From an optimization exercise on the open Yosys and OpenROAD flow, aimed at small area and a short achievable clock period; shortcuts taken in it are not production practice. Where RTL was checked, it was by simulation tests only, not by an equivalence proof against the original. The series may have gaps, and a smaller design here may also do less where the tests do not look. No functional check of the RTL was part of runs 1 to 9. The flow treats the clock pin as an ideal source. Dropping or thinning the clock tree relies on that and would not hold on a real chip. Power and IR drop assume default switching activity.

==> flow/design.v, too long to show whole: its modules and the start of the top module <==
// module wallace_multiplier_16bit: 1365 lines
// module mul_fa: 4 lines
// module mul_ha: 4 lines
// module mul_bpp: 3 lines
// module mul_han: 4 lines
// module mul_xnor: 3 lines
// module mul_or: 3 lines
module wallace_multiplier_16bit(
    input  wire        clk,
    input  wire        rst,
    input  wire [15:0] multiplicand,
    input  wire [15:0] multiplier,
    output reg  [31:0] result
);
  // ...
==> flow/run.sh <==
#!/bin/bash
# synth_recipe.tcl (not shown) runs the flow's synth.tcl, then flattens the netlist and writes it again
# the make line also repeats each setting of config.mk as NAME=value (left out here)
make -C /OpenROAD-flow-scripts/flow DESIGN_CONFIG=/design/flow/config.mk WORK_HOME=/design/flow/orfs CLKGATE_MAP_FILE= SYNTH_SCRIPT=/design/flow/synth_recipe.tcl finish
==> flow/config.mk <==
export PLATFORM = sky130hd
export DESIGN_NAME = wallace_multiplier_16bit
export DESIGN_NICKNAME = wallace_multiplier_16bit
export VERILOG_FILES = /design/flow/design.v
export SDC_FILE = /design/flow/constraint.sdc
export NUM_CORES = 4
export LEC_CHECK = 0
export CAP_MARGIN = 20
export CORE_MARGIN = 2
export CORE_UTILIZATION = 60
export CTS_BUF_LIST = sky130_fd_sc_hd__clkbuf_4 sky130_fd_sc_hd__clkbuf_8
export CTS_CLUSTER_DIAMETER = 50
export CTS_CLUSTER_SIZE = 12
export SETUP_SLACK_MARGIN = 1.05
export SLEW_MARGIN = 20
export SYNTH_HIERARCHICAL = 1
export SYNTH_MINIMUM_KEEP_SIZE = 0
==> flow/constraint.sdc <==
create_clock -name core_clock -period 3.0 [get_ports {clk}]
set_input_delay 0.6000 -clock core_clock [delete_from_list [all_inputs] [get_ports {clk}]]
set_output_delay 0.6000 -clock core_clock [all_outputs]
set_load 0.01 [all_outputs]
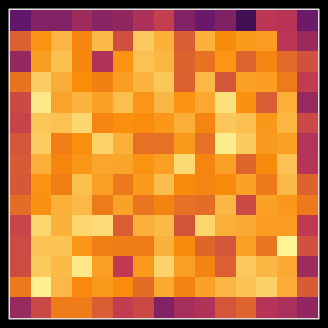
*Local utilization, run 1*
Scale: 2 px per um. The die is cut into 15 by 15 equal tiles; black is low, pale yellow is high, 0 to 100% covered.
50% of the tiles are over 75% full. The mean over all tiles is 71%. The fullest tile reaches 98%.
initial core utilization: 0.615
Core Area: 22,000 sq um
fin util: 0.782

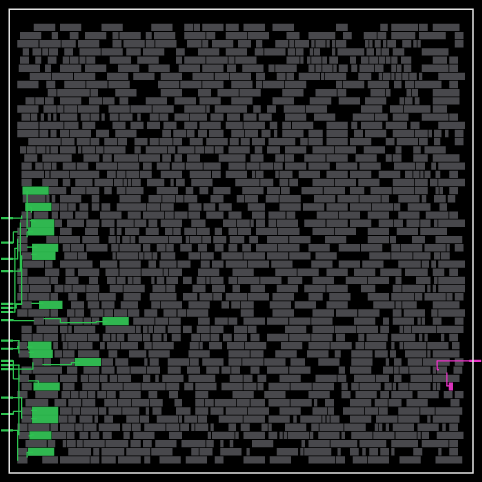
*I/O nets highlighted, run 1*
Scale: 3 px per um.
Key: `multiplier` = green [direction input, edge west, end cells 16, buffers 16, wire 256 um]; `rst` = magenta [direction input, edge east, end cells 1, buffers 1, wire 20.6 um]
io pins: 66
port bufs: 65

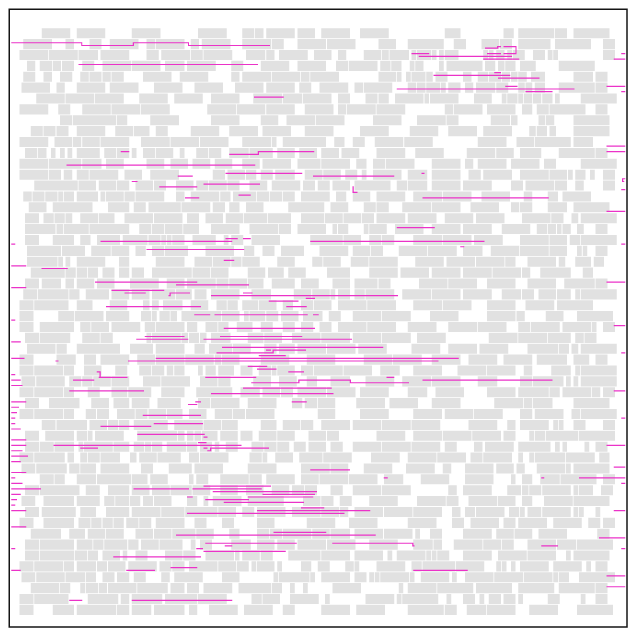
*M3 wires, run 1*
Scale: 4 px per um. Cells faint in the background.
The wires run mostly horizontal. The layer holds 6.5% of the routed length. 133 nets have wire on it. The longest straight run is 77.3 um.
met3 Resource Use GR: 0.0578
routed vias: 8,346
overall routed net length: 29,900 um

==> impl_metrics.ini, run 1 <==
[power]
p_int_mw = 10.2
p_comb_frac = 0.395
power_leakage_nw = 6.95
seqPwrFrac = 0.409
pwr-share-clk = 0.196
pwr_density_cell_nw_per_um2 = 893
ir_drop_mv = 0.588
p_sw_mw = 5.14
p_sw_frac = 0.335

[timing]
final.setup.tns_ns = 0
fin_hold_ws_ns = 0.321
maxSlewViolCount = 0
fmax_ghz = 0.456
tightest_slew_ns = 0.612
fin_crit_ns = 2.19
fin_crit_sh = 0.730
fin_skew_ns = 0.0251
hold_violations = 0
setup_viol = 0
max-slew-margin-rel = 0.581
rsz0062_at_grt = yes

[clock_tree]
clk_pin_slew_ns = 0.08
cts_buffers = 34
worstSkewPairLatency_ns = 0.54
cts_root_buf = clkbuf_8
clockBufferDepth = 3
clkSinkCount = 304
cts_max_level = 2
cts_tree = yes
hold_buffers = 0

[global_route]
grt_first_pass_wirelength_um = 46900
grt_usage = 0.256
grt_overflow = 0
grt_max_degree = 37
antenna_found_initial = 0
first_global_vias = 8628

[layout]
layout_common_cells = 237 x dfxtp_1, 120 x a22oi_2, 104 x xor2_1
largest_reg_flops = 32
antenna_cells = 0
syn_to_final_growth_pct = 27.2
nets = 1420
drive_gt1_frac = 0.335
finalInstanceArea_sq_um = 17200
layout_commonest_cell = dfxtp_1

[worst_hold_path]
min_path_type = register to register
holdPathStages = 0

[setup_path]
ff2ff_path_depth = 8
cp_max_fo = 2
r2r_slack_ns = 0.81
cp.depth = 8
crit_slowest_cell = fa_2
cpPeakStageDelay_ns = 0.53
cp.required_ns = 3.41
worst_setup_path_start_kind = register
crit_family = adder cells
crit_chain = ha_4 > nor2b_4 > o311a_4 > o211a_1 > o21ai_1 > nand2b_1 > fa_2 > nor2_1
end_kind = register
path_buf_inv = 0
path_class = register to register
crit_arrival_ns = 2.60

[floorplanning]
dieWidth_um = 154
die_h_um = 154
die_area_sq_um = 23700
rows = 54

[logic_synthesis]
synth.avg_cell_area_sq_um = 13.2
synth_warnings = 7
postSynthCellCount = 1024
synthesis.area_sq_um = 13500

[run]
cap_violations = 0

[drt]
vias_per_cell = 5.42
drc = 0
wl_per_cell_um = 19.5
drt_iter0_drc = 564
first_pass_iters = 5
ant_nets = 0

[placement]
hpwl_um = 20000
routabilityCongestion = 0.901
place_area_sq_um = 15000

[status]
status = finished clean
==> run 1: metrics by stage <==
| stage | power [mW] | cells | setup slack [ns] |
|---|---|---|---|
| 6_report | 15.3 | 1539 | 0.809 |
| 5_1_grt | 16.5 | 1539 | 0.745 |
| 4_1_cts | 15.1 | 1518 | 0.837 |
| 3_5_place_dp | 11.8 | 1392 | 0.623 |
| 3_3_place_gp | 11.6 | 1392 | 0.638 |
| 2_1_floorplan | 10.1 | 1024 | 0.763 |
==> run 1: layout make-up <==
class,instances,area (sq um)
clock buffers,45,569
clock inverters,10,171
fillers,1390,4780
inverters,40,156
multi-input cells,673,7700
flip-flops and latches,304,6330
well taps,280,350
repair buffers,187,1900
==> run 1: what timing repair did <==
item                                    CTS  global route
pin swaps                                27            85
setup buffers                            70            18
endpoints found under the setup margin  135            84
gates cloned                              1             3
gates resized for setup                  77            81
==> run 1: power groups by stage <==
stage	clock network [mW]	registers, mW	logic [mW]
floorplan	0	6.30	3.77
global placement	0	6.35	5.25
detailed placement	0	6.39	5.45
CTS	3.10	6.26	5.78
global route	3.26	6.43	6.84
finish	3.01	6.27	6.07
==> run 1: worst reg2reg max path, stage by stage, from the launching register on <==
cell and delay, ns:
dfxtp_2 0.34, ha_4 0.23, nor2b_4 0.13, o311a_4 0.32, o211a_1 0.25, o21ai_1 0.13, nand2b_1 0.11, fa_2 0.53
nor2_1 0.04
==> run 1: layer usage <==
| metal | vias up | global-route usage | share of wire |
|---|---|---|---|
| li1 | 3861 | - | - |
| met1 | 4160 | 0.372 | 0.47 |
| met2 | 282 | 0.391 | 0.45 |
| met3 | 43 | 0.0578 | 0.065 |
| met4 | 0 | 0.0681 | 0.020 |
| met5 | - | 0 | 0 |
### Clock routing, run 1

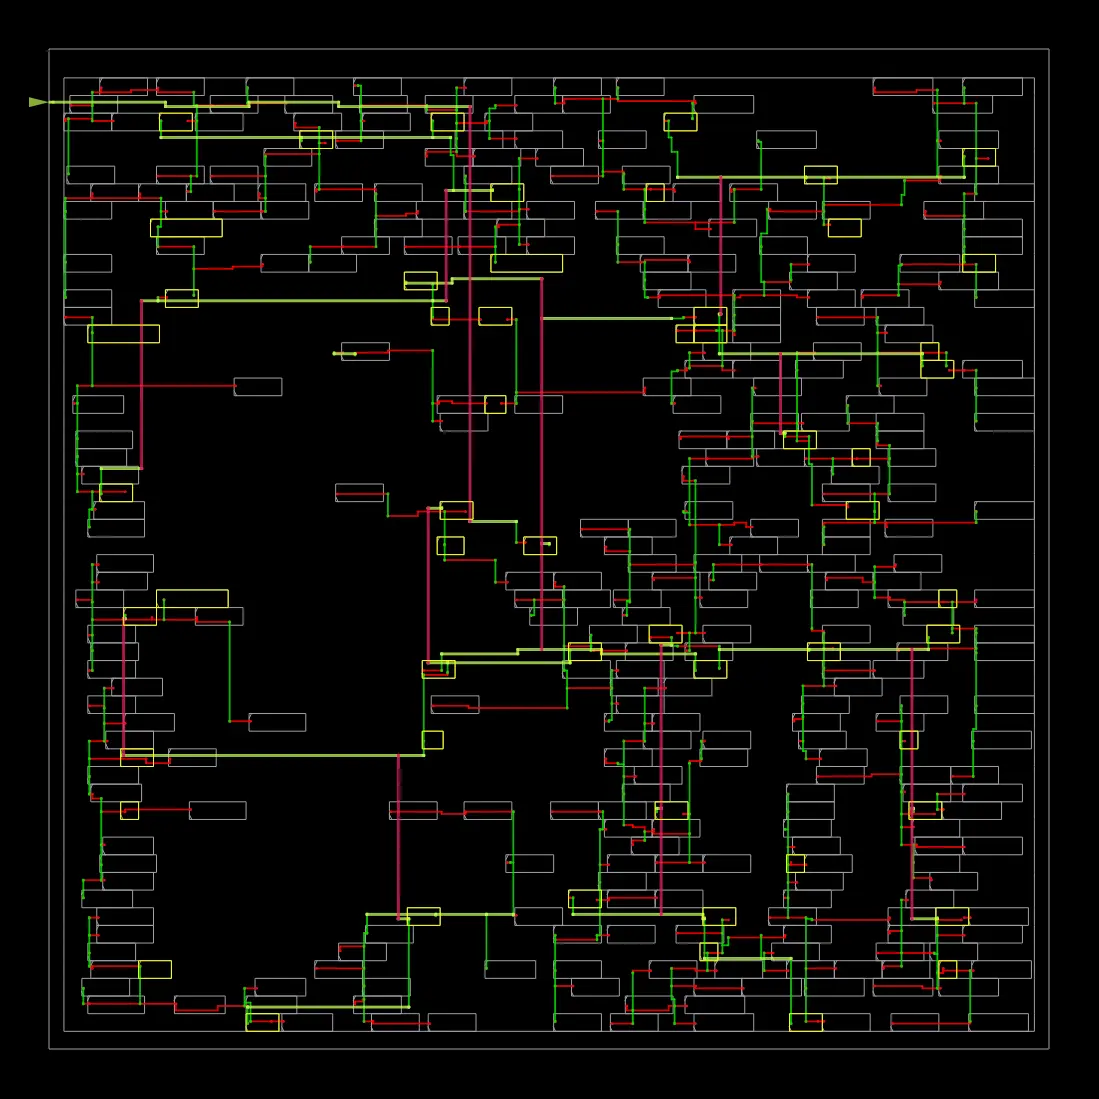

==> inputs of run 2 (changes only) <==
--- a/flow/design.v
+++ b/flow/design.v
@@ -587,4 +587,4 @@
 wire a171_G1_2 = a171_g1 | (a171_p1 & a171_G0_1);
-assign r169[0] = a171_p0 ^ 1'b1;
-assign r169[1] = a171_p1 ^ a171_G0_1;
+mul_xor u_a171_x0 (.a(a171_p0), .b(1'b1), .y(r169[0]));
+mul_xor u_a171_x1 (.a(a171_p1), .b(a171_G0_1), .y(r169[1]));
 assign k170 = a171_G1_2;
@@ -730,6 +730,6 @@
 wire a298_G2_4 = a298_g3 | (a298_p3 & a298_G1_3);
-assign r296[0] = a298_p0 ^ q2_k170;
-assign r296[1] = a298_p1 ^ a298_G0_1;
-assign r296[2] = a298_p2 ^ a298_G1_2;
-assign r296[3] = a298_p3 ^ a298_G1_3;
+mul_xor u_a298_x0 (.a(a298_p0), .b(q2_k170), .y(r296[0]));
+mul_xor u_a298_x1 (.a(a298_p1), .b(a298_G0_1), .y(r296[1]));
+mul_xor u_a298_x2 (.a(a298_p2), .b(a298_G1_2), .y(r296[2]));
+mul_xor u_a298_x3 (.a(a298_p3), .b(a298_G1_3), .y(r296[3]));
 assign k297 = a298_G2_4;
@@ -854,3 +854,3 @@
 wire a415_G0_1 = a415_g0 | (a415_p0 & k297);
-assign r413[0] = a415_p0 ^ k297;
+mul_xor u_a415_x0 (.a(a415_p0), .b(k297), .y(r413[0]));
 assign k414 = a415_G0_1;
@@ -912,8 +912,8 @@
 wire a448_G2_6 = a448_G1_6 | (a448_P1_6 & a448_G1_3);
-assign r446[0] = a448_p0 ^ q3_k414;
-assign r446[1] = a448_p1 ^ a448_G0_1;
-assign r446[2] = a448_p2 ^ a448_G1_2;
-assign r446[3] = a448_p3 ^ a448_G1_3;
-assign r446[4] = a448_p4 ^ a448_G2_4;
-assign r446[5] = a448_p5 ^ a448_G2_5;
+mul_xor u_a448_x0 (.a(a448_p0), .b(q3_k414), .y(r446[0]));
+mul_xor u_a448_x1 (.a(a448_p1), .b(a448_G0_1), .y(r446[1]));
+mul_xor u_a448_x2 (.a(a448_p2), .b(a448_G1_2), .y(r446[2]));
+mul_xor u_a448_x3 (.a(a448_p3), .b(a448_G1_3), .y(r446[3]));
+mul_xor u_a448_x4 (.a(a448_p4), .b(a448_G2_4), .y(r446[4]));
+mul_xor u_a448_x5 (.a(a448_p5), .b(a448_G2_5), .y(r446[5]));
 assign k447 = a448_G2_6;
@@ -962,3 +962,3 @@
 wire a489_G0_1 = a489_g0 | (a489_p0 & k447);
-assign r487[0] = a489_p0 ^ k447;
+mul_xor u_a489_x0 (.a(a489_p0), .b(k447), .y(r487[0]));
 assign k488 = a489_G0_1;
@@ -1058,20 +1058,20 @@
 wire a492_G4_18 = a492_G1_18 | (a492_P1_18 & a492_G3_15);
-assign r490[0] = a492_p0 ^ q4_k488;
-assign r490[1] = a492_p1 ^ a492_G0_1;
-assign r490[2] = a492_p2 ^ a492_G1_2;
-assign r490[3] = a492_p3 ^ a492_G1_3;
-assign r490[4] = a492_p4 ^ a492_G2_4;
-assign r490[5] = a492_p5 ^ a492_G2_5;
-assign r490[6] = a492_p6 ^ a492_G2_6;
-assign r490[7] = a492_p7 ^ a492_G2_7;
-assign r490[8] = a492_p8 ^ a492_G3_8;
-assign r490[9] = a492_p9 ^ a492_G3_9;
-assign r490[10] = a492_p10 ^ a492_G3_10;
-assign r490[11] = a492_p11 ^ a492_G3_11;
-assign r490[12] = a492_p12 ^ a492_G3_12;
-assign r490[13] = a492_p13 ^ a492_G3_13;
-assign r490[14] = a492_p14 ^ a492_G3_14;
-assign r490[15] = a492_p15 ^ a492_G3_15;
-assign r490[16] = a492_p16 ^ a492_G4_16;
-assign r490[17] = a492_p17 ^ a492_G4_17;
+mul_xor u_a492_x0 (.a(a492_p0), .b(q4_k488), .y(r490[0]));
+mul_xor u_a492_x1 (.a(a492_p1), .b(a492_G0_1), .y(r490[1]));
+mul_xor u_a492_x2 (.a(a492_p2), .b(a492_G1_2), .y(r490[2]));
+mul_xor u_a492_x3 (.a(a492_p3), .b(a492_G1_3), .y(r490[3]));
+mul_xor u_a492_x4 (.a(a492_p4), .b(a492_G2_4), .y(r490[4]));
+mul_xor u_a492_x5 (.a(a492_p5), .b(a492_G2_5), .y(r490[5]));
+mul_xor u_a492_x6 (.a(a492_p6), .b(a492_G2_6), .y(r490[6]));
+mul_xor u_a492_x7 (.a(a492_p7), .b(a492_G2_7), .y(r490[7]));
+mul_xor u_a492_x8 (.a(a492_p8), .b(a492_G3_8), .y(r490[8]));
+mul_xor u_a492_x9 (.a(a492_p9), .b(a492_G3_9), .y(r490[9]));
+mul_xor u_a492_x10 (.a(a492_p10), .b(a492_G3_10), .y(r490[10]));
+mul_xor u_a492_x11 (.a(a492_p11), .b(a492_G3_11), .y(r490[11]));
+mul_xor u_a492_x12 (.a(a492_p12), .b(a492_G3_12), .y(r490[12]));
+mul_xor u_a492_x13 (.a(a492_p13), .b(a492_G3_13), .y(r490[13]));
+mul_xor u_a492_x14 (.a(a492_p14), .b(a492_G3_14), .y(r490[14]));
+mul_xor u_a492_x15 (.a(a492_p15), .b(a492_G3_15), .y(r490[15]));
+mul_xor u_a492_x16 (.a(a492_p16), .b(a492_G4_16), .y(r490[16]));
+mul_xor u_a492_x17 (.a(a492_p17), .b(a492_G4_17), .y(r490[17]));
 assign k491 = a492_G4_18;
@@ -1369,2 +1369,5 @@
 endmodule
+module mul_xor(input wire a, input wire b, output wire y);
+    assign y = a ^ b;
+endmodule
 module mul_ha(input wire a, input wire b, output wire s, output wire co);
--- a/flow/config.mk
+++ b/flow/config.mk
@@ -13,3 +13,3 @@
 export CTS_CLUSTER_SIZE = 12
-export SETUP_SLACK_MARGIN = 1.05
+export SETUP_SLACK_MARGIN = 1.0
 export SLEW_MARGIN = 20
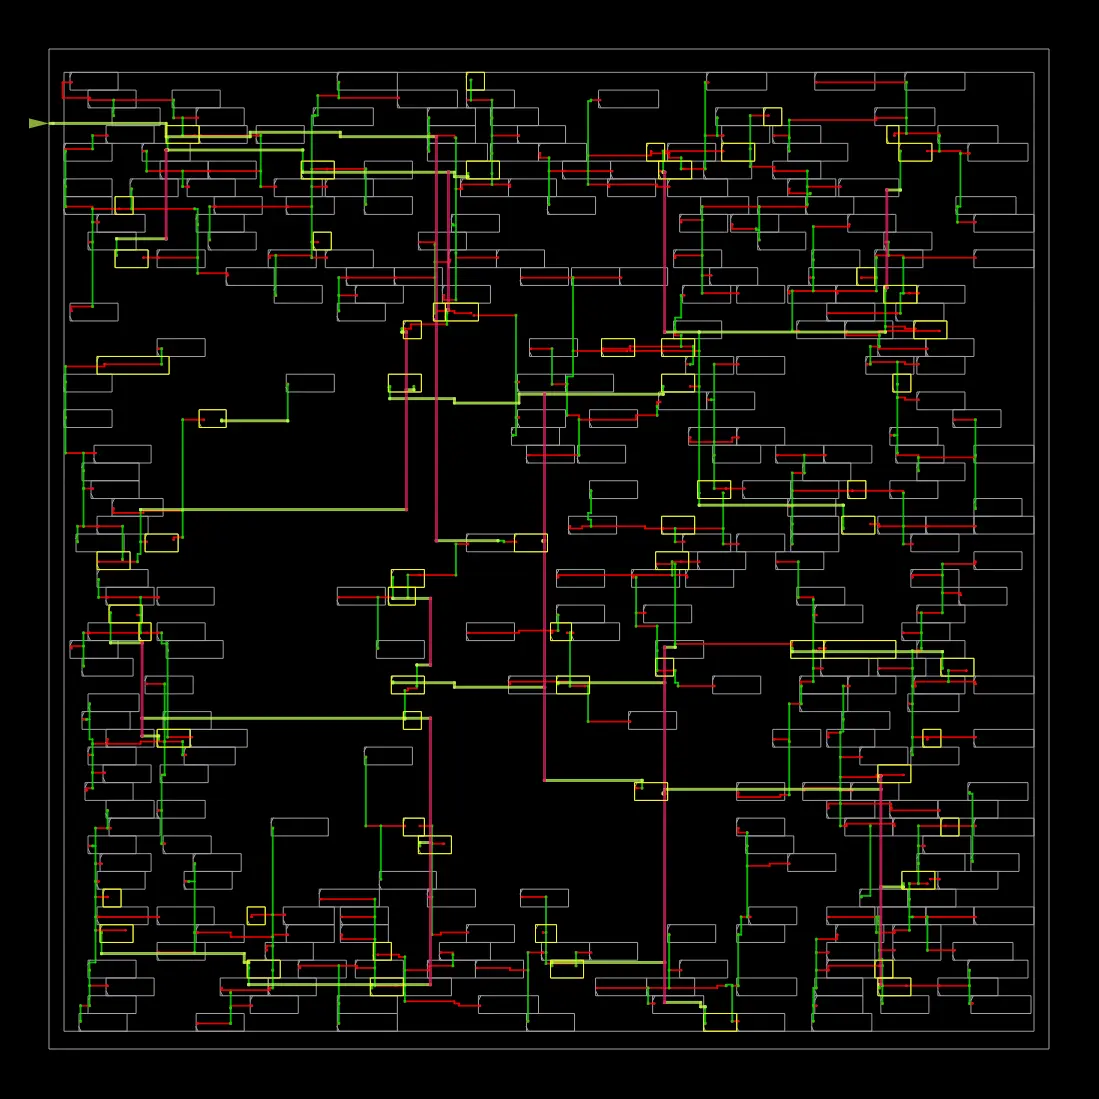
*Clock routing, run 2*
seq_cells: 304
Clk power: 3.04 mW
Final Skew: 0.0224 ns

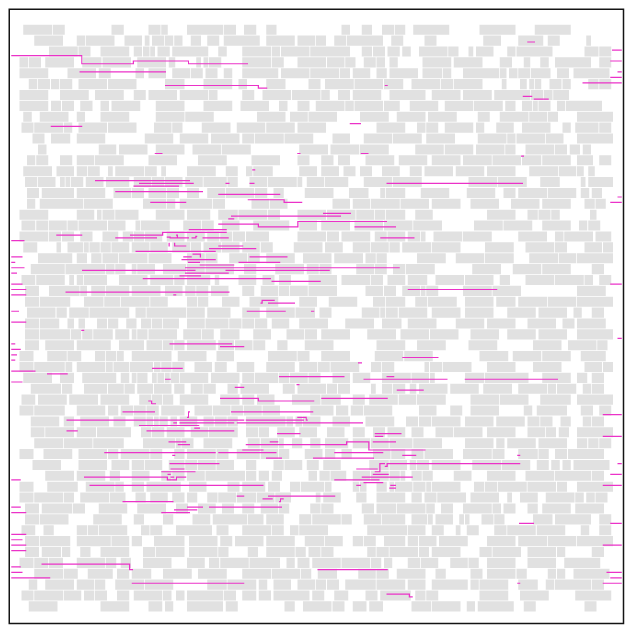
*M3 wires, run 2*
Scale: 4 px per um. Cells faint in the background.
125 nets have wire on it. The layer holds 5.8% of the routed length. The layer carries 1,710 um of wire. The wires run mostly horizontal.
routed vias: 8,236
overall routed net length: 29,700 um
met3 Resource Use GR: 0.0400

==> impl_metrics.ini, run 2 <==
[power]
pwr_density_cell_nw_per_um2 = 927
ir_drop_mv = 0.649
p_sw_frac = 0.332
pwr-share-clk = 0.195
p_comb_frac = 0.404
seqPwrFrac = 0.401
power_leakage_nw = 6.84
p_total_mw = 15.6
p_sw_mw = 5.18
p_int_mw = 10.4

[clock_tree]
clkSinkCount = 304
cts_max_level = 2
hold_buffers = 0
worstSkewPairLatency_ns = 0.55
clockBufferDepth = 3
clk_pin_slew_ns = 0.08
cts_root_buf = clkbuf_8
cts_buffers = 36
cts_tree = yes

[floorplanning]
die_area_sq_um = 23500
initial_core_util = 0.612
rows = 54
die_h_um = 153
dieWidth_um = 153
num_io_pins = 66
fp.coreArea_sq_um = 21800

[setup_path]
worst_setup_path_start_kind = register
crit_slowest_cell = dfxtp_2
r2r_slack_ns = 0.78
ff2ff_path_depth = 9
end_kind = register
cp_max_fo = 3
cp.required_ns = 3.46
path_class = register to register
cpPeakStageDelay_ns = 0.34
crit_arrival_ns = 2.68
crit_chain = ha_4 > a21o_1 > a31o_4 > a31o_4 > a31o_4 > a21o_1 > a21o_1 > xor2_1 > nor2b_1

[timing]
fin_crit_sh = 0.740
max-slew-margin-rel = 0.341
hold_violations = 0
rsz0062_at_grt = yes
maxSlewViolCount = 0
final.setup.tns_ns = 0
tightest_slew_ns = 0.989
setup_viol = 0
fmax_ghz = 0.451
fin_crit_ns = 2.22

[logic_synthesis]
synth_warnings = 7
synthesis.area_sq_um = 13400
synth.avg_cell_area_sq_um = 13.5
postSynthCellCount = 990

[layout]
layout_commonest_cell = dfxtp_1
drive_gt1_frac = 0.318
nets = 1386
largest_reg_flops = 32
fillers = 1414
syn_to_final_growth_pct = 25.9
finalNonFillerCells = 1521
antenna_cells = 0
layout_common_cells = 244 x dfxtp_1, 134 x xor2_1, 120 x a22oi_2

[run]
cap_violations = 0

[worst_hold_path]
min_path_type = register to register
holdPathStages = 0

[global_route]
antenna_found_initial = 0
grt_usage = 0.256
grt_overflow = 0
grt_first_pass_wirelength_um = 46800
first_global_vias = 8584
grt_max_degree = 37

[drt]
first_pass_iters = 5
vias_per_cell = 5.41
ant_nets = 0
drt_iter0_drc = 611
wl_per_cell_um = 19.5
drc = 0

[placement]
dp.cells = 1353
routabilityCongestion = 0.844
portBuffers = 65
hpwl_um = 19600

[status]
status = finished clean
-- run 2: through the flow --
step / hold slack [ns] / cell area, sq um / util / setup WS [ns]
floorplan: 0.310 / 13700 / - / 0.763
global placement: 0.310 / 14800 / 0.678 / 0.646
detailed placement: 0.312 / 14800 / 0.678 / 0.595
CTS: 0.328 / 16300 / 0.748 / 0.728
global route: 0.339 / 16800 / 0.770 / 0.708
finish: 0.329 / 16800 / 0.770 / 0.781
-- run 2: area by class of cell --
class | count | area (sq um) | area share
Clock inverter | 13 | 146 | 0.00871
Timing Repair Buffer | 192 | 1800 | 0.107
Clock buffer | 52 | 628 | 0.0374
Sequential cell | 304 | 6320 | 0.376
Tap cell | 280 | 350 | 0.0208
Multi-Input combinational cell | 667 | 7500 | 0.447
Inverter | 13 | 58.8 | 0.00350
-- run 2: power by group through the flow --
stage	Sequential (mW)	Clock (mW)	Combinational, mW
after global routing	6.39	3.29	7.15
after global placement	6.33	0	5.39
after CTS	6.25	3.13	5.99
after detailed placement	6.38	0	5.55
final	6.25	3.04	6.29
after floorplan	6.28	0	3.95
-- run 2: critical path: cells and delay by family, from the launching register on --
| family | cells | cell delay, ns |
|---|---|---|
| AND/OR/NAND/NOR | 1 | 0.11 |
| AO/OA/AOI/OAI | 6 | 1.31 |
| flip-flops | 1 | 0.34 |
| adder cells (fa/ha/maj) | 1 | 0.23 |
| XOR/XNOR | 1 | 0.15 |
-- run 2: what timing repair did --
item	4_1_cts	5_1_grt
setup endpoints to repair	133	58
setup buffers	74	27
resized for setup	51	48
pin swaps	33	57
cloned	1	1
hold endpoints to repair	0	0
-- run 2: per-layer routing --
| layer | track usage | part of all wire | vias up |
|---|---|---|---|
| li1 | - | - | 3789 |
| met1 | 0.370 | 0.46 | 4086 |
| met2 | 0.403 | 0.46 | 296 |
| met3 | 0.0400 | 0.058 | 65 |
| met4 | 0.0750 | 0.025 | 0 |
| met5 | 0 | 0 | - |
### Local utilization, run 2

Scale: 2 px per um. The die is cut into 15 by 15 equal tiles; black is low, pale yellow is high, 0 to 100% covered.
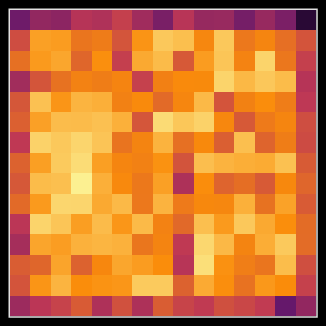

==> run 3: too many edits to list; what changed since run 2 <==
flow/design.v: 1389 -> 1361 lines; modules unchanged: 7
  wallace_multiplier_16bit: edited, 1365 -> 1337 lines
==> flow/flow/run.sh (new file) <==
#!/bin/bash
# Standard ORFS layout (standard.sh) with these changes:
#  - plain buf_1 cells as the port buffers (buffer_ports picks delay cells by default);
#  - clock tree synthesis without dummy load cells;
set -euo pipefail
export BUFFER_PORTS_ARGS="-buffer_cell sky130_fd_sc_hd__buf_1"
export CTS_ARGS="-sink_clustering_enable -repair_clock_nets -dont_use_dummy_load -sink_clustering_size 12 -sink_clustering_max_diameter 50 -buf_list {sky130_fd_sc_hd__clkbuf_4 sky130_fd_sc_hd__clkbuf_8}"
SKIP_CTS_REPAIR_TIMING=1 SETUP_SLACK_MARGIN=0 bash standard.sh cts > standard_to_cts.log 2>&1
RES=orfs/results/${FLOW_PLATFORM:-sky130hd}/wallace_multiplier_16bit/base R5_MODE=none \
  openroad -no_init -exit flow/skew.tcl > skew.log 2>&1
SETUP_SLACK_MARGIN=1.15 bash standard.sh > standard_finish.log 2>&1
==> flow/flow/skew.tcl (new file) <==
proc insts_matching {pats} {
  set r {}
  foreach i [[ord::get_db_block] getInsts] {
    if {[$i findITerm CLK] eq "NULL"} continue
    foreach p $pats { if {[string match $p [$i getName]]} { lappend r $i; break } }
  }
  return $r
}
proc clk_net_of {inst} { return [[[$inst findITerm CLK] getNet] getName] }
proc busiest_net {insts} {
  set cnt [dict create]
  foreach i $insts { dict incr cnt [clk_net_of $i] }
  set best ""; set bn 0
  dict for {k v} $cnt { if {$v > $bn} { set best $k; set bn $v } }
  return $best
}
proc regroup {name insts src_net cells} {
  # a chain of the given buffer cells from src_net to the clock pins of insts
  set block [ord::get_db_block]
  set sx 0; set sy 0
  foreach i $insts {
    set b [$i getBBox]
    set sx [expr {$sx + ([$b xMin] + [$b xMax]) / 2}]
    set sy [expr {$sy + ([$b yMin] + [$b yMax]) / 2}]
  }
  set n [llength $insts]
  set x [expr {$sx / $n}]; set y [expr {$sy / $n}]
  set prev [$block findNet $src_net]
  set k 0
  foreach cell $cells {
    set inst [odb::dbInst_create $block [[ord::get_db] findMaster $cell] ${name}_$k]
    set net [odb::dbNet_create $block ${name}_${k}_net]
    $net setSigType CLOCK
    [$inst findITerm A] connect $prev
    [$inst findITerm X] connect $net
    $inst setLocation $x $y
    $inst setPlacementStatus PLACED
    set prev $net
    incr k
  }
  set old {}
  foreach i $insts {
    set it [$i findITerm CLK]
    lappend old [[$it getNet] getName]
    $it disconnect
    $it connect $prev
  }
  # drop clock buffers left without loads
  foreach on [lsort -unique $old] {
    set cn [$block findNet $on]
    if {$cn eq "NULL"} continue
    set loads 0
    foreach it [$cn getITerms] { if {[$it isInputSignal]} { incr loads } }
    if {$loads == 0} {
      foreach it [$cn getITerms] { odb::dbInst_destroy [$it getInst] }
      odb::dbNet_destroy $cn
      puts "removed clock net $on, left without loads"
    }
  }
  puts "$name: $cells drive $n clock pins from $src_net"
}
proc driver_input_net {netname} {
  # the net at the input of the buffer that drives netname
  foreach it [[[ord::get_db_block] findNet $netname] getITerms] {
    if {[$it isOutputSignal]} { return [[[[$it getInst] findITerm A] getNet] getName] }
  }
  return ""
}
proc halves_by_x {insts} {
  set l {}
  foreach i $insts { lappend l [list [[$i getBBox] xMin] $i] }
  set l [lsort -integer -index 0 $l]
  set h [expr {[llength $l] / 2}]
  set a {}; set b {}
  foreach e [lrange $l 0 [expr {$h - 1}]] { lappend a [lindex $e 1] }
  foreach e [lrange $l $h end] { lappend b [lindex $e 1] }
  return [list $a $b]
}
proc apply_skew {r5_mode} {
  lassign [halves_by_x [insts_matching {q1_*}]] a b
  regroup ckskew_r1a $a clk sky130_fd_sc_hd__clkbuf_16
  regroup ckskew_r1b $b clk sky130_fd_sc_hd__clkbuf_16
  set r5 [insts_matching {result* vld_n*}]
  set leaf [busiest_net $r5]
  if {$r5_mode eq "leaf"} {
    regroup ckskew_r5 $r5 $leaf sky130_fd_sc_hd__clkbuf_16
  } elseif {$r5_mode eq "mid"} {
    regroup ckskew_r5 $r5 [driver_input_net $leaf] {sky130_fd_sc_hd__clkbuf_2 sky130_fd_sc_hd__clkbuf_16}
  }
}

set res $::env(RES)
read_db $res/4_cts.odb
apply_skew $::env(R5_MODE)
detailed_placement
check_placement
write_db $res/4_cts.odb
==> flow/standard.sh (new file) <==
#!/bin/bash
# synth_recipe.tcl (not shown) runs the flow's synth.tcl, then flattens the netlist and writes it again
# the make line also repeats each setting of config.mk as NAME=value (left out here)
make -C /OpenROAD-flow-scripts/flow DESIGN_CONFIG=/design/flow/config.mk WORK_HOME=/design/flow/orfs CLKGATE_MAP_FILE= SYNTH_SCRIPT=/design/flow/synth_recipe.tcl "${@:-finish}"
--- a/flow/config.mk
+++ b/flow/config.mk
@@ -12,5 +12,4 @@
 export CTS_CLUSTER_DIAMETER = 50
 export CTS_CLUSTER_SIZE = 12
-export SETUP_SLACK_MARGIN = 1.0
 export SLEW_MARGIN = 20
 export SYNTH_HIERARCHICAL = 1
removed: flow/run.sh
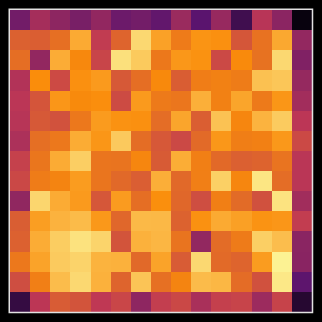
*Local utilization, run 3*
Scale: 2 px per um. The die is cut into 15 by 15 equal tiles; black is low, pale yellow is high, 0 to 100% covered.
The fullest tile reaches 97%. The mean over all tiles is 66%. 37% of the tiles are over 75% full.
initial core utilization: 0.614
Core Area: 21,100 sq um
fin util: 0.732

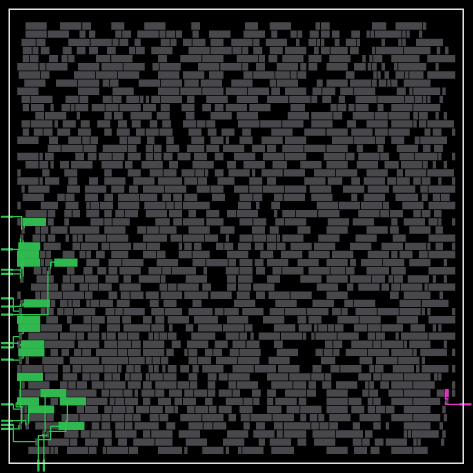
*I/O nets highlighted, run 3*
Scale: 3 px per um.
Key: `multiplier` = green [direction input, edge 14 west, 2 south, end cells 16, buffers 16, wire 219 um]; `rst` = magenta [direction input, edge east, end cells 1, buffers 1, wire 9.30 um]

==> impl_metrics.ini, run 3 <==
[setup_path]
end_kind = register
r2r_slack_ns = 0.91
ff2ff_path_depth = 9
crit_arrival_ns = 2.47
cp_max_fo = 6
cp.required_ns = 3.37
path_class = register to register
worst_setup_path_start_kind = register

[logic_synthesis]
postSynthCellCount = 998
synth_warnings = 7
synth.avg_cell_area_sq_um = 13.0
synthesis.area_sq_um = 12900

[layout]
finalNonFillerCells = 1477
nets = 1376
drive_gt1_frac = 0.282
syn_to_final_growth_pct = 19.4
layout_common_cells = 222 x dfxtp_1, 141 x xor2_1, 120 x a22oi_2
antenna_cells = 0
layout_commonest_cell = dfxtp_1
finalInstanceArea_sq_um = 15400
largest_reg_flops = 32

[timing]
max-slew-margin-rel = 0.575
final.setup.tns_ns = 0
setup_viol = 0
maxSlewViolCount = 0
fin_skew_ns = 0.421
rsz0062_at_grt = yes
fin_hold_ws_ns = 0.112
fin_crit_sh = 0.698
tightest_slew_ns = 0.637
fmax_ghz = 0.478
hold_violations = 0
fin_crit_ns = 2.09

[global_route]
first_global_vias = 7841
grt_first_pass_wirelength_um = 42200
grt_overflow = 0
grt_max_degree = 37
grt_usage = 0.243
antenna_found_initial = 0

[placement]
hpwl_um = 19200
place_area_sq_um = 14100
portBuffers = 65
routabilityCongestion = 0.850
dp.cells = 1386

[worst_hold_path]
min_path_type = primary input to asynchronous set/reset pin

[floorplanning]
dieWidth_um = 151
die_h_um = 151
die_area_sq_um = 22800
num_io_pins = 66
rows = 53

[power]
pwr_density_cell_nw_per_um2 = 882
ir_drop_mv = 0.565
power_leakage_nw = 6.10

[drt]
routed_wl_um = 26900
num_vias = 7969
drc = 0
first_pass_iters = 5
wl_per_cell_um = 18.2
ant_nets = 0
vias_per_cell = 5.40
drt_iter0_drc = 456

[clock_tree]
clk_pin_slew_ns = 0.08
clkSinkCount = 277
worstSkewPairLatency_ns = 0.55

[status]
status = finished clean

[run]
cap_violations = 0
[run 3: where the power goes]
group | internal [mW] | leakage, nW | switching, mW | total [mW]
Sequential | 5.25 | 2.49 | 0.836 | 6.09
Combinational | 2.83 | 3.38 | 2.64 | 5.47
Clock | 0.942 | 0.226 | 1.11 | 2.06
Total | 9.03 | 6.10 | 4.59 | 13.6
[run 3: area by class of cell]
class,instances,area [sq um]
buffer,2,50.0
clock buffer,28,385
fill,1541,5640
inverter,14,63.8
multi-input combinational,699,7470
sequential,277,5770
tap,275,344
timing repair buffer,182,1360
[run 3: worst max-delay path, cell delays in order (launching register included)]
cell,delay [ns]
dfxtp_4,0.41
buf_4,0.14
nand2b_4,0.05
o21ai_4,0.18
buf_6,0.15
buf_6,0.14
a22oi_2,0.06
xor2_1,0.19
fa_1,0.58
fa_1,0.44
[run 3: metal layers]
metal / share of wire / wire length [um] / vias up / track usage
li1: - / - / 3752 / -
met2: 0.44 / 11900 / 291 / 0.363
met3: 0.068 / 1840 / 47 / 0.0548
met1: 0.47 / 12500 / 3879 / 0.354
met4: 0.022 / 591 / 0 / 0.0738
met5: 0 / 0 / - / 0
[run 3: through the flow]
step	setup WS, ns	power, mW	util
after floorplan	0.104	9.85	-
after global placement	0.362	11.1	0.668
after detailed placement	0.287	11.3	0.668
after CTS	0.311	13.3	0.687
after global routing	0.884	14.8	0.732
final	0.907	13.6	0.732
### M3 wires, run 3

Scale: 4 px per um. Cells faint in the background.
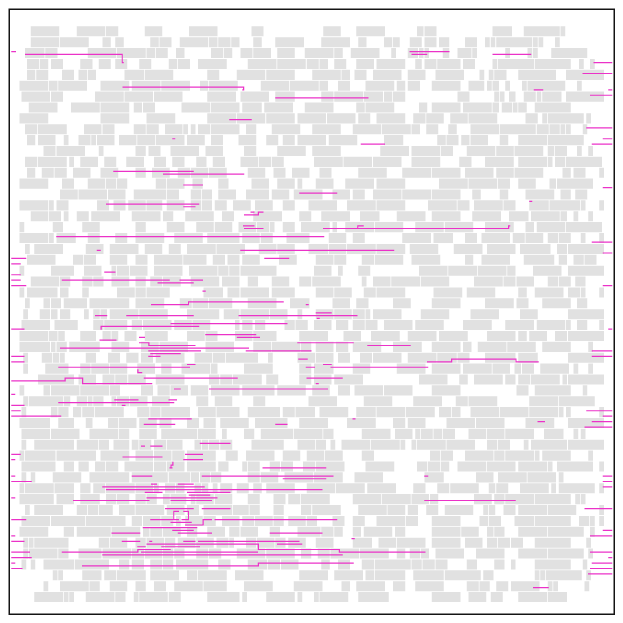

## Run 4: large edit since run 3, in outline
flow/design.v: 1361 -> 1411 lines; modules unchanged: 7
  wallace_multiplier_16bit: edited, 1337 -> 1387 lines
==> flow/run.sh (new file) <==
#!/bin/bash
# synth_recipe.tcl (not shown) runs the flow's synth.tcl, then flattens the netlist and writes it again
# the make line also repeats each setting of config.mk as NAME=value (left out here)
make -C /OpenROAD-flow-scripts/flow DESIGN_CONFIG=/design/flow/config.mk WORK_HOME=/design/flow/orfs CLKGATE_MAP_FILE= SYNTH_SCRIPT=/design/flow/synth_recipe.tcl finish
--- a/flow/config.mk
+++ b/flow/config.mk
@@ -12,4 +12,5 @@
 export CTS_CLUSTER_DIAMETER = 50
 export CTS_CLUSTER_SIZE = 12
+export SETUP_SLACK_MARGIN = 1.1
 export SLEW_MARGIN = 20
 export SYNTH_HIERARCHICAL = 1
removed: flow/flow/run.sh
removed: flow/flow/skew.tcl
removed: flow/standard.sh
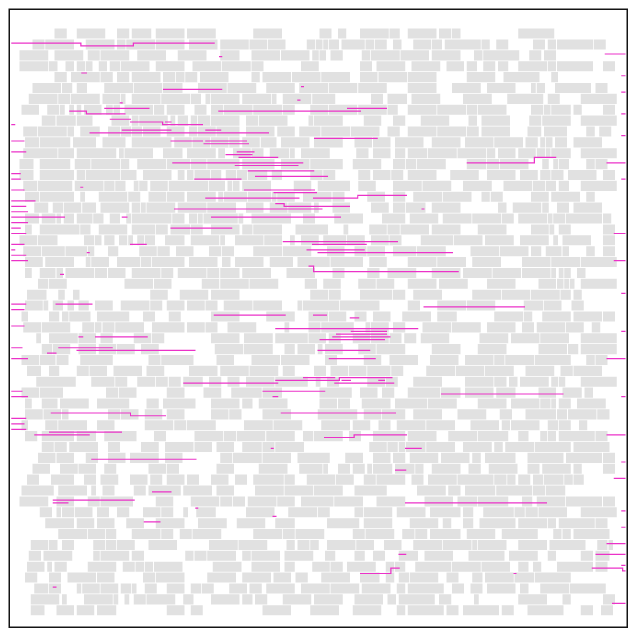
*M3 wires, run 4*
Scale: 4 px per um. Cells faint in the background.
The longest straight run is 44.6 um. 104 nets have wire on it. The layer holds 5.4% of the routed length. The layer carries 1,450 um of wire. The wires run mostly horizontal.
overall routed net length: 27,100 um
met3 Resource Use GR: 0.0454
routed vias: 7,717

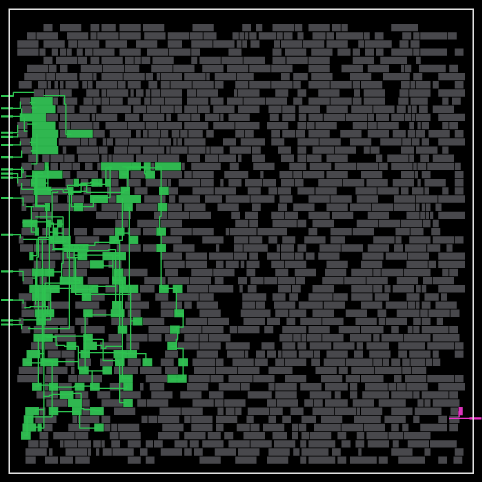
*I/O nets highlighted, run 4*
Scale: 3 px per um.

==> impl_metrics.ini, run 4 <==
[global_route]
busiest_layer = met1
antenna_found_initial = 1
grt_overflow = 0
grt_max_degree = 37
groute.layer.met2.usage = 0.355
first_global_vias = 8185
use_met1 = 0.355
grt_first_pass_wirelength_um = 44300
grt_usage = 0.238

[clock_tree]
cts_root_buf = clkbuf_8
cts_tree = yes
cts_buffers = 34
worstSkewPairLatency_ns = 0.54
cts_max_level = 2
clockBufferDepth = 3
clkSinkCount = 318
clk_pin_slew_ns = 0.08

[layout]
antenna_cells = 0
nets = 1333
layout_common_cells = 265 x dfxtp_1, 138 x xor2_1, 120 x a22oi_2
final_util = 0.752
layout_commonest_cell = dfxtp_1
drive_gt1_frac = 0.302
largest_reg_flops = 32
finalInstanceArea_sq_um = 16500
syn_to_final_growth_pct = 22.1

[setup_path]
crit_slowest_cell = fa_2
cpPeakStageDelay_ns = 0.49
path_buf_inv = 3
crit_family = adder cells
worst_setup_path_start_kind = register
crit_chain = buf_6 > buf_6 > xor2_4 > buf_16 > a22oi_2 > xor2_1 > fa_2
cp.required_ns = 3.40
end_kind = register
r2r_slack_ns = 0.96
path_class = register to register
cp_max_fo = 6
cp.depth = 7
crit_arrival_ns = 2.43
cpMostUsedCell = buf_6
ff2ff_path_depth = 7

[timing]
fin_skew_ns = 0.0214
hold_violations = 0
maxSlewViolCount = 0
rsz0062_at_grt = yes
max-slew-margin-rel = 0.465
setup_ws_ns = 0.964
setup_viol = 0
tightest_slew_ns = 0.802
final.setup.tns_ns = 0
fin_crit_sh = 0.679
fmax_ghz = 0.491
fin_crit_ns = 2.04

[placement]
pre_cts_slack_ns = 0.205
portBuffers = 65
place_area_sq_um = 15100
routabilityCongestion = 0.802
hpwl_um = 18500

[drt]
vias_per_cell = 5.29
wl_per_cell_um = 18.6
first_pass_iters = 4
ant_nets = 0
drc = 0
drt_iter0_drc = 353

[floorplanning]
fp.coreArea_sq_um = 22000
num_io_pins = 66
die_h_um = 154
dieWidth_um = 154
rows = 54
initial_core_util = 0.616
die_area_sq_um = 23800

[power]
pwr_density_cell_nw_per_um2 = 928
ir_drop_mv = 0.532
power_leakage_nw = 6.71

[logic_synthesis]
synth.avg_cell_area_sq_um = 13.6
synth_warnings = 7
postSynthCellCount = 995
synthesis.area_sq_um = 13500

[worst_hold_path]
min_path_type = register to register
holdPathStages = 0

[status]
status = finished clean

[run]
cap_violations = 0
-- run 4: worst register-to-register path, cell delays in order, from the launching register on --
cell	delay, ns
dfxtp_4	0.38
buf_6	0.13
buf_6	0.12
xor2_4	0.21
buf_16	0.18
a22oi_2	0.18
xor2_1	0.21
fa_2	0.49
-- run 4: metal layers --
layer / vias to the layer above / share of wire
met2: 216 / 0.44
met4: 0 / 0.024
met3: 45 / 0.053
li1: 3671 / -
met5: - / 0
met1: 3785 / 0.48
-- run 4: repair_timing --
| item | in CTS | in global routing |
|---|---|---|
| gates resized for setup | 66 | 58 |
| buffers inserted | 36 | 3 |
| pin swaps | 37 | 25 |
| endpoints found under the setup margin | 153 | 68 |
| hold buffers | 0 | 0 |
| cloned | 2 | 1 |
| hold endpoints to repair | 0 | 0 |
-- run 4: where the power goes --
part / leakage [nW] / internal [mW] / total, mW / switching (mW)
Sequential: 2.84 / 5.84 / 6.51 / 0.674
Clock: 0.342 / 1.30 / 2.71 / 1.41
Combinational: 3.53 / 3.12 / 6.11 / 2.99
-- run 4: layout make-up --
cell class | count | area [sq um]
Multi-Input combinational cell | 655 | 7440
Sequential cell | 318 | 6580
Fill cell | 1426 | 5440
Timing Repair Buffer | 132 | 1410
Clock buffer | 49 | 599
Tap cell | 280 | 350
Inverter | 18 | 81.3
Clock inverter | 8 | 55.1
-- run 4: metrics by stage --
step | power [mW] | hold WS [ns] | instances
2_1_floorplan | 10.5 | 0.310 | 997
3_3_place_gp | 12.1 | 0.310 | 1361
3_5_place_dp | 12.3 | 0.312 | 1361
4_1_cts | 15.2 | 0.330 | 1456
5_1_grt | 16.5 | 0.332 | 1460
6_report | 15.3 | 0.328 | 1460
### Clock routing, run 4

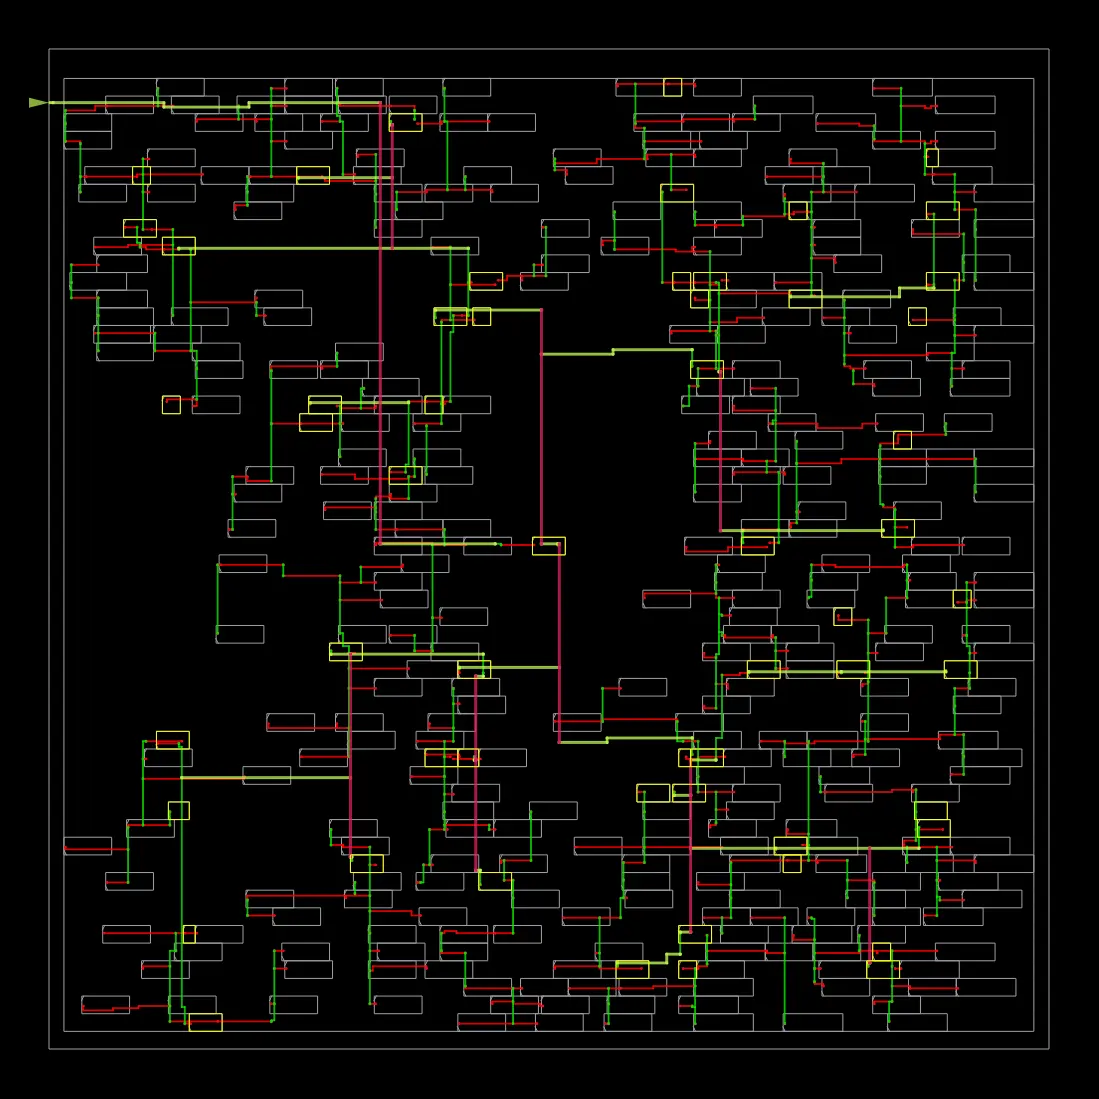

==> run 5: too many edits to list; what changed since run 4 <==
flow/design.v: 1411 -> 1551 lines; modules unchanged: 6
  wallace_multiplier_16bit: edited, 1387 -> 1530 lines
  removed: mul_bpp
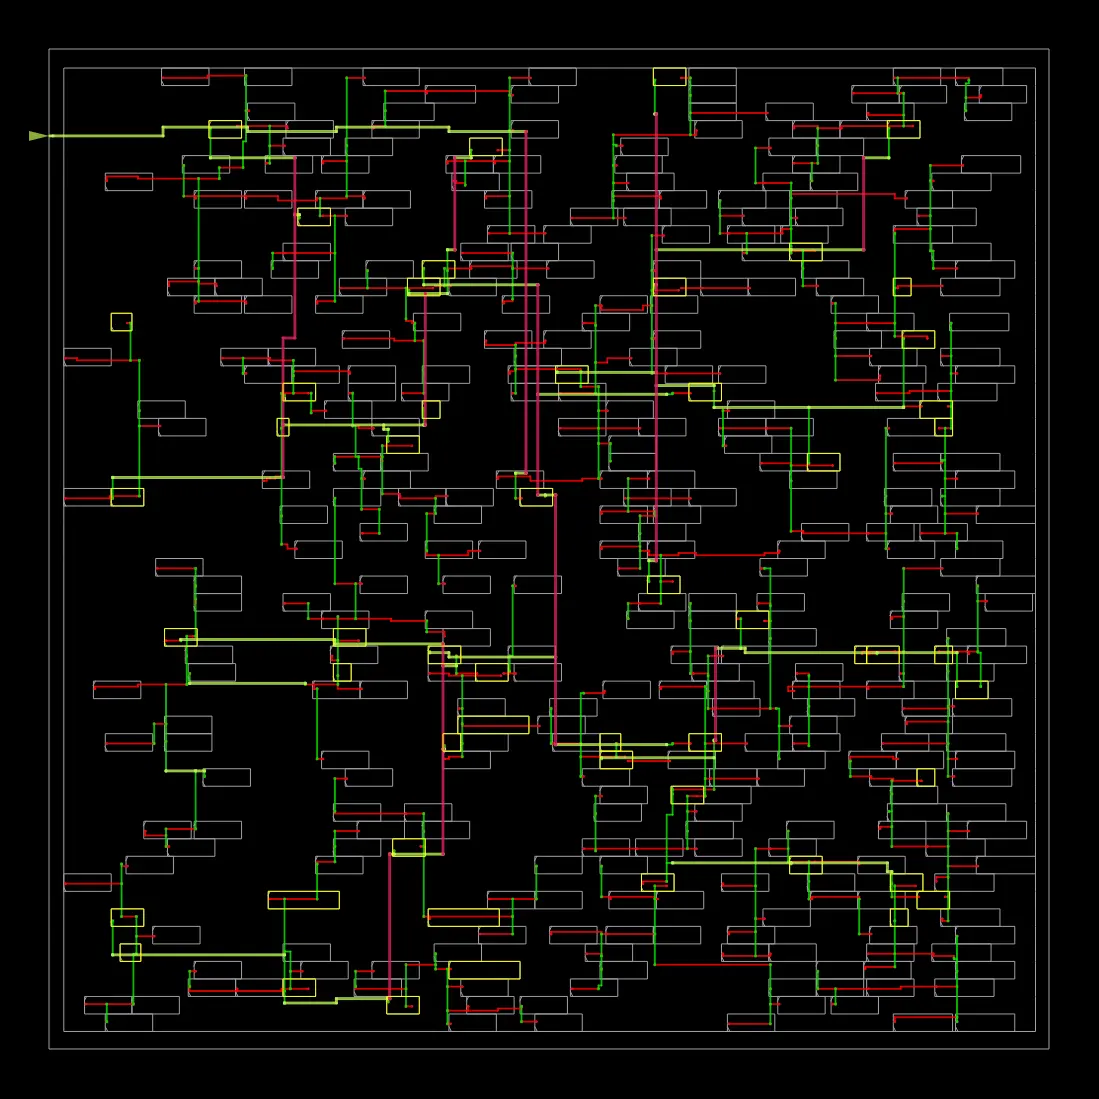
*Clock routing, run 5*
Clk power: 3.09 mW
Final Skew: 0.0336 ns
CTS Buf Count: 37
clock network latency to the later pin of the worst-skew pair: 0.54 ns

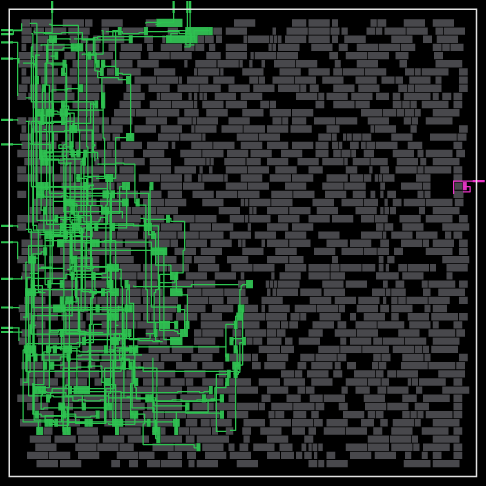
*I/O nets highlighted, run 5*
Scale: 3 px per um.
Key: `rst` = magenta [direction input, edge east, end cells 1, buffers 1, wire 17.4 um]; `multiplier` = green [direction input, edge 12 west, 4 north, end cells 211, buffers 61, wire 5,440 um]

==> impl_metrics.ini, run 5 <==
[status]
status = finished clean

[setup_path]
crit_family = adder cells
cpMostUsedCell = fa_1
path_class = primary input to register
r2r_slack_ns = 1.07
cp.depth = 4
crit_arrival_ns = 2.35
crit_chain = clkdlybuf4s50_1 > nand2_2 > fa_1 > fa_1
end_kind = register
path_buf_inv = 1
cpPeakStageDelay_ns = 0.63
worst_setup_path_start_kind = primary input
ff2ff_path_depth = 8
crit_slowest_cell = clkdlybuf4s50_1
cp.required_ns = 3.41
cp_max_fo = 4

[logic_synthesis]
synth_cell_types = 31
yosys-top-cells-area = dfxtp_1 44%, fa_1 28%, nand2_1 7.1%
synth-seq-cells = 340
synth_top_area_frac = 0.443
yosysTopAreaCell = dfxtp_1
seq_area_frac_synth = 0.509
synth_edf_count = 0
synth.avg_cell_area_sq_um = 13.0
synth_common_cells = 304 x dfxtp_1, 259 x nand2_1, 193 x fa_1
synth_warnings = 7
postSynthCellCount = 1058
yosysMostFrequentCell = dfxtp_1
synth-async-reset-ratio = 0.106
synth-main-ff-cell = dfxtp_1
synthesis.area_sq_um = 13700

[layout]
multi_input_area_sq_um = 6690
nets = 1461
finalNonFillerCells = 1504
syn_to_final_growth_pct = 19.7
largest_reg_flops = 32
register_area_sq_um = 6990
antenna_cells = 0
fillers = 1594
layout_common_cells = 301 x dfxtp_1, 238 x nand2_1, 185 x fa_1
layout_commonest_cell = dfxtp_1
drive_gt1_frac = 0.153

[floorplanning]
initial_core_util = 0.608
dieWidth_um = 155
rows = 55
num_io_pins = 66
die_h_um = 155
die_area_sq_um = 24100
fp.coreArea_sq_um = 22600

[drt]
drt_iter0_drc = 392
wl_per_cell_um = 18.3
routed_wl_um = 27500
num_vias = 7637
vias_per_cell = 5.08
first_pass_iters = 5
ant_nets = 0
drc = 0

[timing]
rsz0062_at_grt = yes
fmax_ghz = 0.515
final.setup.tns_ns = 0
setup_viol = 0
maxSlewViolCount = 0
max-slew-margin-rel = 0.557
hold_violations = 0
fin_crit_ns = 1.94
tightest_slew_ns = 0.664
fin_crit_sh = 0.647

[power]
ir_drop_mv = 0.395
p_comb_frac = 0.325
p_sw_mw = 4.37
power_leakage_nw = 6.81
seqPwrFrac = 0.458
pwr-share-clk = 0.217
p_int_mw = 9.88
p_sw_frac = 0.307
pwr_density_cell_nw_per_um2 = 867

[clock_tree]
clkSinkCount = 340
cts_root_buf = clkbuf_8
cts_tree = yes
clockBufferDepth = 3
cts_max_level = 2
clk_pin_slew_ns = 0.07

[global_route]
grt_overflow = 0
antenna_found_initial = 0
grt_usage = 0.238
grt_max_degree = 37
first_global_vias = 7993
grt_first_pass_wirelength_um = 43500

[worst_hold_path]
min_path_type = register to register
holdPathStages = 0

[placement]
dp.cells = 1396
portBuffers = 65
routabilityCongestion = 0.821
hpwl_um = 17700

[run]
cap_violations = 0
-- run 5: power groups by stage --
stage                     logic [mW]  registers [mW]  clock network [mW]
after floorplan                 3.02            6.54                   0
after global placement          4.23            6.59                   0
after detailed placement        4.34            6.63                   0
after CTS                       4.51            6.54                3.18
after global routing            5.28            6.65                3.36
final                           4.63            6.52                3.09
-- run 5: area by class of cell --
| type | instances | area share |
|---|---|---|
| well taps | 285 | 0.0217 |
| multi-input cells | 666 | 0.407 |
| repair buffers | 154 | 0.100 |
| clock inverters | 11 | 0.0104 |
| clock buffers | 43 | 0.0337 |
| inverters | 5 | 0.00114 |
| flip-flops and latches | 340 | 0.426 |
-- run 5: per-stage QoR --
stage	total power, mW	instance area (sq um)	utilization	setup slack, ns	hold WS (ns)
after floorplan	9.56	14100	-	1.01	0.310
after detailed placement	11.0	14900	0.661	0.165	0.312
final	14.2	16400	0.728	1.06	0.322
after global placement	10.8	14900	0.661	0.205	0.310
after CTS	14.2	16300	0.723	1.07	0.325
after global routing	15.3	16400	0.728	1.01	0.334
-- run 5: timing repair --
action                     in CTS  in global routing
hold buffers                    0                  0
cloned                         16                  2
setup endpoints to repair     136                 43
buffers inserted               33                  3
pin swaps                      12                 13
gates resized for setup        99                 28
-- run 5: worst register-to-register path, delay by kind of cell, from the launching register on --
| family | cells | cell delay [ns] |
|---|---|---|
| DFF | 1 | 0.30 |
| buffers and inverters | 1 | 0.06 |
| adders and majority gates | 1 | 0.30 |
| AOI/OAI and AO/OA | 5 | 1.02 |
| xor gates and xnor gates | 1 | 0.16 |
-- run 5: kinds of logic after synthesis --
logic type               share of synthesized area
XOR/XNOR                                    0.0408
flip-flops                                   0.509
AND/OR/NAND/NOR                              0.106
adder cells (fa/ha/maj)                      0.309
buffers and inverters                       0.0148
AO/OA/AOI/OAI                               0.0202
other                                     0.000273
-- run 5: routing by layer --
metal	track usage	vias up	share of wire
met1	0.346	3709	0.46
met4	0.0887	0	0.035
met5	0	-	0
li1	-	3519	-
met2	0.353	335	0.43
met3	0.0577	74	0.073
### M2 wires, run 5

Scale: 2 px per um.
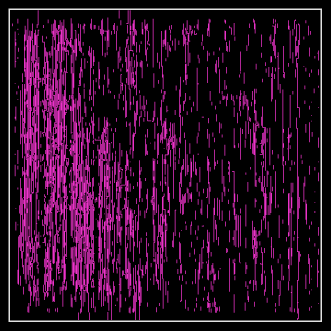

## Run 6: large edit since run 5, in outline
flow/design.v: 1551 -> 1597 lines; modules unchanged: 6
  wallace_multiplier_16bit: edited, 1530 -> 1576 lines
--- a/flow/config.mk
+++ b/flow/config.mk
@@ -12,5 +12,5 @@
 export CTS_CLUSTER_DIAMETER = 50
 export CTS_CLUSTER_SIZE = 12
-export SETUP_SLACK_MARGIN = 1.1
+export SETUP_SLACK_MARGIN = 1.2
 export SLEW_MARGIN = 20
 export SYNTH_HIERARCHICAL = 1
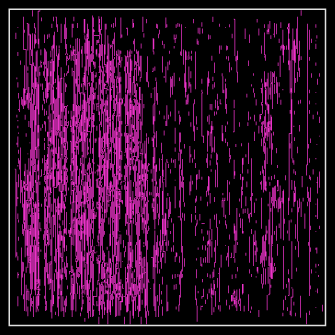
*M2 wires, run 6*
Scale: 2 px per um.
1,286 nets have wire on it. The layer holds 44% of the routed length.
M2 GR Usage: 0.414
routed vias: 8,441
overall routed net length: 32,500 um

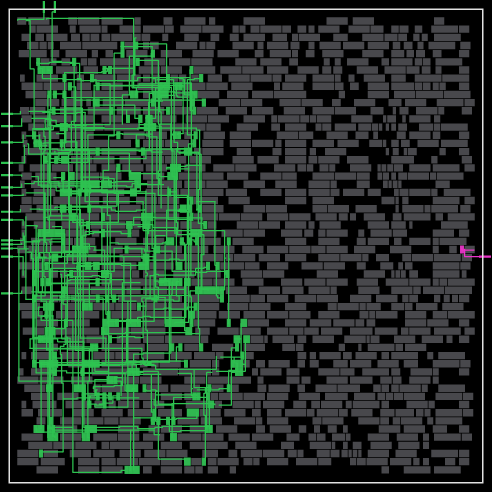
*I/O nets highlighted, run 6*
Scale: 3 px per um.

==> impl_metrics.ini, run 6 <==
[run]
cap_violations = 0

[clock_tree]
worstSkewPairLatency_ns = 0.55
cts_buffers = 37
cts_tree = yes
cts_root_buf = clkbuf_8
clk_pin_slew_ns = 0.08
clkSinkCount = 342
clockBufferDepth = 3
cts_max_level = 2

[timing]
fin_crit_sh = 0.613
fin_crit_ns = 1.84
max-slew-margin-rel = 0.551
hold_violations = 0
setup_viol = 0
maxSlewViolCount = 0
fmax_ghz = 0.543
rsz0062_at_grt = yes
final.setup.tns_ns = 0
fin_skew_ns = 0.0295
tightest_slew_ns = 0.674

[setup_path]
worst_setup_path_start_kind = register
crit_arrival_ns = 2.25
ff2ff_path_depth = 7
end_kind = register
cp.required_ns = 3.41
cp_max_fo = 4
r2r_slack_ns = 1.16
path_class = register to register

[layout]
largest_reg_flops = 32
drive_gt1_frac = 0.238
layout_commonest_cell = dfxtp_1
register_area_sq_um = 7030
multi_input_area_sq_um = 7270
final_util = 0.765
fillers = 1519
finalInstanceArea_sq_um = 17800
antenna_cells = 0
syn_to_final_growth_pct = 26.1
nets = 1525
layout_common_cells = 300 x dfxtp_1, 199 x nand2_1, 146 x fa_1

[global_route]
busiest_layer = met2
grt_overflow = 0
grt_first_pass_wirelength_um = 49500
use_met1 = 0.369
grt_usage = 0.274
grt_max_degree = 37
antenna_found_initial = 0
grt_use_met3 = 0.0790
first_global_vias = 8770

[floorplanning]
dieWidth_um = 157
die_h_um = 157
num_io_pins = 66
initial_core_util = 0.607
die_area_sq_um = 24800
rows = 56
fp.coreArea_sq_um = 23300

[drt]
wl_per_cell_um = 20.2
first_pass_iters = 5
vias_per_cell = 5.24
drt_iter0_drc = 607
drc = 0
ant_nets = 0

[logic_synthesis]
synth_warnings = 7
synth.avg_cell_area_sq_um = 12.6
synthesis.area_sq_um = 14100
postSynthCellCount = 1121

[power]
power_leakage_nw = 7.22
ir_drop_mv = 0.494
pwr_density_cell_nw_per_um2 = 844

[placement]
portBuffers = 65
routabilityCongestion = 0.846
place_area_sq_um = 15600
hpwl_um = 18300

[worst_hold_path]
min_path_type = register to register
holdPathStages = 0

[status]
status = finished clean
[run 6: metrics by stage]
| stage | std cells | worst slack, ns | power [mW] | hold slack, ns |
|---|---|---|---|---|
| 3_3_place_gp | 1483 | 0.399 | 11.3 | 0.310 |
| 2_1_floorplan | 1123 | 0.993 | 10.1 | 0.310 |
| 6_report | 1611 | 1.16 | 15.0 | 0.321 |
| 4_1_cts | 1608 | 1.15 | 14.9 | 0.329 |
| 5_1_grt | 1611 | 1.08 | 16.1 | 0.328 |
| 3_5_place_dp | 1483 | 0.379 | 11.5 | 0.313 |
[run 6: critical path, cell delays in order (launching register included)]
cell	delay, ns
dfxtp_2	0.34
ha_4	0.23
and3_4	0.18
a22o_4	0.26
a41o_4	0.24
a31oi_4	0.24
o21bai_1	0.10
xor2_1	0.14
[run 6: area by class of cell]
type                       count  share of cell area
clock inverter                 8             0.00591
sequential                   342               0.395
tap                          319              0.0224
clock buffer                  52              0.0363
inverter                       6             0.00127
timing repair buffer         172               0.131
multi-input combinational    712               0.408
[run 6: power breakdown]
group / total [mW] / switching [mW] / internal [mW]
Combinational: 5.25 / 2.50 / 2.75
Sequential: 6.65 / 0.598 / 6.05
Clock: 3.13 / 1.55 / 1.57
Total: 15.0 / 4.65 / 10.4
[run 6: what timing repair did]
item	in CTS	in global routing
setup endpoints to repair	130	66
cloned	28	0
gates resized for setup	160	60
hold buffers	0	0
endpoints found under the hold margin	0	0
setup buffers	37	3
pin swaps	12	10
[run 6: routing by layer]
layer	vias to the layer above	wire length, um
li1	3730	-
met2	498	14200
met3	119	3350
met4	0	1590
met5	-	0
met1	4094	13400
### Clock routing, run 6

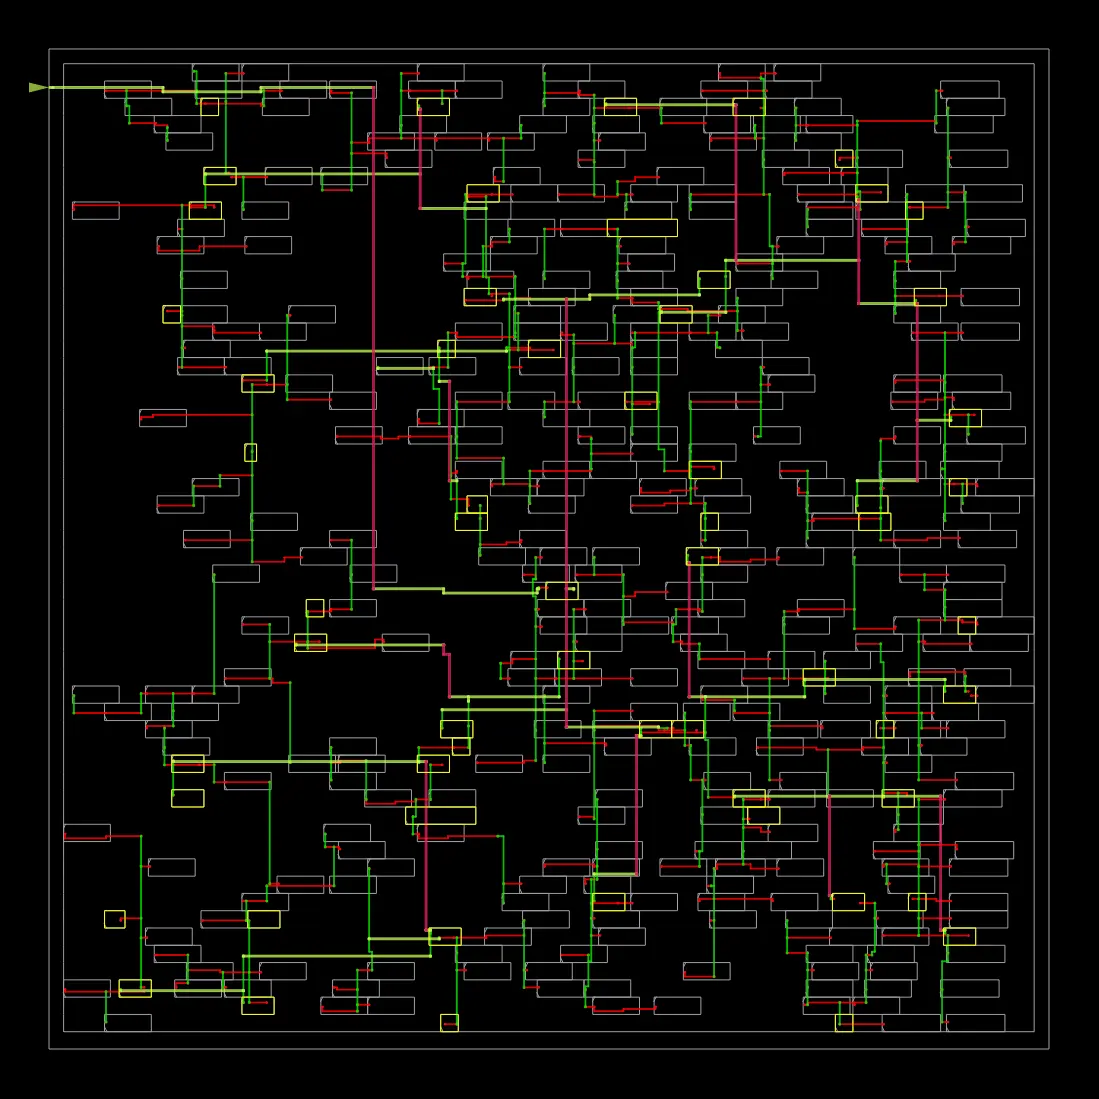

==> run 7: too many edits to list; what changed since run 6 <==
flow/design.v: 1597 -> 1476 lines; modules unchanged: 6
  wallace_multiplier_16bit: edited, 1576 -> 1455 lines
==> flow/flow/run.sh (new file) <==
#!/bin/bash
set -euo pipefail
export BUFFER_PORTS_ARGS="-buffer_cell sky130_fd_sc_hd__buf_1"
export CTS_ARGS="-sink_clustering_enable -repair_clock_nets -dont_use_dummy_load -sink_clustering_size 12 -sink_clustering_max_diameter 50 -buf_list {sky130_fd_sc_hd__clkbuf_4 sky130_fd_sc_hd__clkbuf_8}"
bash standard.sh cts > standard_to_cts.log 2>&1
RES=orfs/results/${FLOW_PLATFORM:-sky130hd}/wallace_multiplier_16bit/base R5_MODE=leaf \
  openroad -no_init -exit flow/skew.tcl > skew.log 2>&1
bash standard.sh > standard_finish.log 2>&1
==> flow/flow/skew.tcl (new file) <==
proc insts_matching {pats} {
  set r {}
  foreach i [[ord::get_db_block] getInsts] {
    if {[$i findITerm CLK] eq "NULL"} continue
    foreach p $pats { if {[string match $p [$i getName]]} { lappend r $i; break } }
  }
  return $r
}
proc clk_net_of {inst} { return [[[$inst findITerm CLK] getNet] getName] }
proc busiest_net {insts} {
  set cnt [dict create]
  foreach i $insts { dict incr cnt [clk_net_of $i] }
  set best ""; set bn 0
  dict for {k v} $cnt { if {$v > $bn} { set best $k; set bn $v } }
  return $best
}
proc regroup {name insts src_net cell} {
  set block [ord::get_db_block]
  set master [[ord::get_db] findMaster $cell]
  set inst [odb::dbInst_create $block $master $name]
  set net [odb::dbNet_create $block ${name}_net]
  $net setSigType CLOCK
  [$inst findITerm A] connect [$block findNet $src_net]
  [$inst findITerm X] connect $net
  set old {}
  set sx 0; set sy 0
  foreach i $insts {
    set it [$i findITerm CLK]
    lappend old [[$it getNet] getName]
    $it disconnect
    $it connect $net
    set b [$i getBBox]
    set sx [expr {$sx + ([$b xMin] + [$b xMax]) / 2}]
    set sy [expr {$sy + ([$b yMin] + [$b yMax]) / 2}]
  }
  set n [llength $insts]
  $inst setLocation [expr {$sx / $n}] [expr {$sy / $n}]
  $inst setPlacementStatus PLACED
  # drop clock buffers left without loads
  foreach on [lsort -unique $old] {
    set cn [$block findNet $on]
    if {$cn eq "NULL"} continue
    set loads 0
    foreach it [$cn getITerms] { if {[$it isInputSignal]} { incr loads } }
    if {$loads == 0} {
      foreach it [$cn getITerms] { odb::dbInst_destroy [$it getInst] }
      odb::dbNet_destroy $cn
      puts "removed clock net $on, left without loads"
    }
  }
  puts "$name: $cell drives $n clock pins from $src_net"
}
proc apply_skew {r5_mode} {
  set r1 [insts_matching {q1_*}]
  regroup ckskew_r1 $r1 clk sky130_fd_sc_hd__clkbuf_16
  if {$r5_mode eq "leaf"} {
    set r5 [insts_matching {result* vld_n*}]
    regroup ckskew_r5 $r5 [busiest_net $r5] sky130_fd_sc_hd__clkbuf_16
  }
}

set res $::env(RES)
read_db $res/4_cts.odb
apply_skew $::env(R5_MODE)
detailed_placement
check_placement
write_db $res/4_cts.odb
==> flow/standard.sh (new file) <==
#!/bin/bash
# synth_recipe.tcl (not shown) runs the flow's synth.tcl, then flattens the netlist and writes it again
# the make line also repeats each setting of config.mk as NAME=value (left out here)
make -C /OpenROAD-flow-scripts/flow DESIGN_CONFIG=/design/flow/config.mk WORK_HOME=/design/flow/orfs CLKGATE_MAP_FILE= SYNTH_SCRIPT=/design/flow/synth_recipe.tcl "${@:-finish}"
removed: flow/run.sh
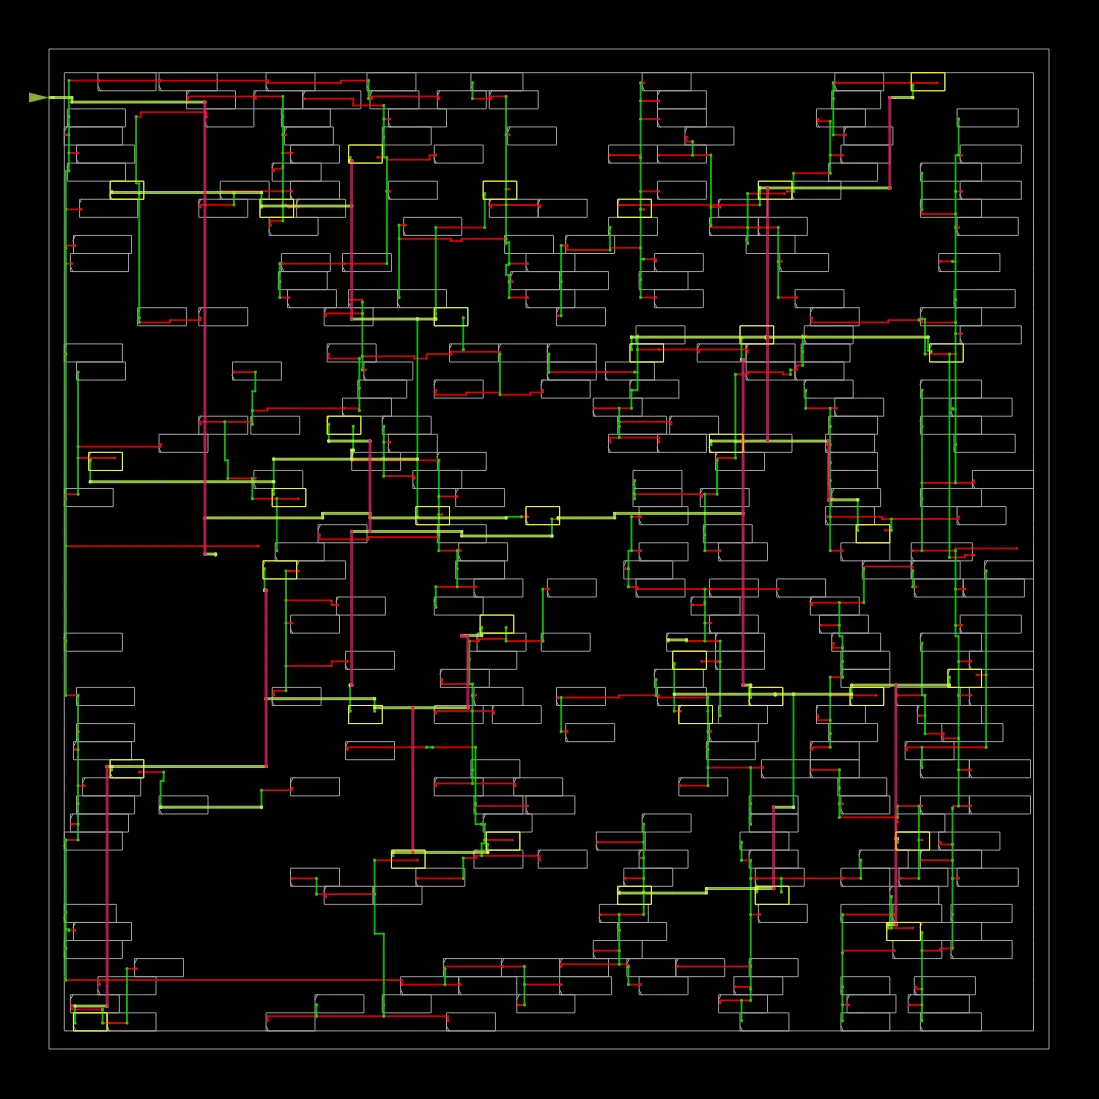
*Clock routing, run 7*
Final Skew: 0.349 ns
clock network latency to the later pin of the worst-skew pair: 0.52 ns

==> impl_metrics.ini, run 7 <==
[setup_path]
end_kind = register
cp.required_ns = 3.39
worst_setup_path_start_kind = register
cpMostUsedCell = fa_2
ff2ff_path_depth = 5
crit_slowest_cell = fa_2
cp_max_fo = 9
path_class = register to register
r2r_slack_ns = 1.07
cpPeakStageDelay_ns = 0.58
crit_arrival_ns = 2.32
crit_chain = buf_4 > nand2_1 > fa_1 > fa_2 > fa_2

[drt]
drc = 0
ant_nets = 0
wl_per_cell_um = 17.1
first_pass_iters = 5
vias_per_cell = 5.09
drt_iter0_drc = 362

[timing]
maxSlewViolCount = 0
setup_viol = 0
tightest_slew_ns = 0.533
max-slew-margin-rel = 0.644
fin_crit_ns = 1.93
hold_violations = 0
fmax_ghz = 0.517
setup_ws_ns = 1.07
final.setup.tns_ns = 0
fin_crit_sh = 0.645
rsz0062_at_grt = yes

[logic_synthesis]
yosys-top-cells-area = dfxtp_1 41%, fa_1 30%, nand2_1 7.6%
synth-main-ff-cell = dfxtp_1
seq_area_frac_synth = 0.478
synth_edf_count = 0
synth-async-reset-ratio = 0.121
synth_common_cells = 262 x dfxtp_1, 262 x nand2_1, 193 x fa_1
yosysTopAreaCell = dfxtp_1
synth_warnings = 7
synth.avg_cell_area_sq_um = 12.5
postSynthCellCount = 1030
synthesis.area_sq_um = 12900
synth_cell_types = 33
synth_top_area_frac = 0.408
synth-seq-cells = 298

[global_route]
grt_first_pass_wirelength_um = 39700
grt_usage = 0.233
antenna_found_initial = 0
grt_overflow = 0
grt_max_degree = 37
first_global_vias = 7508

[floorplanning]
rows = 53
die_h_um = 150
die_area_sq_um = 22600
dieWidth_um = 150
fp.coreArea_sq_um = 21000
initial_core_util = 0.612
num_io_pins = 66

[run]
cap_violations = 0

[clock_tree]
clkSinkCount = 298
clk_pin_slew_ns = 0.12
clockBufferDepth = 3
cts_max_level = 2
cts_root_buf = clkbuf_8
cts_tree = yes
cts_buffers = 34

[layout]
final_util = 0.723
register_area_sq_um = 6260
fillers = 1465
multi_input_area_sq_um = 6810
antenna_cells = 0
nets = 1427
layout_common_cells = 230 x nand2_1, 230 x dfxtp_1, 130 x fa_1
syn_to_final_growth_pct = 18.1
drive_gt1_frac = 0.244
largest_reg_flops = 32

[power]
ir_drop_mv = 0.528
pwr_density_cell_nw_per_um2 = 835
power_leakage_nw = 6.05
p_total_mw = 12.7

[worst_hold_path]
holdPathStages = 0
min_path_type = register to register

[status]
status = finished clean

[placement]
portBuffers = 65
routabilityCongestion = 0.865
hpwl_um = 16900
pre_cts_slack_ns = 0.428
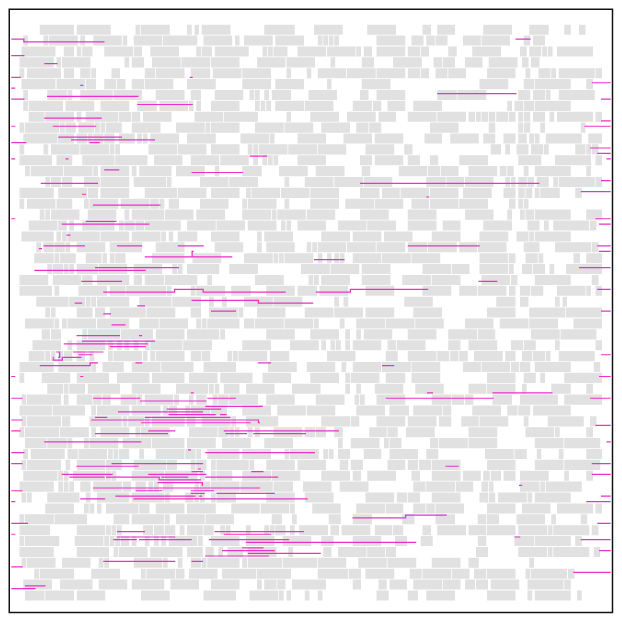
*M3 wires, run 7*
Scale: 4 px per um. Cells faint in the background.
The layer holds 6.7% of the routed length. 115 nets have wire on it.
routed vias: 7,340
overall routed net length: 24,600 um
met3 Resource Use GR: 0.0494

-- run 7: cells by family (layout without fill, tap and decap cells) --
| logic type | Yosys count | count (layout) | synth area share |
|---|---|---|---|
| AOI/OAI and AO/OA | 42 | 42 | 0.0224 |
| xor gates and xnor gates | 63 | 63 | 0.0429 |
| adders and majority gates | 224 | 224 | 0.330 |
| buffers and inverters | 55 | 192 | 0.0160 |
| DFF | 298 | 298 | 0.478 |
| other | 2 | 2 | 0.000584 |
| and+or+nand+nor | 346 | 346 | 0.110 |
-- run 7: cell type report --
cell class                      count  share of cell area
Inverter                            6             0.00148
Timing Repair Buffer              150              0.0810
Multi-Input combinational cell    677               0.448
Sequential cell                   298               0.412
Clock buffer                       34              0.0308
Buffer                              2             0.00329
Tap cell                          275              0.0226
-- run 7: per-layer routing --
layer | GRT usage | wire length, um | vias up | share of wire
met3 | 0.0494 | 1660 | 58 | 0.067
met4 | 0.0769 | 736 | 0 | 0.030
met2 | 0.345 | 10700 | 265 | 0.44
li1 | - | - | 3412 | -
met5 | 0 | 0 | - | 0
met1 | 0.346 | 11500 | 3605 | 0.47
-- run 7: timing repair --
item                       4_1_cts  5_1_grt
setup buffers                   44       17
setup endpoints to repair       99       68
pin swaps                       31       20
gates resized for setup         99       70
cloned                           1        1
hold buffers                     0        2
hold endpoints to repair         0       33
-- run 7: worst max-delay path, delay by kind of cell (launching register included) --
| kind | cells | cell delay (ns) |
|---|---|---|
| adder cells (fa/ha/maj) | 3 | 1.51 |
| flip-flops | 1 | 0.44 |
| AND/OR/NAND/NOR | 1 | 0.06 |
| buffers and inverters | 1 | 0.13 |
-- run 7: where the power goes --
group	leakage (nW)	total [mW]	switching [mW]	internal [mW]
Combinational	3.12	4.32	2.14	2.18
Sequential	2.67	5.97	0.705	5.27
Clock	0.269	2.39	1.26	1.13
-- run 7: metrics by stage --
step / instances / hold WS, ns / instance area, sq um
global placement: 1341 / 0.312 / 13600
floorplan: 1030 / 0.310 / 13400
detailed placement: 1341 / 0.312 / 13600
CTS: 1420 / 0.118 / 14800
finish: 1442 / 0.00791 / 15200
global route: 1442 / 0.00428 / 15200
### I/O nets highlighted, run 7

Scale: 3 px per um.
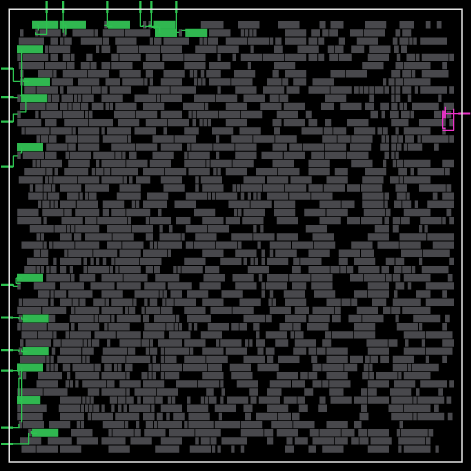

## Run 8: large edit since run 7, in outline
flow/design.v: 1476 -> 1340 lines; modules unchanged: 0
  wallace_multiplier_16bit: edited, 1455 -> 1340 lines
  removed: mul_fa, mul_xor, mul_ha, mul_han, mul_xnor, mul_or
==> flow/run.sh (new file) <==
#!/bin/bash
# synth_recipe.tcl (not shown) runs the flow's synth.tcl, then flattens the netlist and writes it again
# the make line also repeats each setting of config.mk as NAME=value (left out here)
make -C /OpenROAD-flow-scripts/flow DESIGN_CONFIG=/design/flow/config.mk WORK_HOME=/design/flow/orfs CLKGATE_MAP_FILE= SYNTH_SCRIPT=/design/flow/synth_recipe.tcl finish
==> flow/config.mk (replaced) <==
export PLATFORM = sky130hd
export DESIGN_NAME = wallace_multiplier_16bit
export DESIGN_NICKNAME = wallace_multiplier_16bit
export VERILOG_FILES = /design/flow/design.v
export SDC_FILE = /design/flow/constraint.sdc
export NUM_CORES = 4
export LEC_CHECK = 0
export CAP_MARGIN = 20
export CORE_MARGIN = 2
export CORE_UTILIZATION = 40
export SLEW_MARGIN = 20
removed: flow/flow/run.sh
removed: flow/flow/skew.tcl
removed: flow/standard.sh
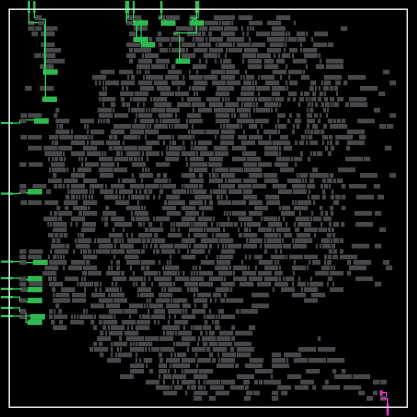
*I/O nets highlighted, run 8*
Scale: 2 px per um.
Key: `rst` = magenta [direction input, edge south, end cells 1, buffers 1, wire 12.3 um]; `multiplier` = green [direction input, edge 8 west, 8 north, end cells 16, buffers 16, wire 247 um]

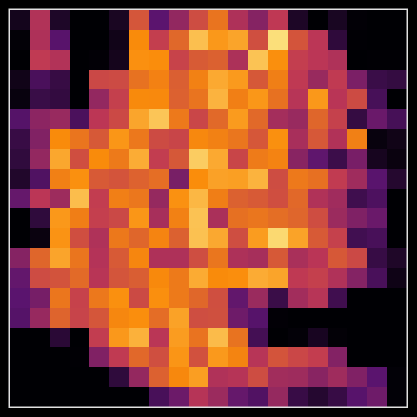
*Local utilization, run 8*
Scale: 2 px per um. The die is cut into 20 by 20 equal tiles; black is low, pale yellow is high, 0 to 100% covered.
14% of the tiles are over 75% full. The fullest tile reaches 93%. The emptiest ninth of the die: south-east. The mean over all tiles is 43%.
initial core utilization: 0.404
fin util: 0.470

==> impl_metrics.ini, run 8 <==
[timing]
fmax_ghz = 0.402
max-slew-margin-rel = 0.414
rsz0062_at_grt = no
setup_ws_ns = 0.514
setup_viol = 0
tightest_slew_ns = 0.877
hold_violations = 0
fin_crit_ns = 2.49
fin_skew_ns = 0.0132
fin_hold_ws_ns = 0.323
fin_crit_sh = 0.829
final.setup.tns_ns = 0
maxSlewViolCount = 0

[logic_synthesis]
synth_mux_area_frac = 0.00133
yosys.area_share.adder = 0.314
synth.avg_cell_area_sq_um = 11.2
synth-main-ff-cell = dfxtp_1
synth_compound_area_frac = 0.0269
synth_top_area_frac = 0.391
synth-simple-area-share = 0.108
postSynthCellCount = 1354
synthesis.area_sq_um = 15100
yosysMostFrequentCell = inv_1
synth_common_cells = 315 x inv_1, 295 x dfxtp_1, 200 x fa_1
yosysTopAreaCell = dfxtp_1
yosys-top-cells-area = dfxtp_1 39%, fa_1 27%, inv_1 7.8%
synth-seq-cells = 331
seq_area_frac_synth = 0.451
synth_cell_types = 37
synth_edf_count = 0
synth_top_family_by_area = adder cells
synth-async-reset-ratio = 0.109
synth-xor-area-share = 0.0110
synth_warnings = 1

[setup_path]
r2r_slack_ns = 0.51
cp_max_fo = 4
worst_setup_path_start_kind = register
path_class = register to register
crit_arrival_ns = 2.93
ff2ff_path_depth = 10
end_kind = register
cp.required_ns = 3.45

[clock_tree]
clkSinkCount = 331
cts_max_level = 2
cts_tree = yes
post_cts_buffers = 0
worstSkewPairLatency_ns = 0.53
clk_pin_slew_ns = 0.06
cts_buffers = 36
hold_buffers = 0
cts_resized = 0
cts_root_buf = clkbuf_16
clockBufferDepth = 3

[layout]
layout_commonest_cell = inv_1
syn_to_final_growth_pct = 16.4
largest_reg_flops = 32
drive_gt1_frac = 0.0529
antenna_cells = 0
finalNonFillerCells = 1966
layout_common_cells = 315 x inv_1, 295 x dfxtp_1, 200 x fa_1
fillers = 3417
nets = 1721

[placement]
routabilityCongestion = 0.786
hpwl_um = 20100
dp.cells = 1901
portBuffers = 65
pre_cts_slack_ns = 0.503

[global_route]
antenna_found_initial = 0
grt_usage = 0.153
grt_first_pass_wirelength_um = 46700
grt_max_degree = 37
first_global_vias = 8979
grt_overflow = 0

[power]
power_leakage_nw = 8.31
pwr_density_cell_nw_per_um2 = 879
ir_drop_mv = 0.401

[worst_hold_path]
min_path_type = register to register
holdPathStages = 0

[drt]
vias_per_cell = 4.33
ant_nets = 0
first_pass_iters = 5
wl_per_cell_um = 14.4
drt_iter0_drc = 330
routed_wl_um = 28400
num_vias = 8515
wl_met3_um = 1630
drt-met1-wl_um = 13400
wl_met2_um = 12700
drc = 0
highest_layer = met4

[run]
cap_violations = 0

[floorplanning]
die_h_um = 198
die_area_sq_um = 39300
dieWidth_um = 198
num_io_pins = 66
fp.coreArea_sq_um = 37400
rows = 71

[status]
status = finished clean
==> run 8: cell count changes after synthesis, moves of 28 or more <==
| cell | delta |
|---|---|
| and2_1 | +131 |
| or2_1 | -33 |
| nand2_1 | -95 |
| inv_1 | +309 |
| dfxtp_1 | +33 |
| ha_1 | +28 |
| nor2_1 | -29 |
==> run 8: power breakdown <==
| part | internal (mW) | switching, mW |
|---|---|---|
| Sequential | 5.62 | 0.506 |
| Combinational | 2.16 | 2.56 |
| Clock | 2.83 | 1.77 |
| Total | 10.6 | 4.84 |
==> run 8: stage by stage <==
step                instance area [sq um]  power (mW)
finish                              17600        15.4
floorplan                           15100        9.43
global route                        17600        16.7
global placement                    16300        10.9
detailed placement                  16300        11.0
CTS                                 17600        15.7
==> run 8: routing by layer <==
metal,track usage,vias to the layer above
li1,-,4064
met1,0.211,4190
met2,0.242,207
met3,0.0329,54
met4,0.0487,0
met5,0,-
==> run 8: cell families after synthesis <==
logic type / after synthesis
buffers and inverters: 351
AND/OR/NAND/NOR: 332
flip-flops: 331
adder cells (fa/ha/maj): 259
AO/OA/AOI/OAI: 59
XOR/XNOR: 19
multiplexers: 2
other: 1
==> run 8: cell type report <==
class / count / area [sq um] / area share
Timing Repair Buffer: 72 / 703 / 0.0400
Multi-Input combinational cell: 672 / 6970 / 0.397
Inverter: 315 / 1180 / 0.0673
Sequential cell: 331 / 6810 / 0.387
Clock buffer: 49 / 1090 / 0.0622
Tap cell: 511 / 639 / 0.0364
Clock inverter: 16 / 178 / 0.0101
==> run 8: worst max-delay path, cell delays in order (launching register included) <==
cell and delay [ns]:
dfxtp_1 0.31, inv_1 0.05, fa_1 0.46, inv_1 0.09, fa_1 0.18, nand2b_1 0.15
a21oi_1 0.10, o2111ai_1 0.39, nand2_1 0.17, a211oi_1 0.30, mux2i_1 0.22
### M2 wires, run 8

Scale: 2 px per um.
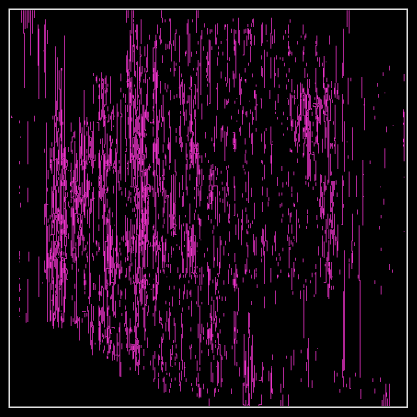

==> inputs of run 9 (changes only) <==
--- a/flow/config.mk
+++ b/flow/config.mk
@@ -10,2 +10,3 @@
 export CORE_UTILIZATION = 40
+export SETUP_SLACK_MARGIN = 1.0
 export SLEW_MARGIN = 20
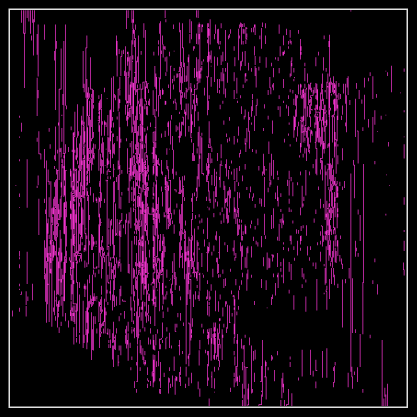
*M2 wires, run 9*
Scale: 2 px per um.
The layer carries 12,500 um of wire. The wires run mostly vertical. The layer holds 44% of the routed length.
routed vias: 8,466
M2 GR Usage: 0.243
overall routed net length: 28,500 um

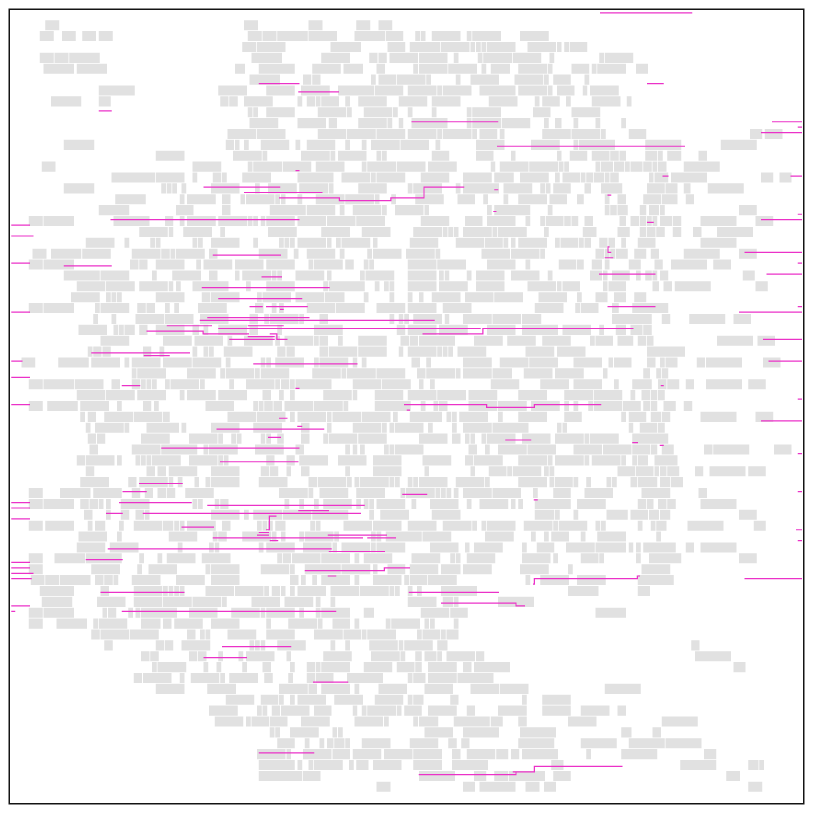
*M3 wires, run 9*
Scale: 4 px per um. Cells faint in the background.
81 nets have wire on it. The wires run mostly horizontal.
met3 Resource Use GR: 0.0341

==> impl_metrics.ini, run 9 <==
[layout]
drive_gt1_frac = 0.0912
layout_common_cells = 311 x inv_1, 263 x dfxtp_1, 196 x fa_1
finalInstanceArea_sq_um = 17700
finalNonFillerCells = 1970
largest_reg_flops = 32
layout_commonest_cell = inv_1
final_util = 0.474
antenna_cells = 0
syn_to_final_growth_pct = 17.4
nets = 1728

[clock_tree]
cts_buffers = 37
clk_pin_slew_ns = 0.06
cts_tree = yes
worstSkewPairLatency_ns = 0.52
clockBufferDepth = 3
cts_root_buf = clkbuf_16
clkSinkCount = 331
cts_max_level = 2

[logic_synthesis]
seq_area_frac_synth = 0.451
synth-async-reset-ratio = 0.109
synth_edf_count = 0
synth_top_area_frac = 0.391
synth_common_cells = 315 x inv_1, 295 x dfxtp_1, 200 x fa_1
yosysMostFrequentCell = inv_1
synth_cell_types = 37
synth-seq-cells = 331
synth-main-ff-cell = dfxtp_1
yosys-top-cells-area = dfxtp_1 39%, fa_1 27%, inv_1 7.8%
synthesis.area_sq_um = 15100
yosysTopAreaCell = dfxtp_1
synth.avg_cell_area_sq_um = 11.2
synth_warnings = 1
postSynthCellCount = 1354

[floorplanning]
initial_core_util = 0.404
dieWidth_um = 198
die_area_sq_um = 39300
fp.coreArea_sq_um = 37400
die_h_um = 198
num_io_pins = 66
rows = 71

[timing]
fmax_ghz = 0.463
final.setup.tns_ns = 0
fin_hold_ws_ns = 0.324
setup_viol = 0
fin_skew_ns = 0.0224
tightest_slew_ns = 0.857
rsz0062_at_grt = yes
fin_crit_ns = 2.16
hold_violations = 0
fin_crit_sh = 0.719
setup_ws_ns = 0.842
maxSlewViolCount = 0
max-slew-margin-rel = 0.429

[placement]
routabilityCongestion = 0.796
pre_cts_slack_ns = 0.769
hpwl_um = 20200
dp.cells = 1901
portBuffers = 65
place_area_sq_um = 16300

[drt]
ant_nets = 0
drc = 0
drt_iter0_drc = 339
wl_per_cell_um = 14.4
first_pass_iters = 5
vias_per_cell = 4.30

[setup_path]
crit_chain = fa_2 > buf_4 > a211oi_4 > o211ai_2 > a41oi_4 > o31ai_2 > xnor2_1 > and2_1
cpPeakStageDelay_ns = 0.39
crit_arrival_ns = 2.55
ff2ff_path_depth = 8
cp.required_ns = 3.39
worst_setup_path_start_kind = register
cp_max_fo = 5
path_class = register to register
end_kind = register
r2r_slack_ns = 0.84
crit_slowest_cell = fa_2

[status]
status = finished clean

[run]
cap_violations = 0

[power]
pwr_density_cell_nw_per_um2 = 874
ir_drop_mv = 0.387
p_total_mw = 15.5
power_leakage_nw = 8.58

[global_route]
first_global_vias = 9186
grt_overflow = 0
antenna_found_initial = 0
grt_max_degree = 37
grt_usage = 0.154
grt_first_pass_wirelength_um = 47100

[worst_hold_path]
min_path_type = register to register
holdPathStages = 0
run 9: area by class of cell:
type,instances,area (sq um)
inverter,315,1180
clock buffer,52,1090
timing repair buffer,78,776
tap,511,639
sequential,331,6850
multi-input combinational,672,7080
clock inverter,11,115
fill,3399,19700
run 9: critical path: cells and delay by family (launching register included):
kind                       cells  cell delay [ns]
AOI/OAI and AO/OA              4             0.87
adders and majority gates      1             0.39
DFF                            1             0.33
and+or+nand+nor                1             0.16
buffers and inverters          1             0.15
xor gates and xnor gates       1             0.14
run 9: cell families after synthesis:
logic type / Yosys count / synth area share
AO/OA/AOI/OAI: 59 / 0.0269
XOR/XNOR: 19 / 0.0110
adder cells (fa/ha/maj): 259 / 0.314
buffers and inverters: 351 / 0.0873
flip-flops: 331 / 0.451
multiplexers: 2 / 0.00133
other: 1 / 0.000248
AND/OR/NAND/NOR: 332 / 0.108
run 9: where the power goes:
| group | total, mW | switching [mW] | leakage [nW] | internal (mW) |
|---|---|---|---|---|
| registers | 6.13 | 0.498 | 2.93 | 5.63 |
| clock network | 4.41 | 1.71 | 0.600 | 2.70 |
| logic | 4.96 | 2.72 | 5.05 | 2.25 |
| total | 15.5 | 4.93 | 8.58 | 10.6 |
run 9: per-layer routing:
layer	routed length, um	GRT usage	share of wire
met4	721	0.0496	0.025
met3	1630	0.0341	0.057
met1	13600	0.213	0.48
met2	12500	0.243	0.44
met5	0	0	0
run 9: timing repair:
| item | CTS | global route |
|---|---|---|
| pin swaps | 14 | 10 |
| setup endpoints to repair | 81 | 33 |
| hold buffers | 0 | 0 |
| resized for setup | 55 | 29 |
| buffers inserted | 5 | 1 |
| gates cloned | 0 | 0 |
### I/O nets highlighted, run 9

Scale: 2 px per um.
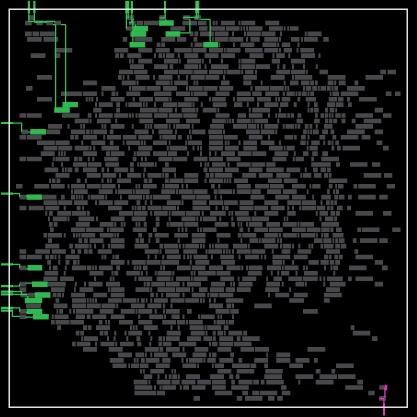

## Run 10: large edit since run 9, in outline
flow/design.v: 1340 -> 1354 lines; modules unchanged: 0
  wallace_multiplier_16bit: edited, 1340 -> 1340 lines
  mul_fa: new, 4 lines
  mul_han: new, 4 lines
  mul_xnor: new, 3 lines
  mul_or: new, 3 lines
==> module mul_or as of run 10 <==
module mul_or(input wire a, input wire b, output wire y);
    assign y = a | b;
endmodule
==> module mul_fa as of run 10 <==
module mul_fa(input wire a, input wire b, input wire c, output wire s, output wire co);
    assign s = a ^ b ^ c;
    assign co = (a & b) | (a & c) | (b & c);
endmodule
==> module mul_han as of run 10 <==
module mul_han(input wire a, input wire b, output wire s, output wire co);
    mul_xnor u_s (.a(a), .b(b), .y(s));
    mul_or u_c (.a(a), .b(b), .y(co));
endmodule
==> module mul_xnor as of run 10 <==
module mul_xnor(input wire a, input wire b, output wire y);
    assign y = ~(a ^ b);
endmodule
--- a/flow/config.mk
+++ b/flow/config.mk
@@ -11,2 +11,4 @@
 export SETUP_SLACK_MARGIN = 1.0
 export SLEW_MARGIN = 20
+export SYNTH_HIERARCHICAL = 1
+export SYNTH_MINIMUM_KEEP_SIZE = 0
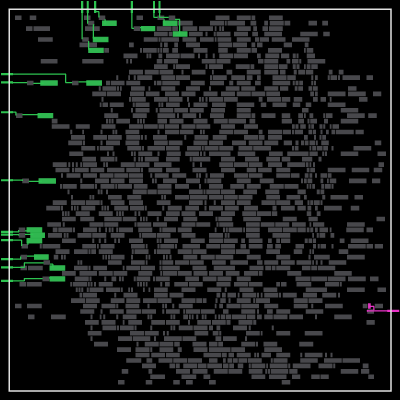
*I/O nets highlighted, run 10*
Scale: 2 px per um.

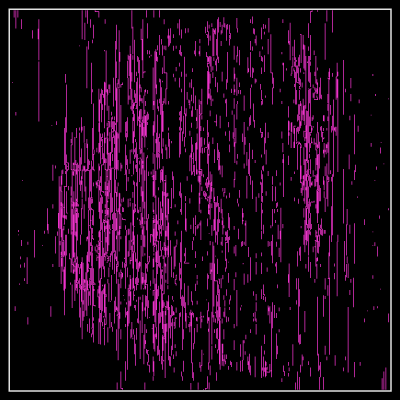
*M2 wires, run 10*
Scale: 2 px per um.
The layer carries 11,800 um of wire. 1,157 nets have wire on it.
M2 GR Usage: 0.247
overall routed net length: 26,900 um
routed vias: 7,632

==> impl_metrics.ini, run 10 <==
[drt]
wl_per_cell_um = 16.1
first_pass_iters = 5
drt_iter0_drc = 372
vias_per_cell = 4.58
drc = 0
ant_nets = 0

[worst_hold_path]
min_path_type = register to register
holdPathStages = 0

[timing]
fin_crit_sh = 0.682
fin_hold_ws_ns = 0.326
final.setup.tns_ns = 0
hold_violations = 0
tightest_slew_ns = 0.597
setup_viol = 0
maxSlewViolCount = 0
fin_crit_ns = 2.05
fmax_ghz = 0.489
setup_ws_ns = 0.953
rsz0062_at_grt = yes

[power]
p_comb_frac = 0.307
p_int_mw = 11.0
p_sw_mw = 4.88
ir_drop_mv = 0.384
p_total_mw = 15.9
pwr_density_cell_nw_per_um2 = 966
power_leakage_nw = 6.73
seqPwrFrac = 0.393
pwr-share-clk = 0.300

[clock_tree]
clk_pin_slew_ns = 0.06
post_cts_buffers = 0
cts_max_level = 2
clkSinkCount = 331
clockBufferDepth = 3
worstSkewPairLatency_ns = 0.51
cts_root_buf = clkbuf_16
cts_tree = yes
cts_buffers = 35

[setup_path]
crit_family = adder cells
r2r_slack_ns = 0.95
cp.required_ns = 3.39
path_buf_inv = 1
cp_max_fo = 4
crit_slowest_cell = fa_2
cpPeakStageDelay_ns = 0.40
ff2ff_path_depth = 9
path_class = register to register
worst_setup_path_start_kind = register
crit_arrival_ns = 2.43
cpMostUsedCell = fa_2
cp.depth = 9
end_kind = register
crit_chain = fa_2 > inv_2 > fa_2 > nand2b_4 > a21oi_4 > o211ai_2 > nand4_1 > a41o_1 > mux2i_1

[floorplanning]
initial_core_util = 0.403
die_area_sq_um = 36200
num_io_pins = 66
die_h_um = 190
fp.coreArea_sq_um = 34400
dieWidth_um = 190
rows = 68

[logic_synthesis]
yosysMostFrequentCell = dfxtp_1
postSynthCellCount = 1120
synth_edf_count = 0
synth-main-ff-cell = dfxtp_1
synth-async-reset-ratio = 0.109
synth_cell_types = 42
synth_common_cells = 295 x dfxtp_1, 279 x nand2_1, 200 x fa_1
yosysTopAreaCell = dfxtp_1
seq_area_frac_synth = 0.491
synth_warnings = 7
yosys-top-cells-area = dfxtp_1 43%, fa_1 29%, nand2_1 7.6%
synthesis.area_sq_um = 13900
synth_top_area_frac = 0.426

[global_route]
antenna_found_initial = 0
grt_usage = 0.157
grt_first_pass_wirelength_um = 44800
grt_overflow = 0
first_global_vias = 8393
grt_max_degree = 37

[status]
status = finished clean

[layout]
layout_common_cells = 279 x nand2_1, 264 x dfxtp_1, 198 x fa_1
syn_to_final_growth_pct = 18.6
drive_gt1_frac = 0.102
largest_reg_flops = 32
nets = 1443
final_util = 0.479
layout_commonest_cell = nand2_1

[placement]
routabilityCongestion = 0.836
hpwl_um = 18900
portBuffers = 65

[run]
cap_violations = 0
run 10: cell types whose count changed after synthesis, moves of 26 or more:
cell,before,now
and2_1,133,3
inv_1,315,26
ha_1,59,26
or2_1,0,33
xnor2_1,10,36
nand2_1,167,279
run 10: cell families after synthesis:
kind of cell,after synthesis,synth area share
xor+xnor,43,0.0272
compound gates,66,0.0318
mux,8,0.00578
other cells,1,0.000270
fa+ha+maj,226,0.312
simple gates,368,0.111
buf+inv,77,0.0214
flops,331,0.491
run 10: power groups by stage:
stage                     logic, mW  registers [mW]  clock network, mW
after floorplan                3.43            6.20                  0
after global placement         4.73            6.33                  0
after detailed placement       4.81            6.35                  0
after CTS                      4.88            6.26               4.90
after global routing           5.62            6.37               5.08
final                          4.88            6.24               4.77
run 10: layout make-up:
| type | instances | area [sq um] |
|---|---|---|
| Clock buffer | 53 | 1090 |
| Clock inverter | 11 | 228 |
| Fill cell | 3080 | 17900 |
| Inverter | 26 | 97.6 |
| Multi-Input combinational cell | 712 | 6820 |
| Sequential cell | 331 | 6860 |
| Tap cell | 455 | 569 |
| Timing Repair Buffer | 77 | 793 |
run 10: what timing repair did:
item                                    4_1_cts  5_1_grt
hold buffers                                  0        0
endpoints found under the setup margin       80       41
pin swaps                                     7        2
resized for setup                            40       37
run 10: worst register-to-register path: stages (launching register included):
cell	delay [ns]
dfxtp_2	0.32
fa_2	0.40
inv_2	0.07
fa_2	0.20
nand2b_4	0.15
a21oi_4	0.08
o211ai_2	0.19
nand4_1	0.17
a41o_1	0.24
mux2i_1	0.12
run 10: stage by stage:
step	area, sq um	cells
final	16400	1665
after global routing	16400	1665
after CTS	16400	1665
after detailed placement	15000	1601
after global placement	15000	1601
after floorplan	13900	1120
run 10: metal layers:
metal	track usage	vias up	share of wire
li1	-	3583	-
met1	0.221	3804	0.48
met2	0.247	208	0.44
met3	0.0338	37	0.065
met4	0.0438	0	0.019
met5	0	-	0
### Clock routing, run 10

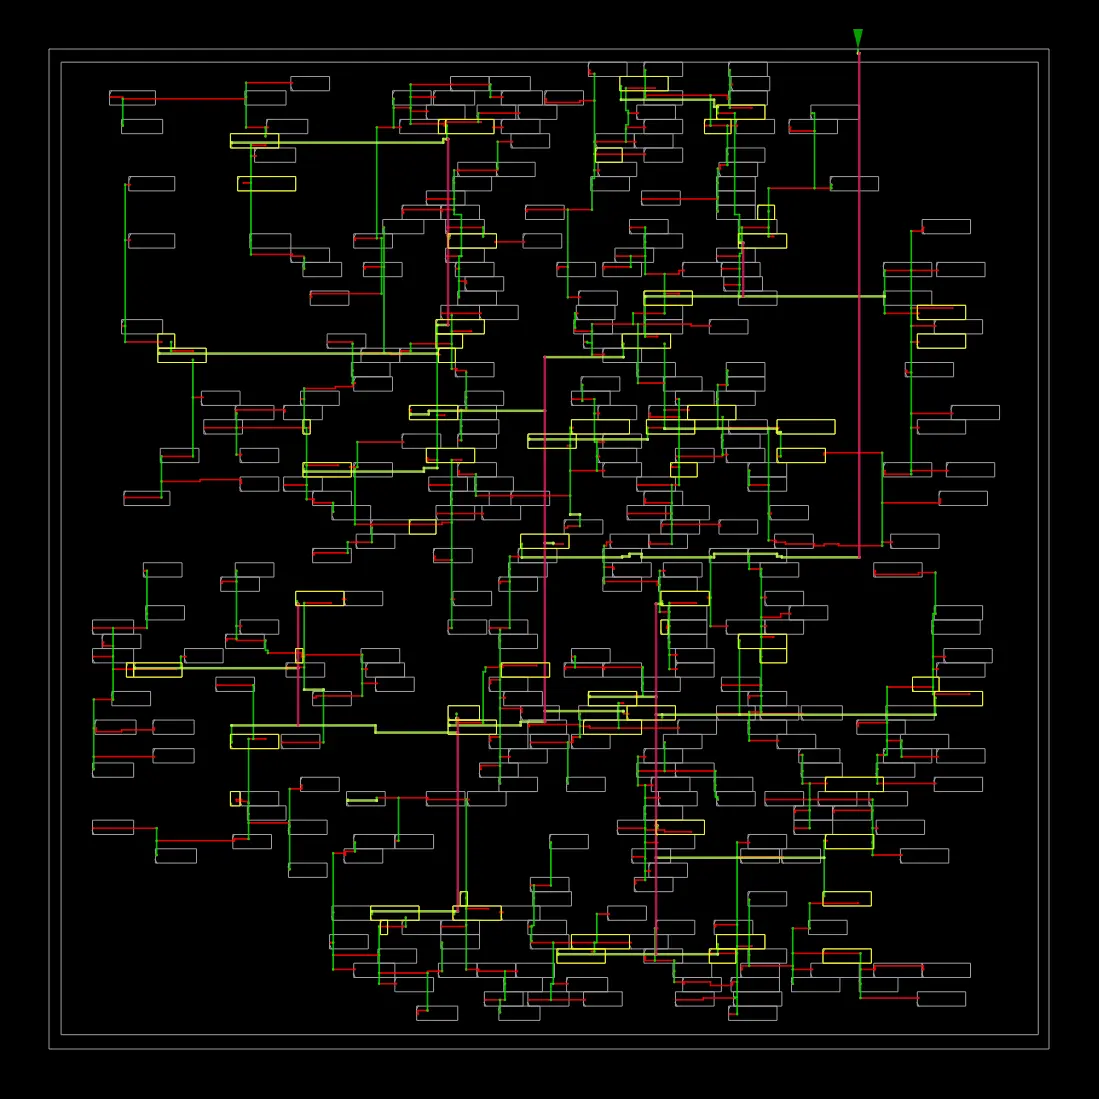

==> inputs of run 11 (changes only) <==
--- a/flow/config.mk
+++ b/flow/config.mk
@@ -9,3 +9,3 @@
 export CORE_MARGIN = 2
-export CORE_UTILIZATION = 40
+export CORE_UTILIZATION = 60
 export SETUP_SLACK_MARGIN = 1.0
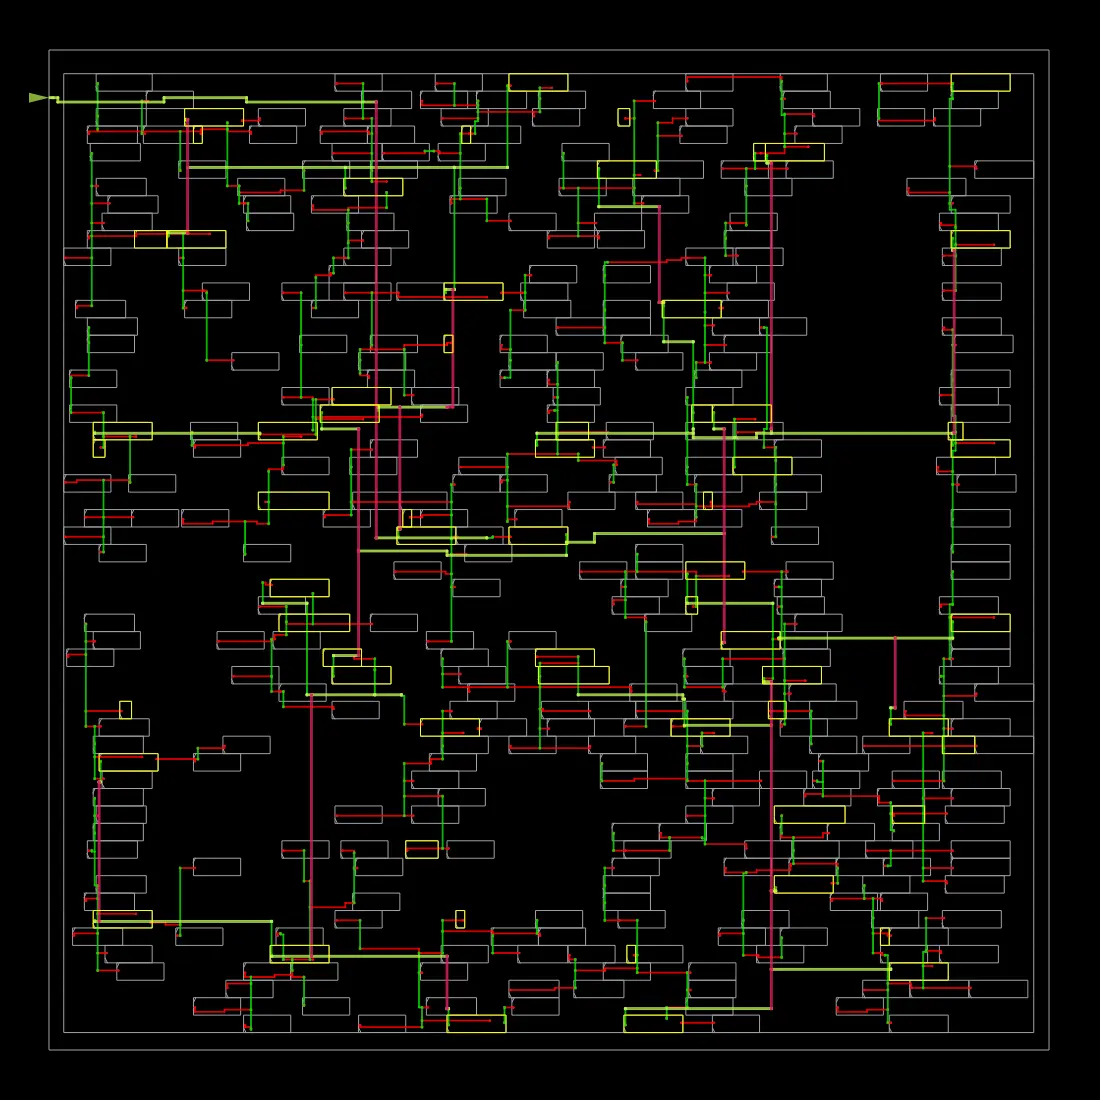
*Clock routing, run 11*
Clk power: 4.42 mW
CTS Buf Count: 35
seq_cells: 331

==> impl_metrics.ini, run 11 <==
[drt]
drt_iter0_drc = 374
first_pass_iters = 8
drc = 0
wl_per_cell_um = 16.8
vias_per_cell = 5.16
ant_nets = 0

[logic_synthesis]
synth-main-ff-cell = dfxtp_1
yosys-top-cells-area = dfxtp_1 43%, fa_1 29%, nand2_1 7.6%
postSynthCellCount = 1120
synth_top_area_frac = 0.426
seq_area_frac_synth = 0.491
synth-seq-cells = 331
synth_edf_count = 0
yosysTopAreaCell = dfxtp_1
synth_cell_types = 42
synth-async-reset-ratio = 0.109
synth.avg_cell_area_sq_um = 12.4
synthesis.area_sq_um = 13900
synth_warnings = 7
synth_common_cells = 295 x dfxtp_1, 279 x nand2_1, 200 x fa_1
yosysMostFrequentCell = dfxtp_1

[floorplanning]
num_io_pins = 66
initial_core_util = 0.612
die_h_um = 156
dieWidth_um = 156
die_area_sq_um = 24300
fp.coreArea_sq_um = 22600
rows = 55

[power]
power_leakage_nw = 6.46
p_total_mw = 15.6
ir_drop_mv = 0.637
pwr_density_cell_nw_per_um2 = 969

[layout]
finalInstanceArea_sq_um = 16100
syn_to_final_growth_pct = 15.9
largest_reg_flops = 32
nets = 1441
finalNonFillerCells = 1492
antenna_cells = 0
fillers = 1556
layout_commonest_cell = nand2_1
drive_gt1_frac = 0.0953
layout_common_cells = 279 x nand2_1, 265 x dfxtp_1, 198 x fa_1

[global_route]
grt_first_pass_wirelength_um = 41500
antenna_found_initial = 0
grt_usage = 0.222
grt_overflow = 0
grt_max_degree = 37
first_global_vias = 8020

[timing]
tightest_slew_ns = 0.665
final.setup.tns_ns = 0
hold_violations = 0
max-slew-margin-rel = 0.556
rsz0062_at_grt = yes
fin_hold_ws_ns = 0.325
fin_skew_ns = 0.0121
setup_viol = 0
fin_crit_sh = 0.665
maxSlewViolCount = 0
fmax_ghz = 0.501
fin_crit_ns = 2.00

[placement]
dp.cells = 1427
routabilityCongestion = 0.850
portBuffers = 65
hpwl_um = 18100
place_area_sq_um = 14700

[setup_path]
cp.required_ns = 3.39
end_kind = register
cp_max_fo = 4
ff2ff_path_depth = 9
worst_setup_path_start_kind = register
r2r_slack_ns = 1.00
crit_arrival_ns = 2.39
path_class = register to register

[clock_tree]
clk_pin_slew_ns = 0.06
cts_max_level = 2
cts_root_buf = clkbuf_16
clkSinkCount = 331
worstSkewPairLatency_ns = 0.51
hold_buffers = 0
clockBufferDepth = 3
cts_tree = yes

[run]
cap_violations = 0

[worst_hold_path]
holdPathStages = 0
min_path_type = register to register

[status]
status = finished clean
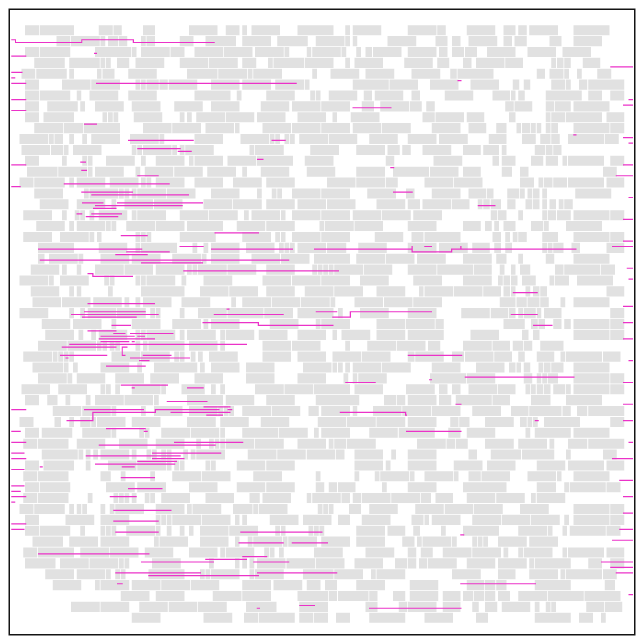
*M3 wires, run 11*
Scale: 4 px per um. Cells faint in the background.
The layer holds 6.6% of the routed length. The layer carries 1,660 um of wire. The wires run mostly horizontal.
routed vias: 7,703
overall routed net length: 25,100 um
met3 Resource Use GR: 0.0439

[run 11: cell count changes in the layout (fill, tap and decap cells not counted), sizes merged]
cell and delta:
bufinv -2, clkdlybuf4s50 +18, dlygate4sd2 -4, clkinv +2, clkbuf -3, dlymetal6s2s -14
inv +1, buf -2, clkinvlp +1
[run 11: per-stage QoR]
stage	worst slack (ns)	util
after floorplan	1.02	-
after detailed placement	0.820	0.651
after global placement	0.852	0.651
after CTS	0.993	0.708
after global routing	0.858	0.710
final	1.00	0.710
[run 11: where the power goes]
part	switching, mW	internal [mW]	total (mW)
registers	0.601	5.64	6.24
logic	2.51	2.40	4.91
clock network	1.68	2.74	4.42
[run 11: metal layers]
layer / share of wire / up-vias / GRT usage
li1: - / 3586 / -
met1: 0.49 / 3789 / 0.340
met2: 0.42 / 277 / 0.320
met3: 0.066 / 51 / 0.0439
met4: 0.021 / 0 / 0.0743
met5: 0 / - / 0
[run 11: timing repair]
action | CTS | global route
setup buffers | 2 | 0
gates resized for setup | 34 | 17
hold endpoints to repair | 0 | 0
setup endpoints to repair | 65 | 37
pin swaps | 6 | 3
[run 11: cell type report]
type                            count  area [sq um]  area share
Clock buffer                       50          1020      0.0638
Tap cell                          285           357      0.0222
Sequential cell                   331          6850       0.426
Inverter                           26          97.6     0.00607
Multi-Input combinational cell    712          6810       0.424
Timing Repair Buffer               75           748      0.0466
Clock inverter                     13           184      0.0114
[run 11: critical path: stages, from the launching register on]
cell      delay (ns)
dfxtp_2         0.32
fa_2            0.39
inv_2           0.06
fa_2            0.18
nand2b_4        0.13
a21oi_4         0.06
o211ai_2        0.19
nand4_1         0.17
a41o_1          0.26
mux2i_1         0.11
[run 11: logic make-up (layout without fill, tap and decap cells)]
family / count (synthesis) / count (layout) / share of synthesized area
DFF: 331 / 331 / 0.491
other: 1 / 1 / 0.000270
and+or+nand+nor: 368 / 368 / 0.111
xor gates and xnor gates: 43 / 43 / 0.0272
AOI/OAI and AO/OA: 66 / 66 / 0.0318
buffers and inverters: 77 / 164 / 0.0214
adders and majority gates: 226 / 226 / 0.312
muxes: 8 / 8 / 0.00578

==> gallery <==
Local utilization.
picture 1
Scale: 2 px per um. The die is cut into 16 by 16 equal tiles; black is low, pale yellow is high, 0 to 100% covered.
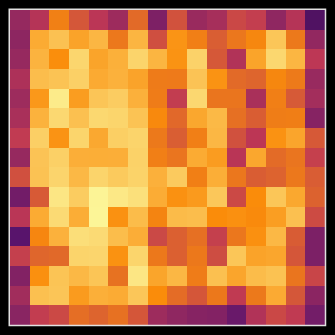
picture 2
Scale: 2 px per um. The die is cut into 15 by 15 equal tiles; black is low, pale yellow is high, 0 to 100% covered.
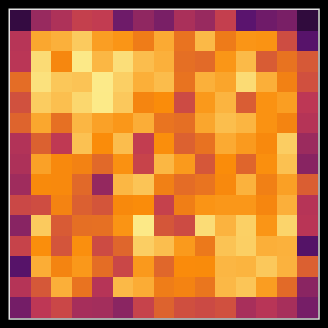
picture 3
Scale: 2 px per um. The die is cut into 19 by 19 equal tiles; black is low, pale yellow is high, 0 to 100% covered.
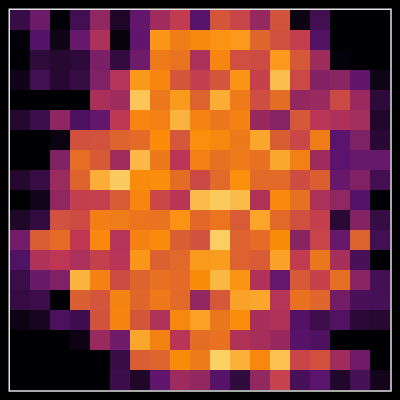
picture 4
Scale: 2 px per um. The die is cut into 15 by 15 equal tiles; black is low, pale yellow is high, 0 to 100% covered.
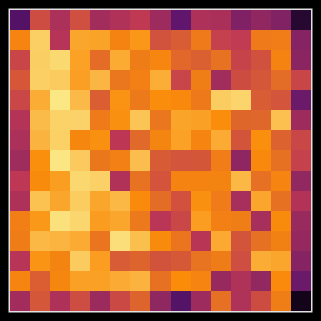
picture 5
Scale: 2 px per um. The die is cut into 16 by 16 equal tiles; black is low, pale yellow is high, 0 to 100% covered.
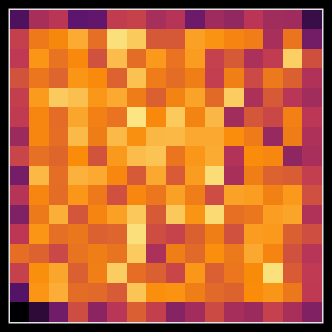
picture 6
Scale: 2 px per um. The die is cut into 20 by 20 equal tiles; black is low, pale yellow is high, 0 to 100% covered.
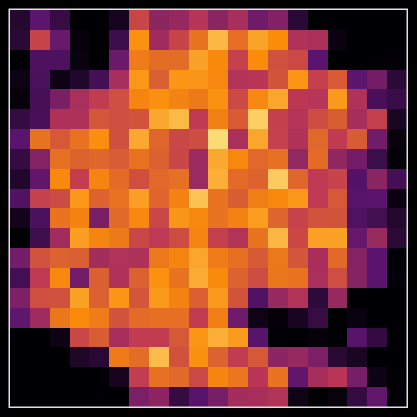
- run 11 = picture 5
- run 6 = picture 1
- run 7 = picture 4
- run 9 = picture 6
- run 10 = picture 3
- run 4 = picture 2

Key to picture 3:
11% of the tiles are over 75% full. The mean over all tiles is 44%. The emptiest ninth of the die: north-west. The fullest tile reaches 90%. The densest ninth of the die: center. 12% of the tiles are nearly empty.

## what the ideal ports hide
In the flow no input, the clock included, has a driving cell. The finished layouts below were timed again as built, in two steps.
Step 1 assumes that a clkbuf_16 drives the clock port and a buf_2 every other input.
Step 2, shift: input delay + t, output delay - t, t = (earliest + latest rising clock arrival at the registers) / 2. This alone moves slack from input paths to output paths.
a / b / c = ideal / step 1 / step 2; a / b = the first two.
| run | t, ns | setup WS [ns] | worst setup path at the end | clock arrival spread, ns | slew at the worst register clock pin (ns) |
|---|---|---|---|---|---|
| run 1 | 0.578 | 0.809 / 0.809 / 0.809 | register to register | 0.030 / 0.031 | 0.08 / 0.08 |
| run 2 | 0.577 | 0.781 / 0.781 / 0.781 | register to register | 0.023 / 0.023 | 0.08 / 0.08 |
| run 3 | 0.411 | 0.907 / 0.907 / 0.907 | register to register | 0.424 / 0.424 | 0.08 / 0.08 |
| run 4 | 0.570 | 0.964 / 0.964 / 0.607 | input to register | 0.025 / 0.025 | 0.09 / 0.09 |
| run 5 | 0.568 | 1.060 / 1.072 / 0.504 | input to register | 0.034 / 0.034 | 0.09 / 0.09 |
| run 6 | 0.579 | 1.160 / 1.160 / 0.636 | input to register | 0.033 / 0.033 | 0.09 / 0.09 |
| run 7 | 0.483 | 1.066 / 1.066 / 1.066 | register to register | 0.509 / 0.509 | 0.12 / 0.12 |
| run 8 | 0.571 | 0.514 / 0.514 / 0.514 | register to register | 0.015 / 0.016 | 0.07 / 0.07 |
| run 9 | 0.562 | 0.842 / 0.842 / 0.842 | register to register | 0.026 / 0.025 | 0.06 / 0.06 |
| run 10 | 0.555 | 0.953 / 0.953 / 0.953 | register to register | 0.012 / 0.012 | 0.06 / 0.06 |
| run 11 | 0.551 | 1.004 / 0.998 / 1.004 | register to register | 0.012 / 0.012 | 0.06 / 0.06 |
Clock arrivals are far apart in run 3 and run 7, so t is only a midpoint there and step 2 fits no single register. The setup slack of run 5, which loses most, moves by +0.012 ns with the drivers and by -0.556 ns with both steps.
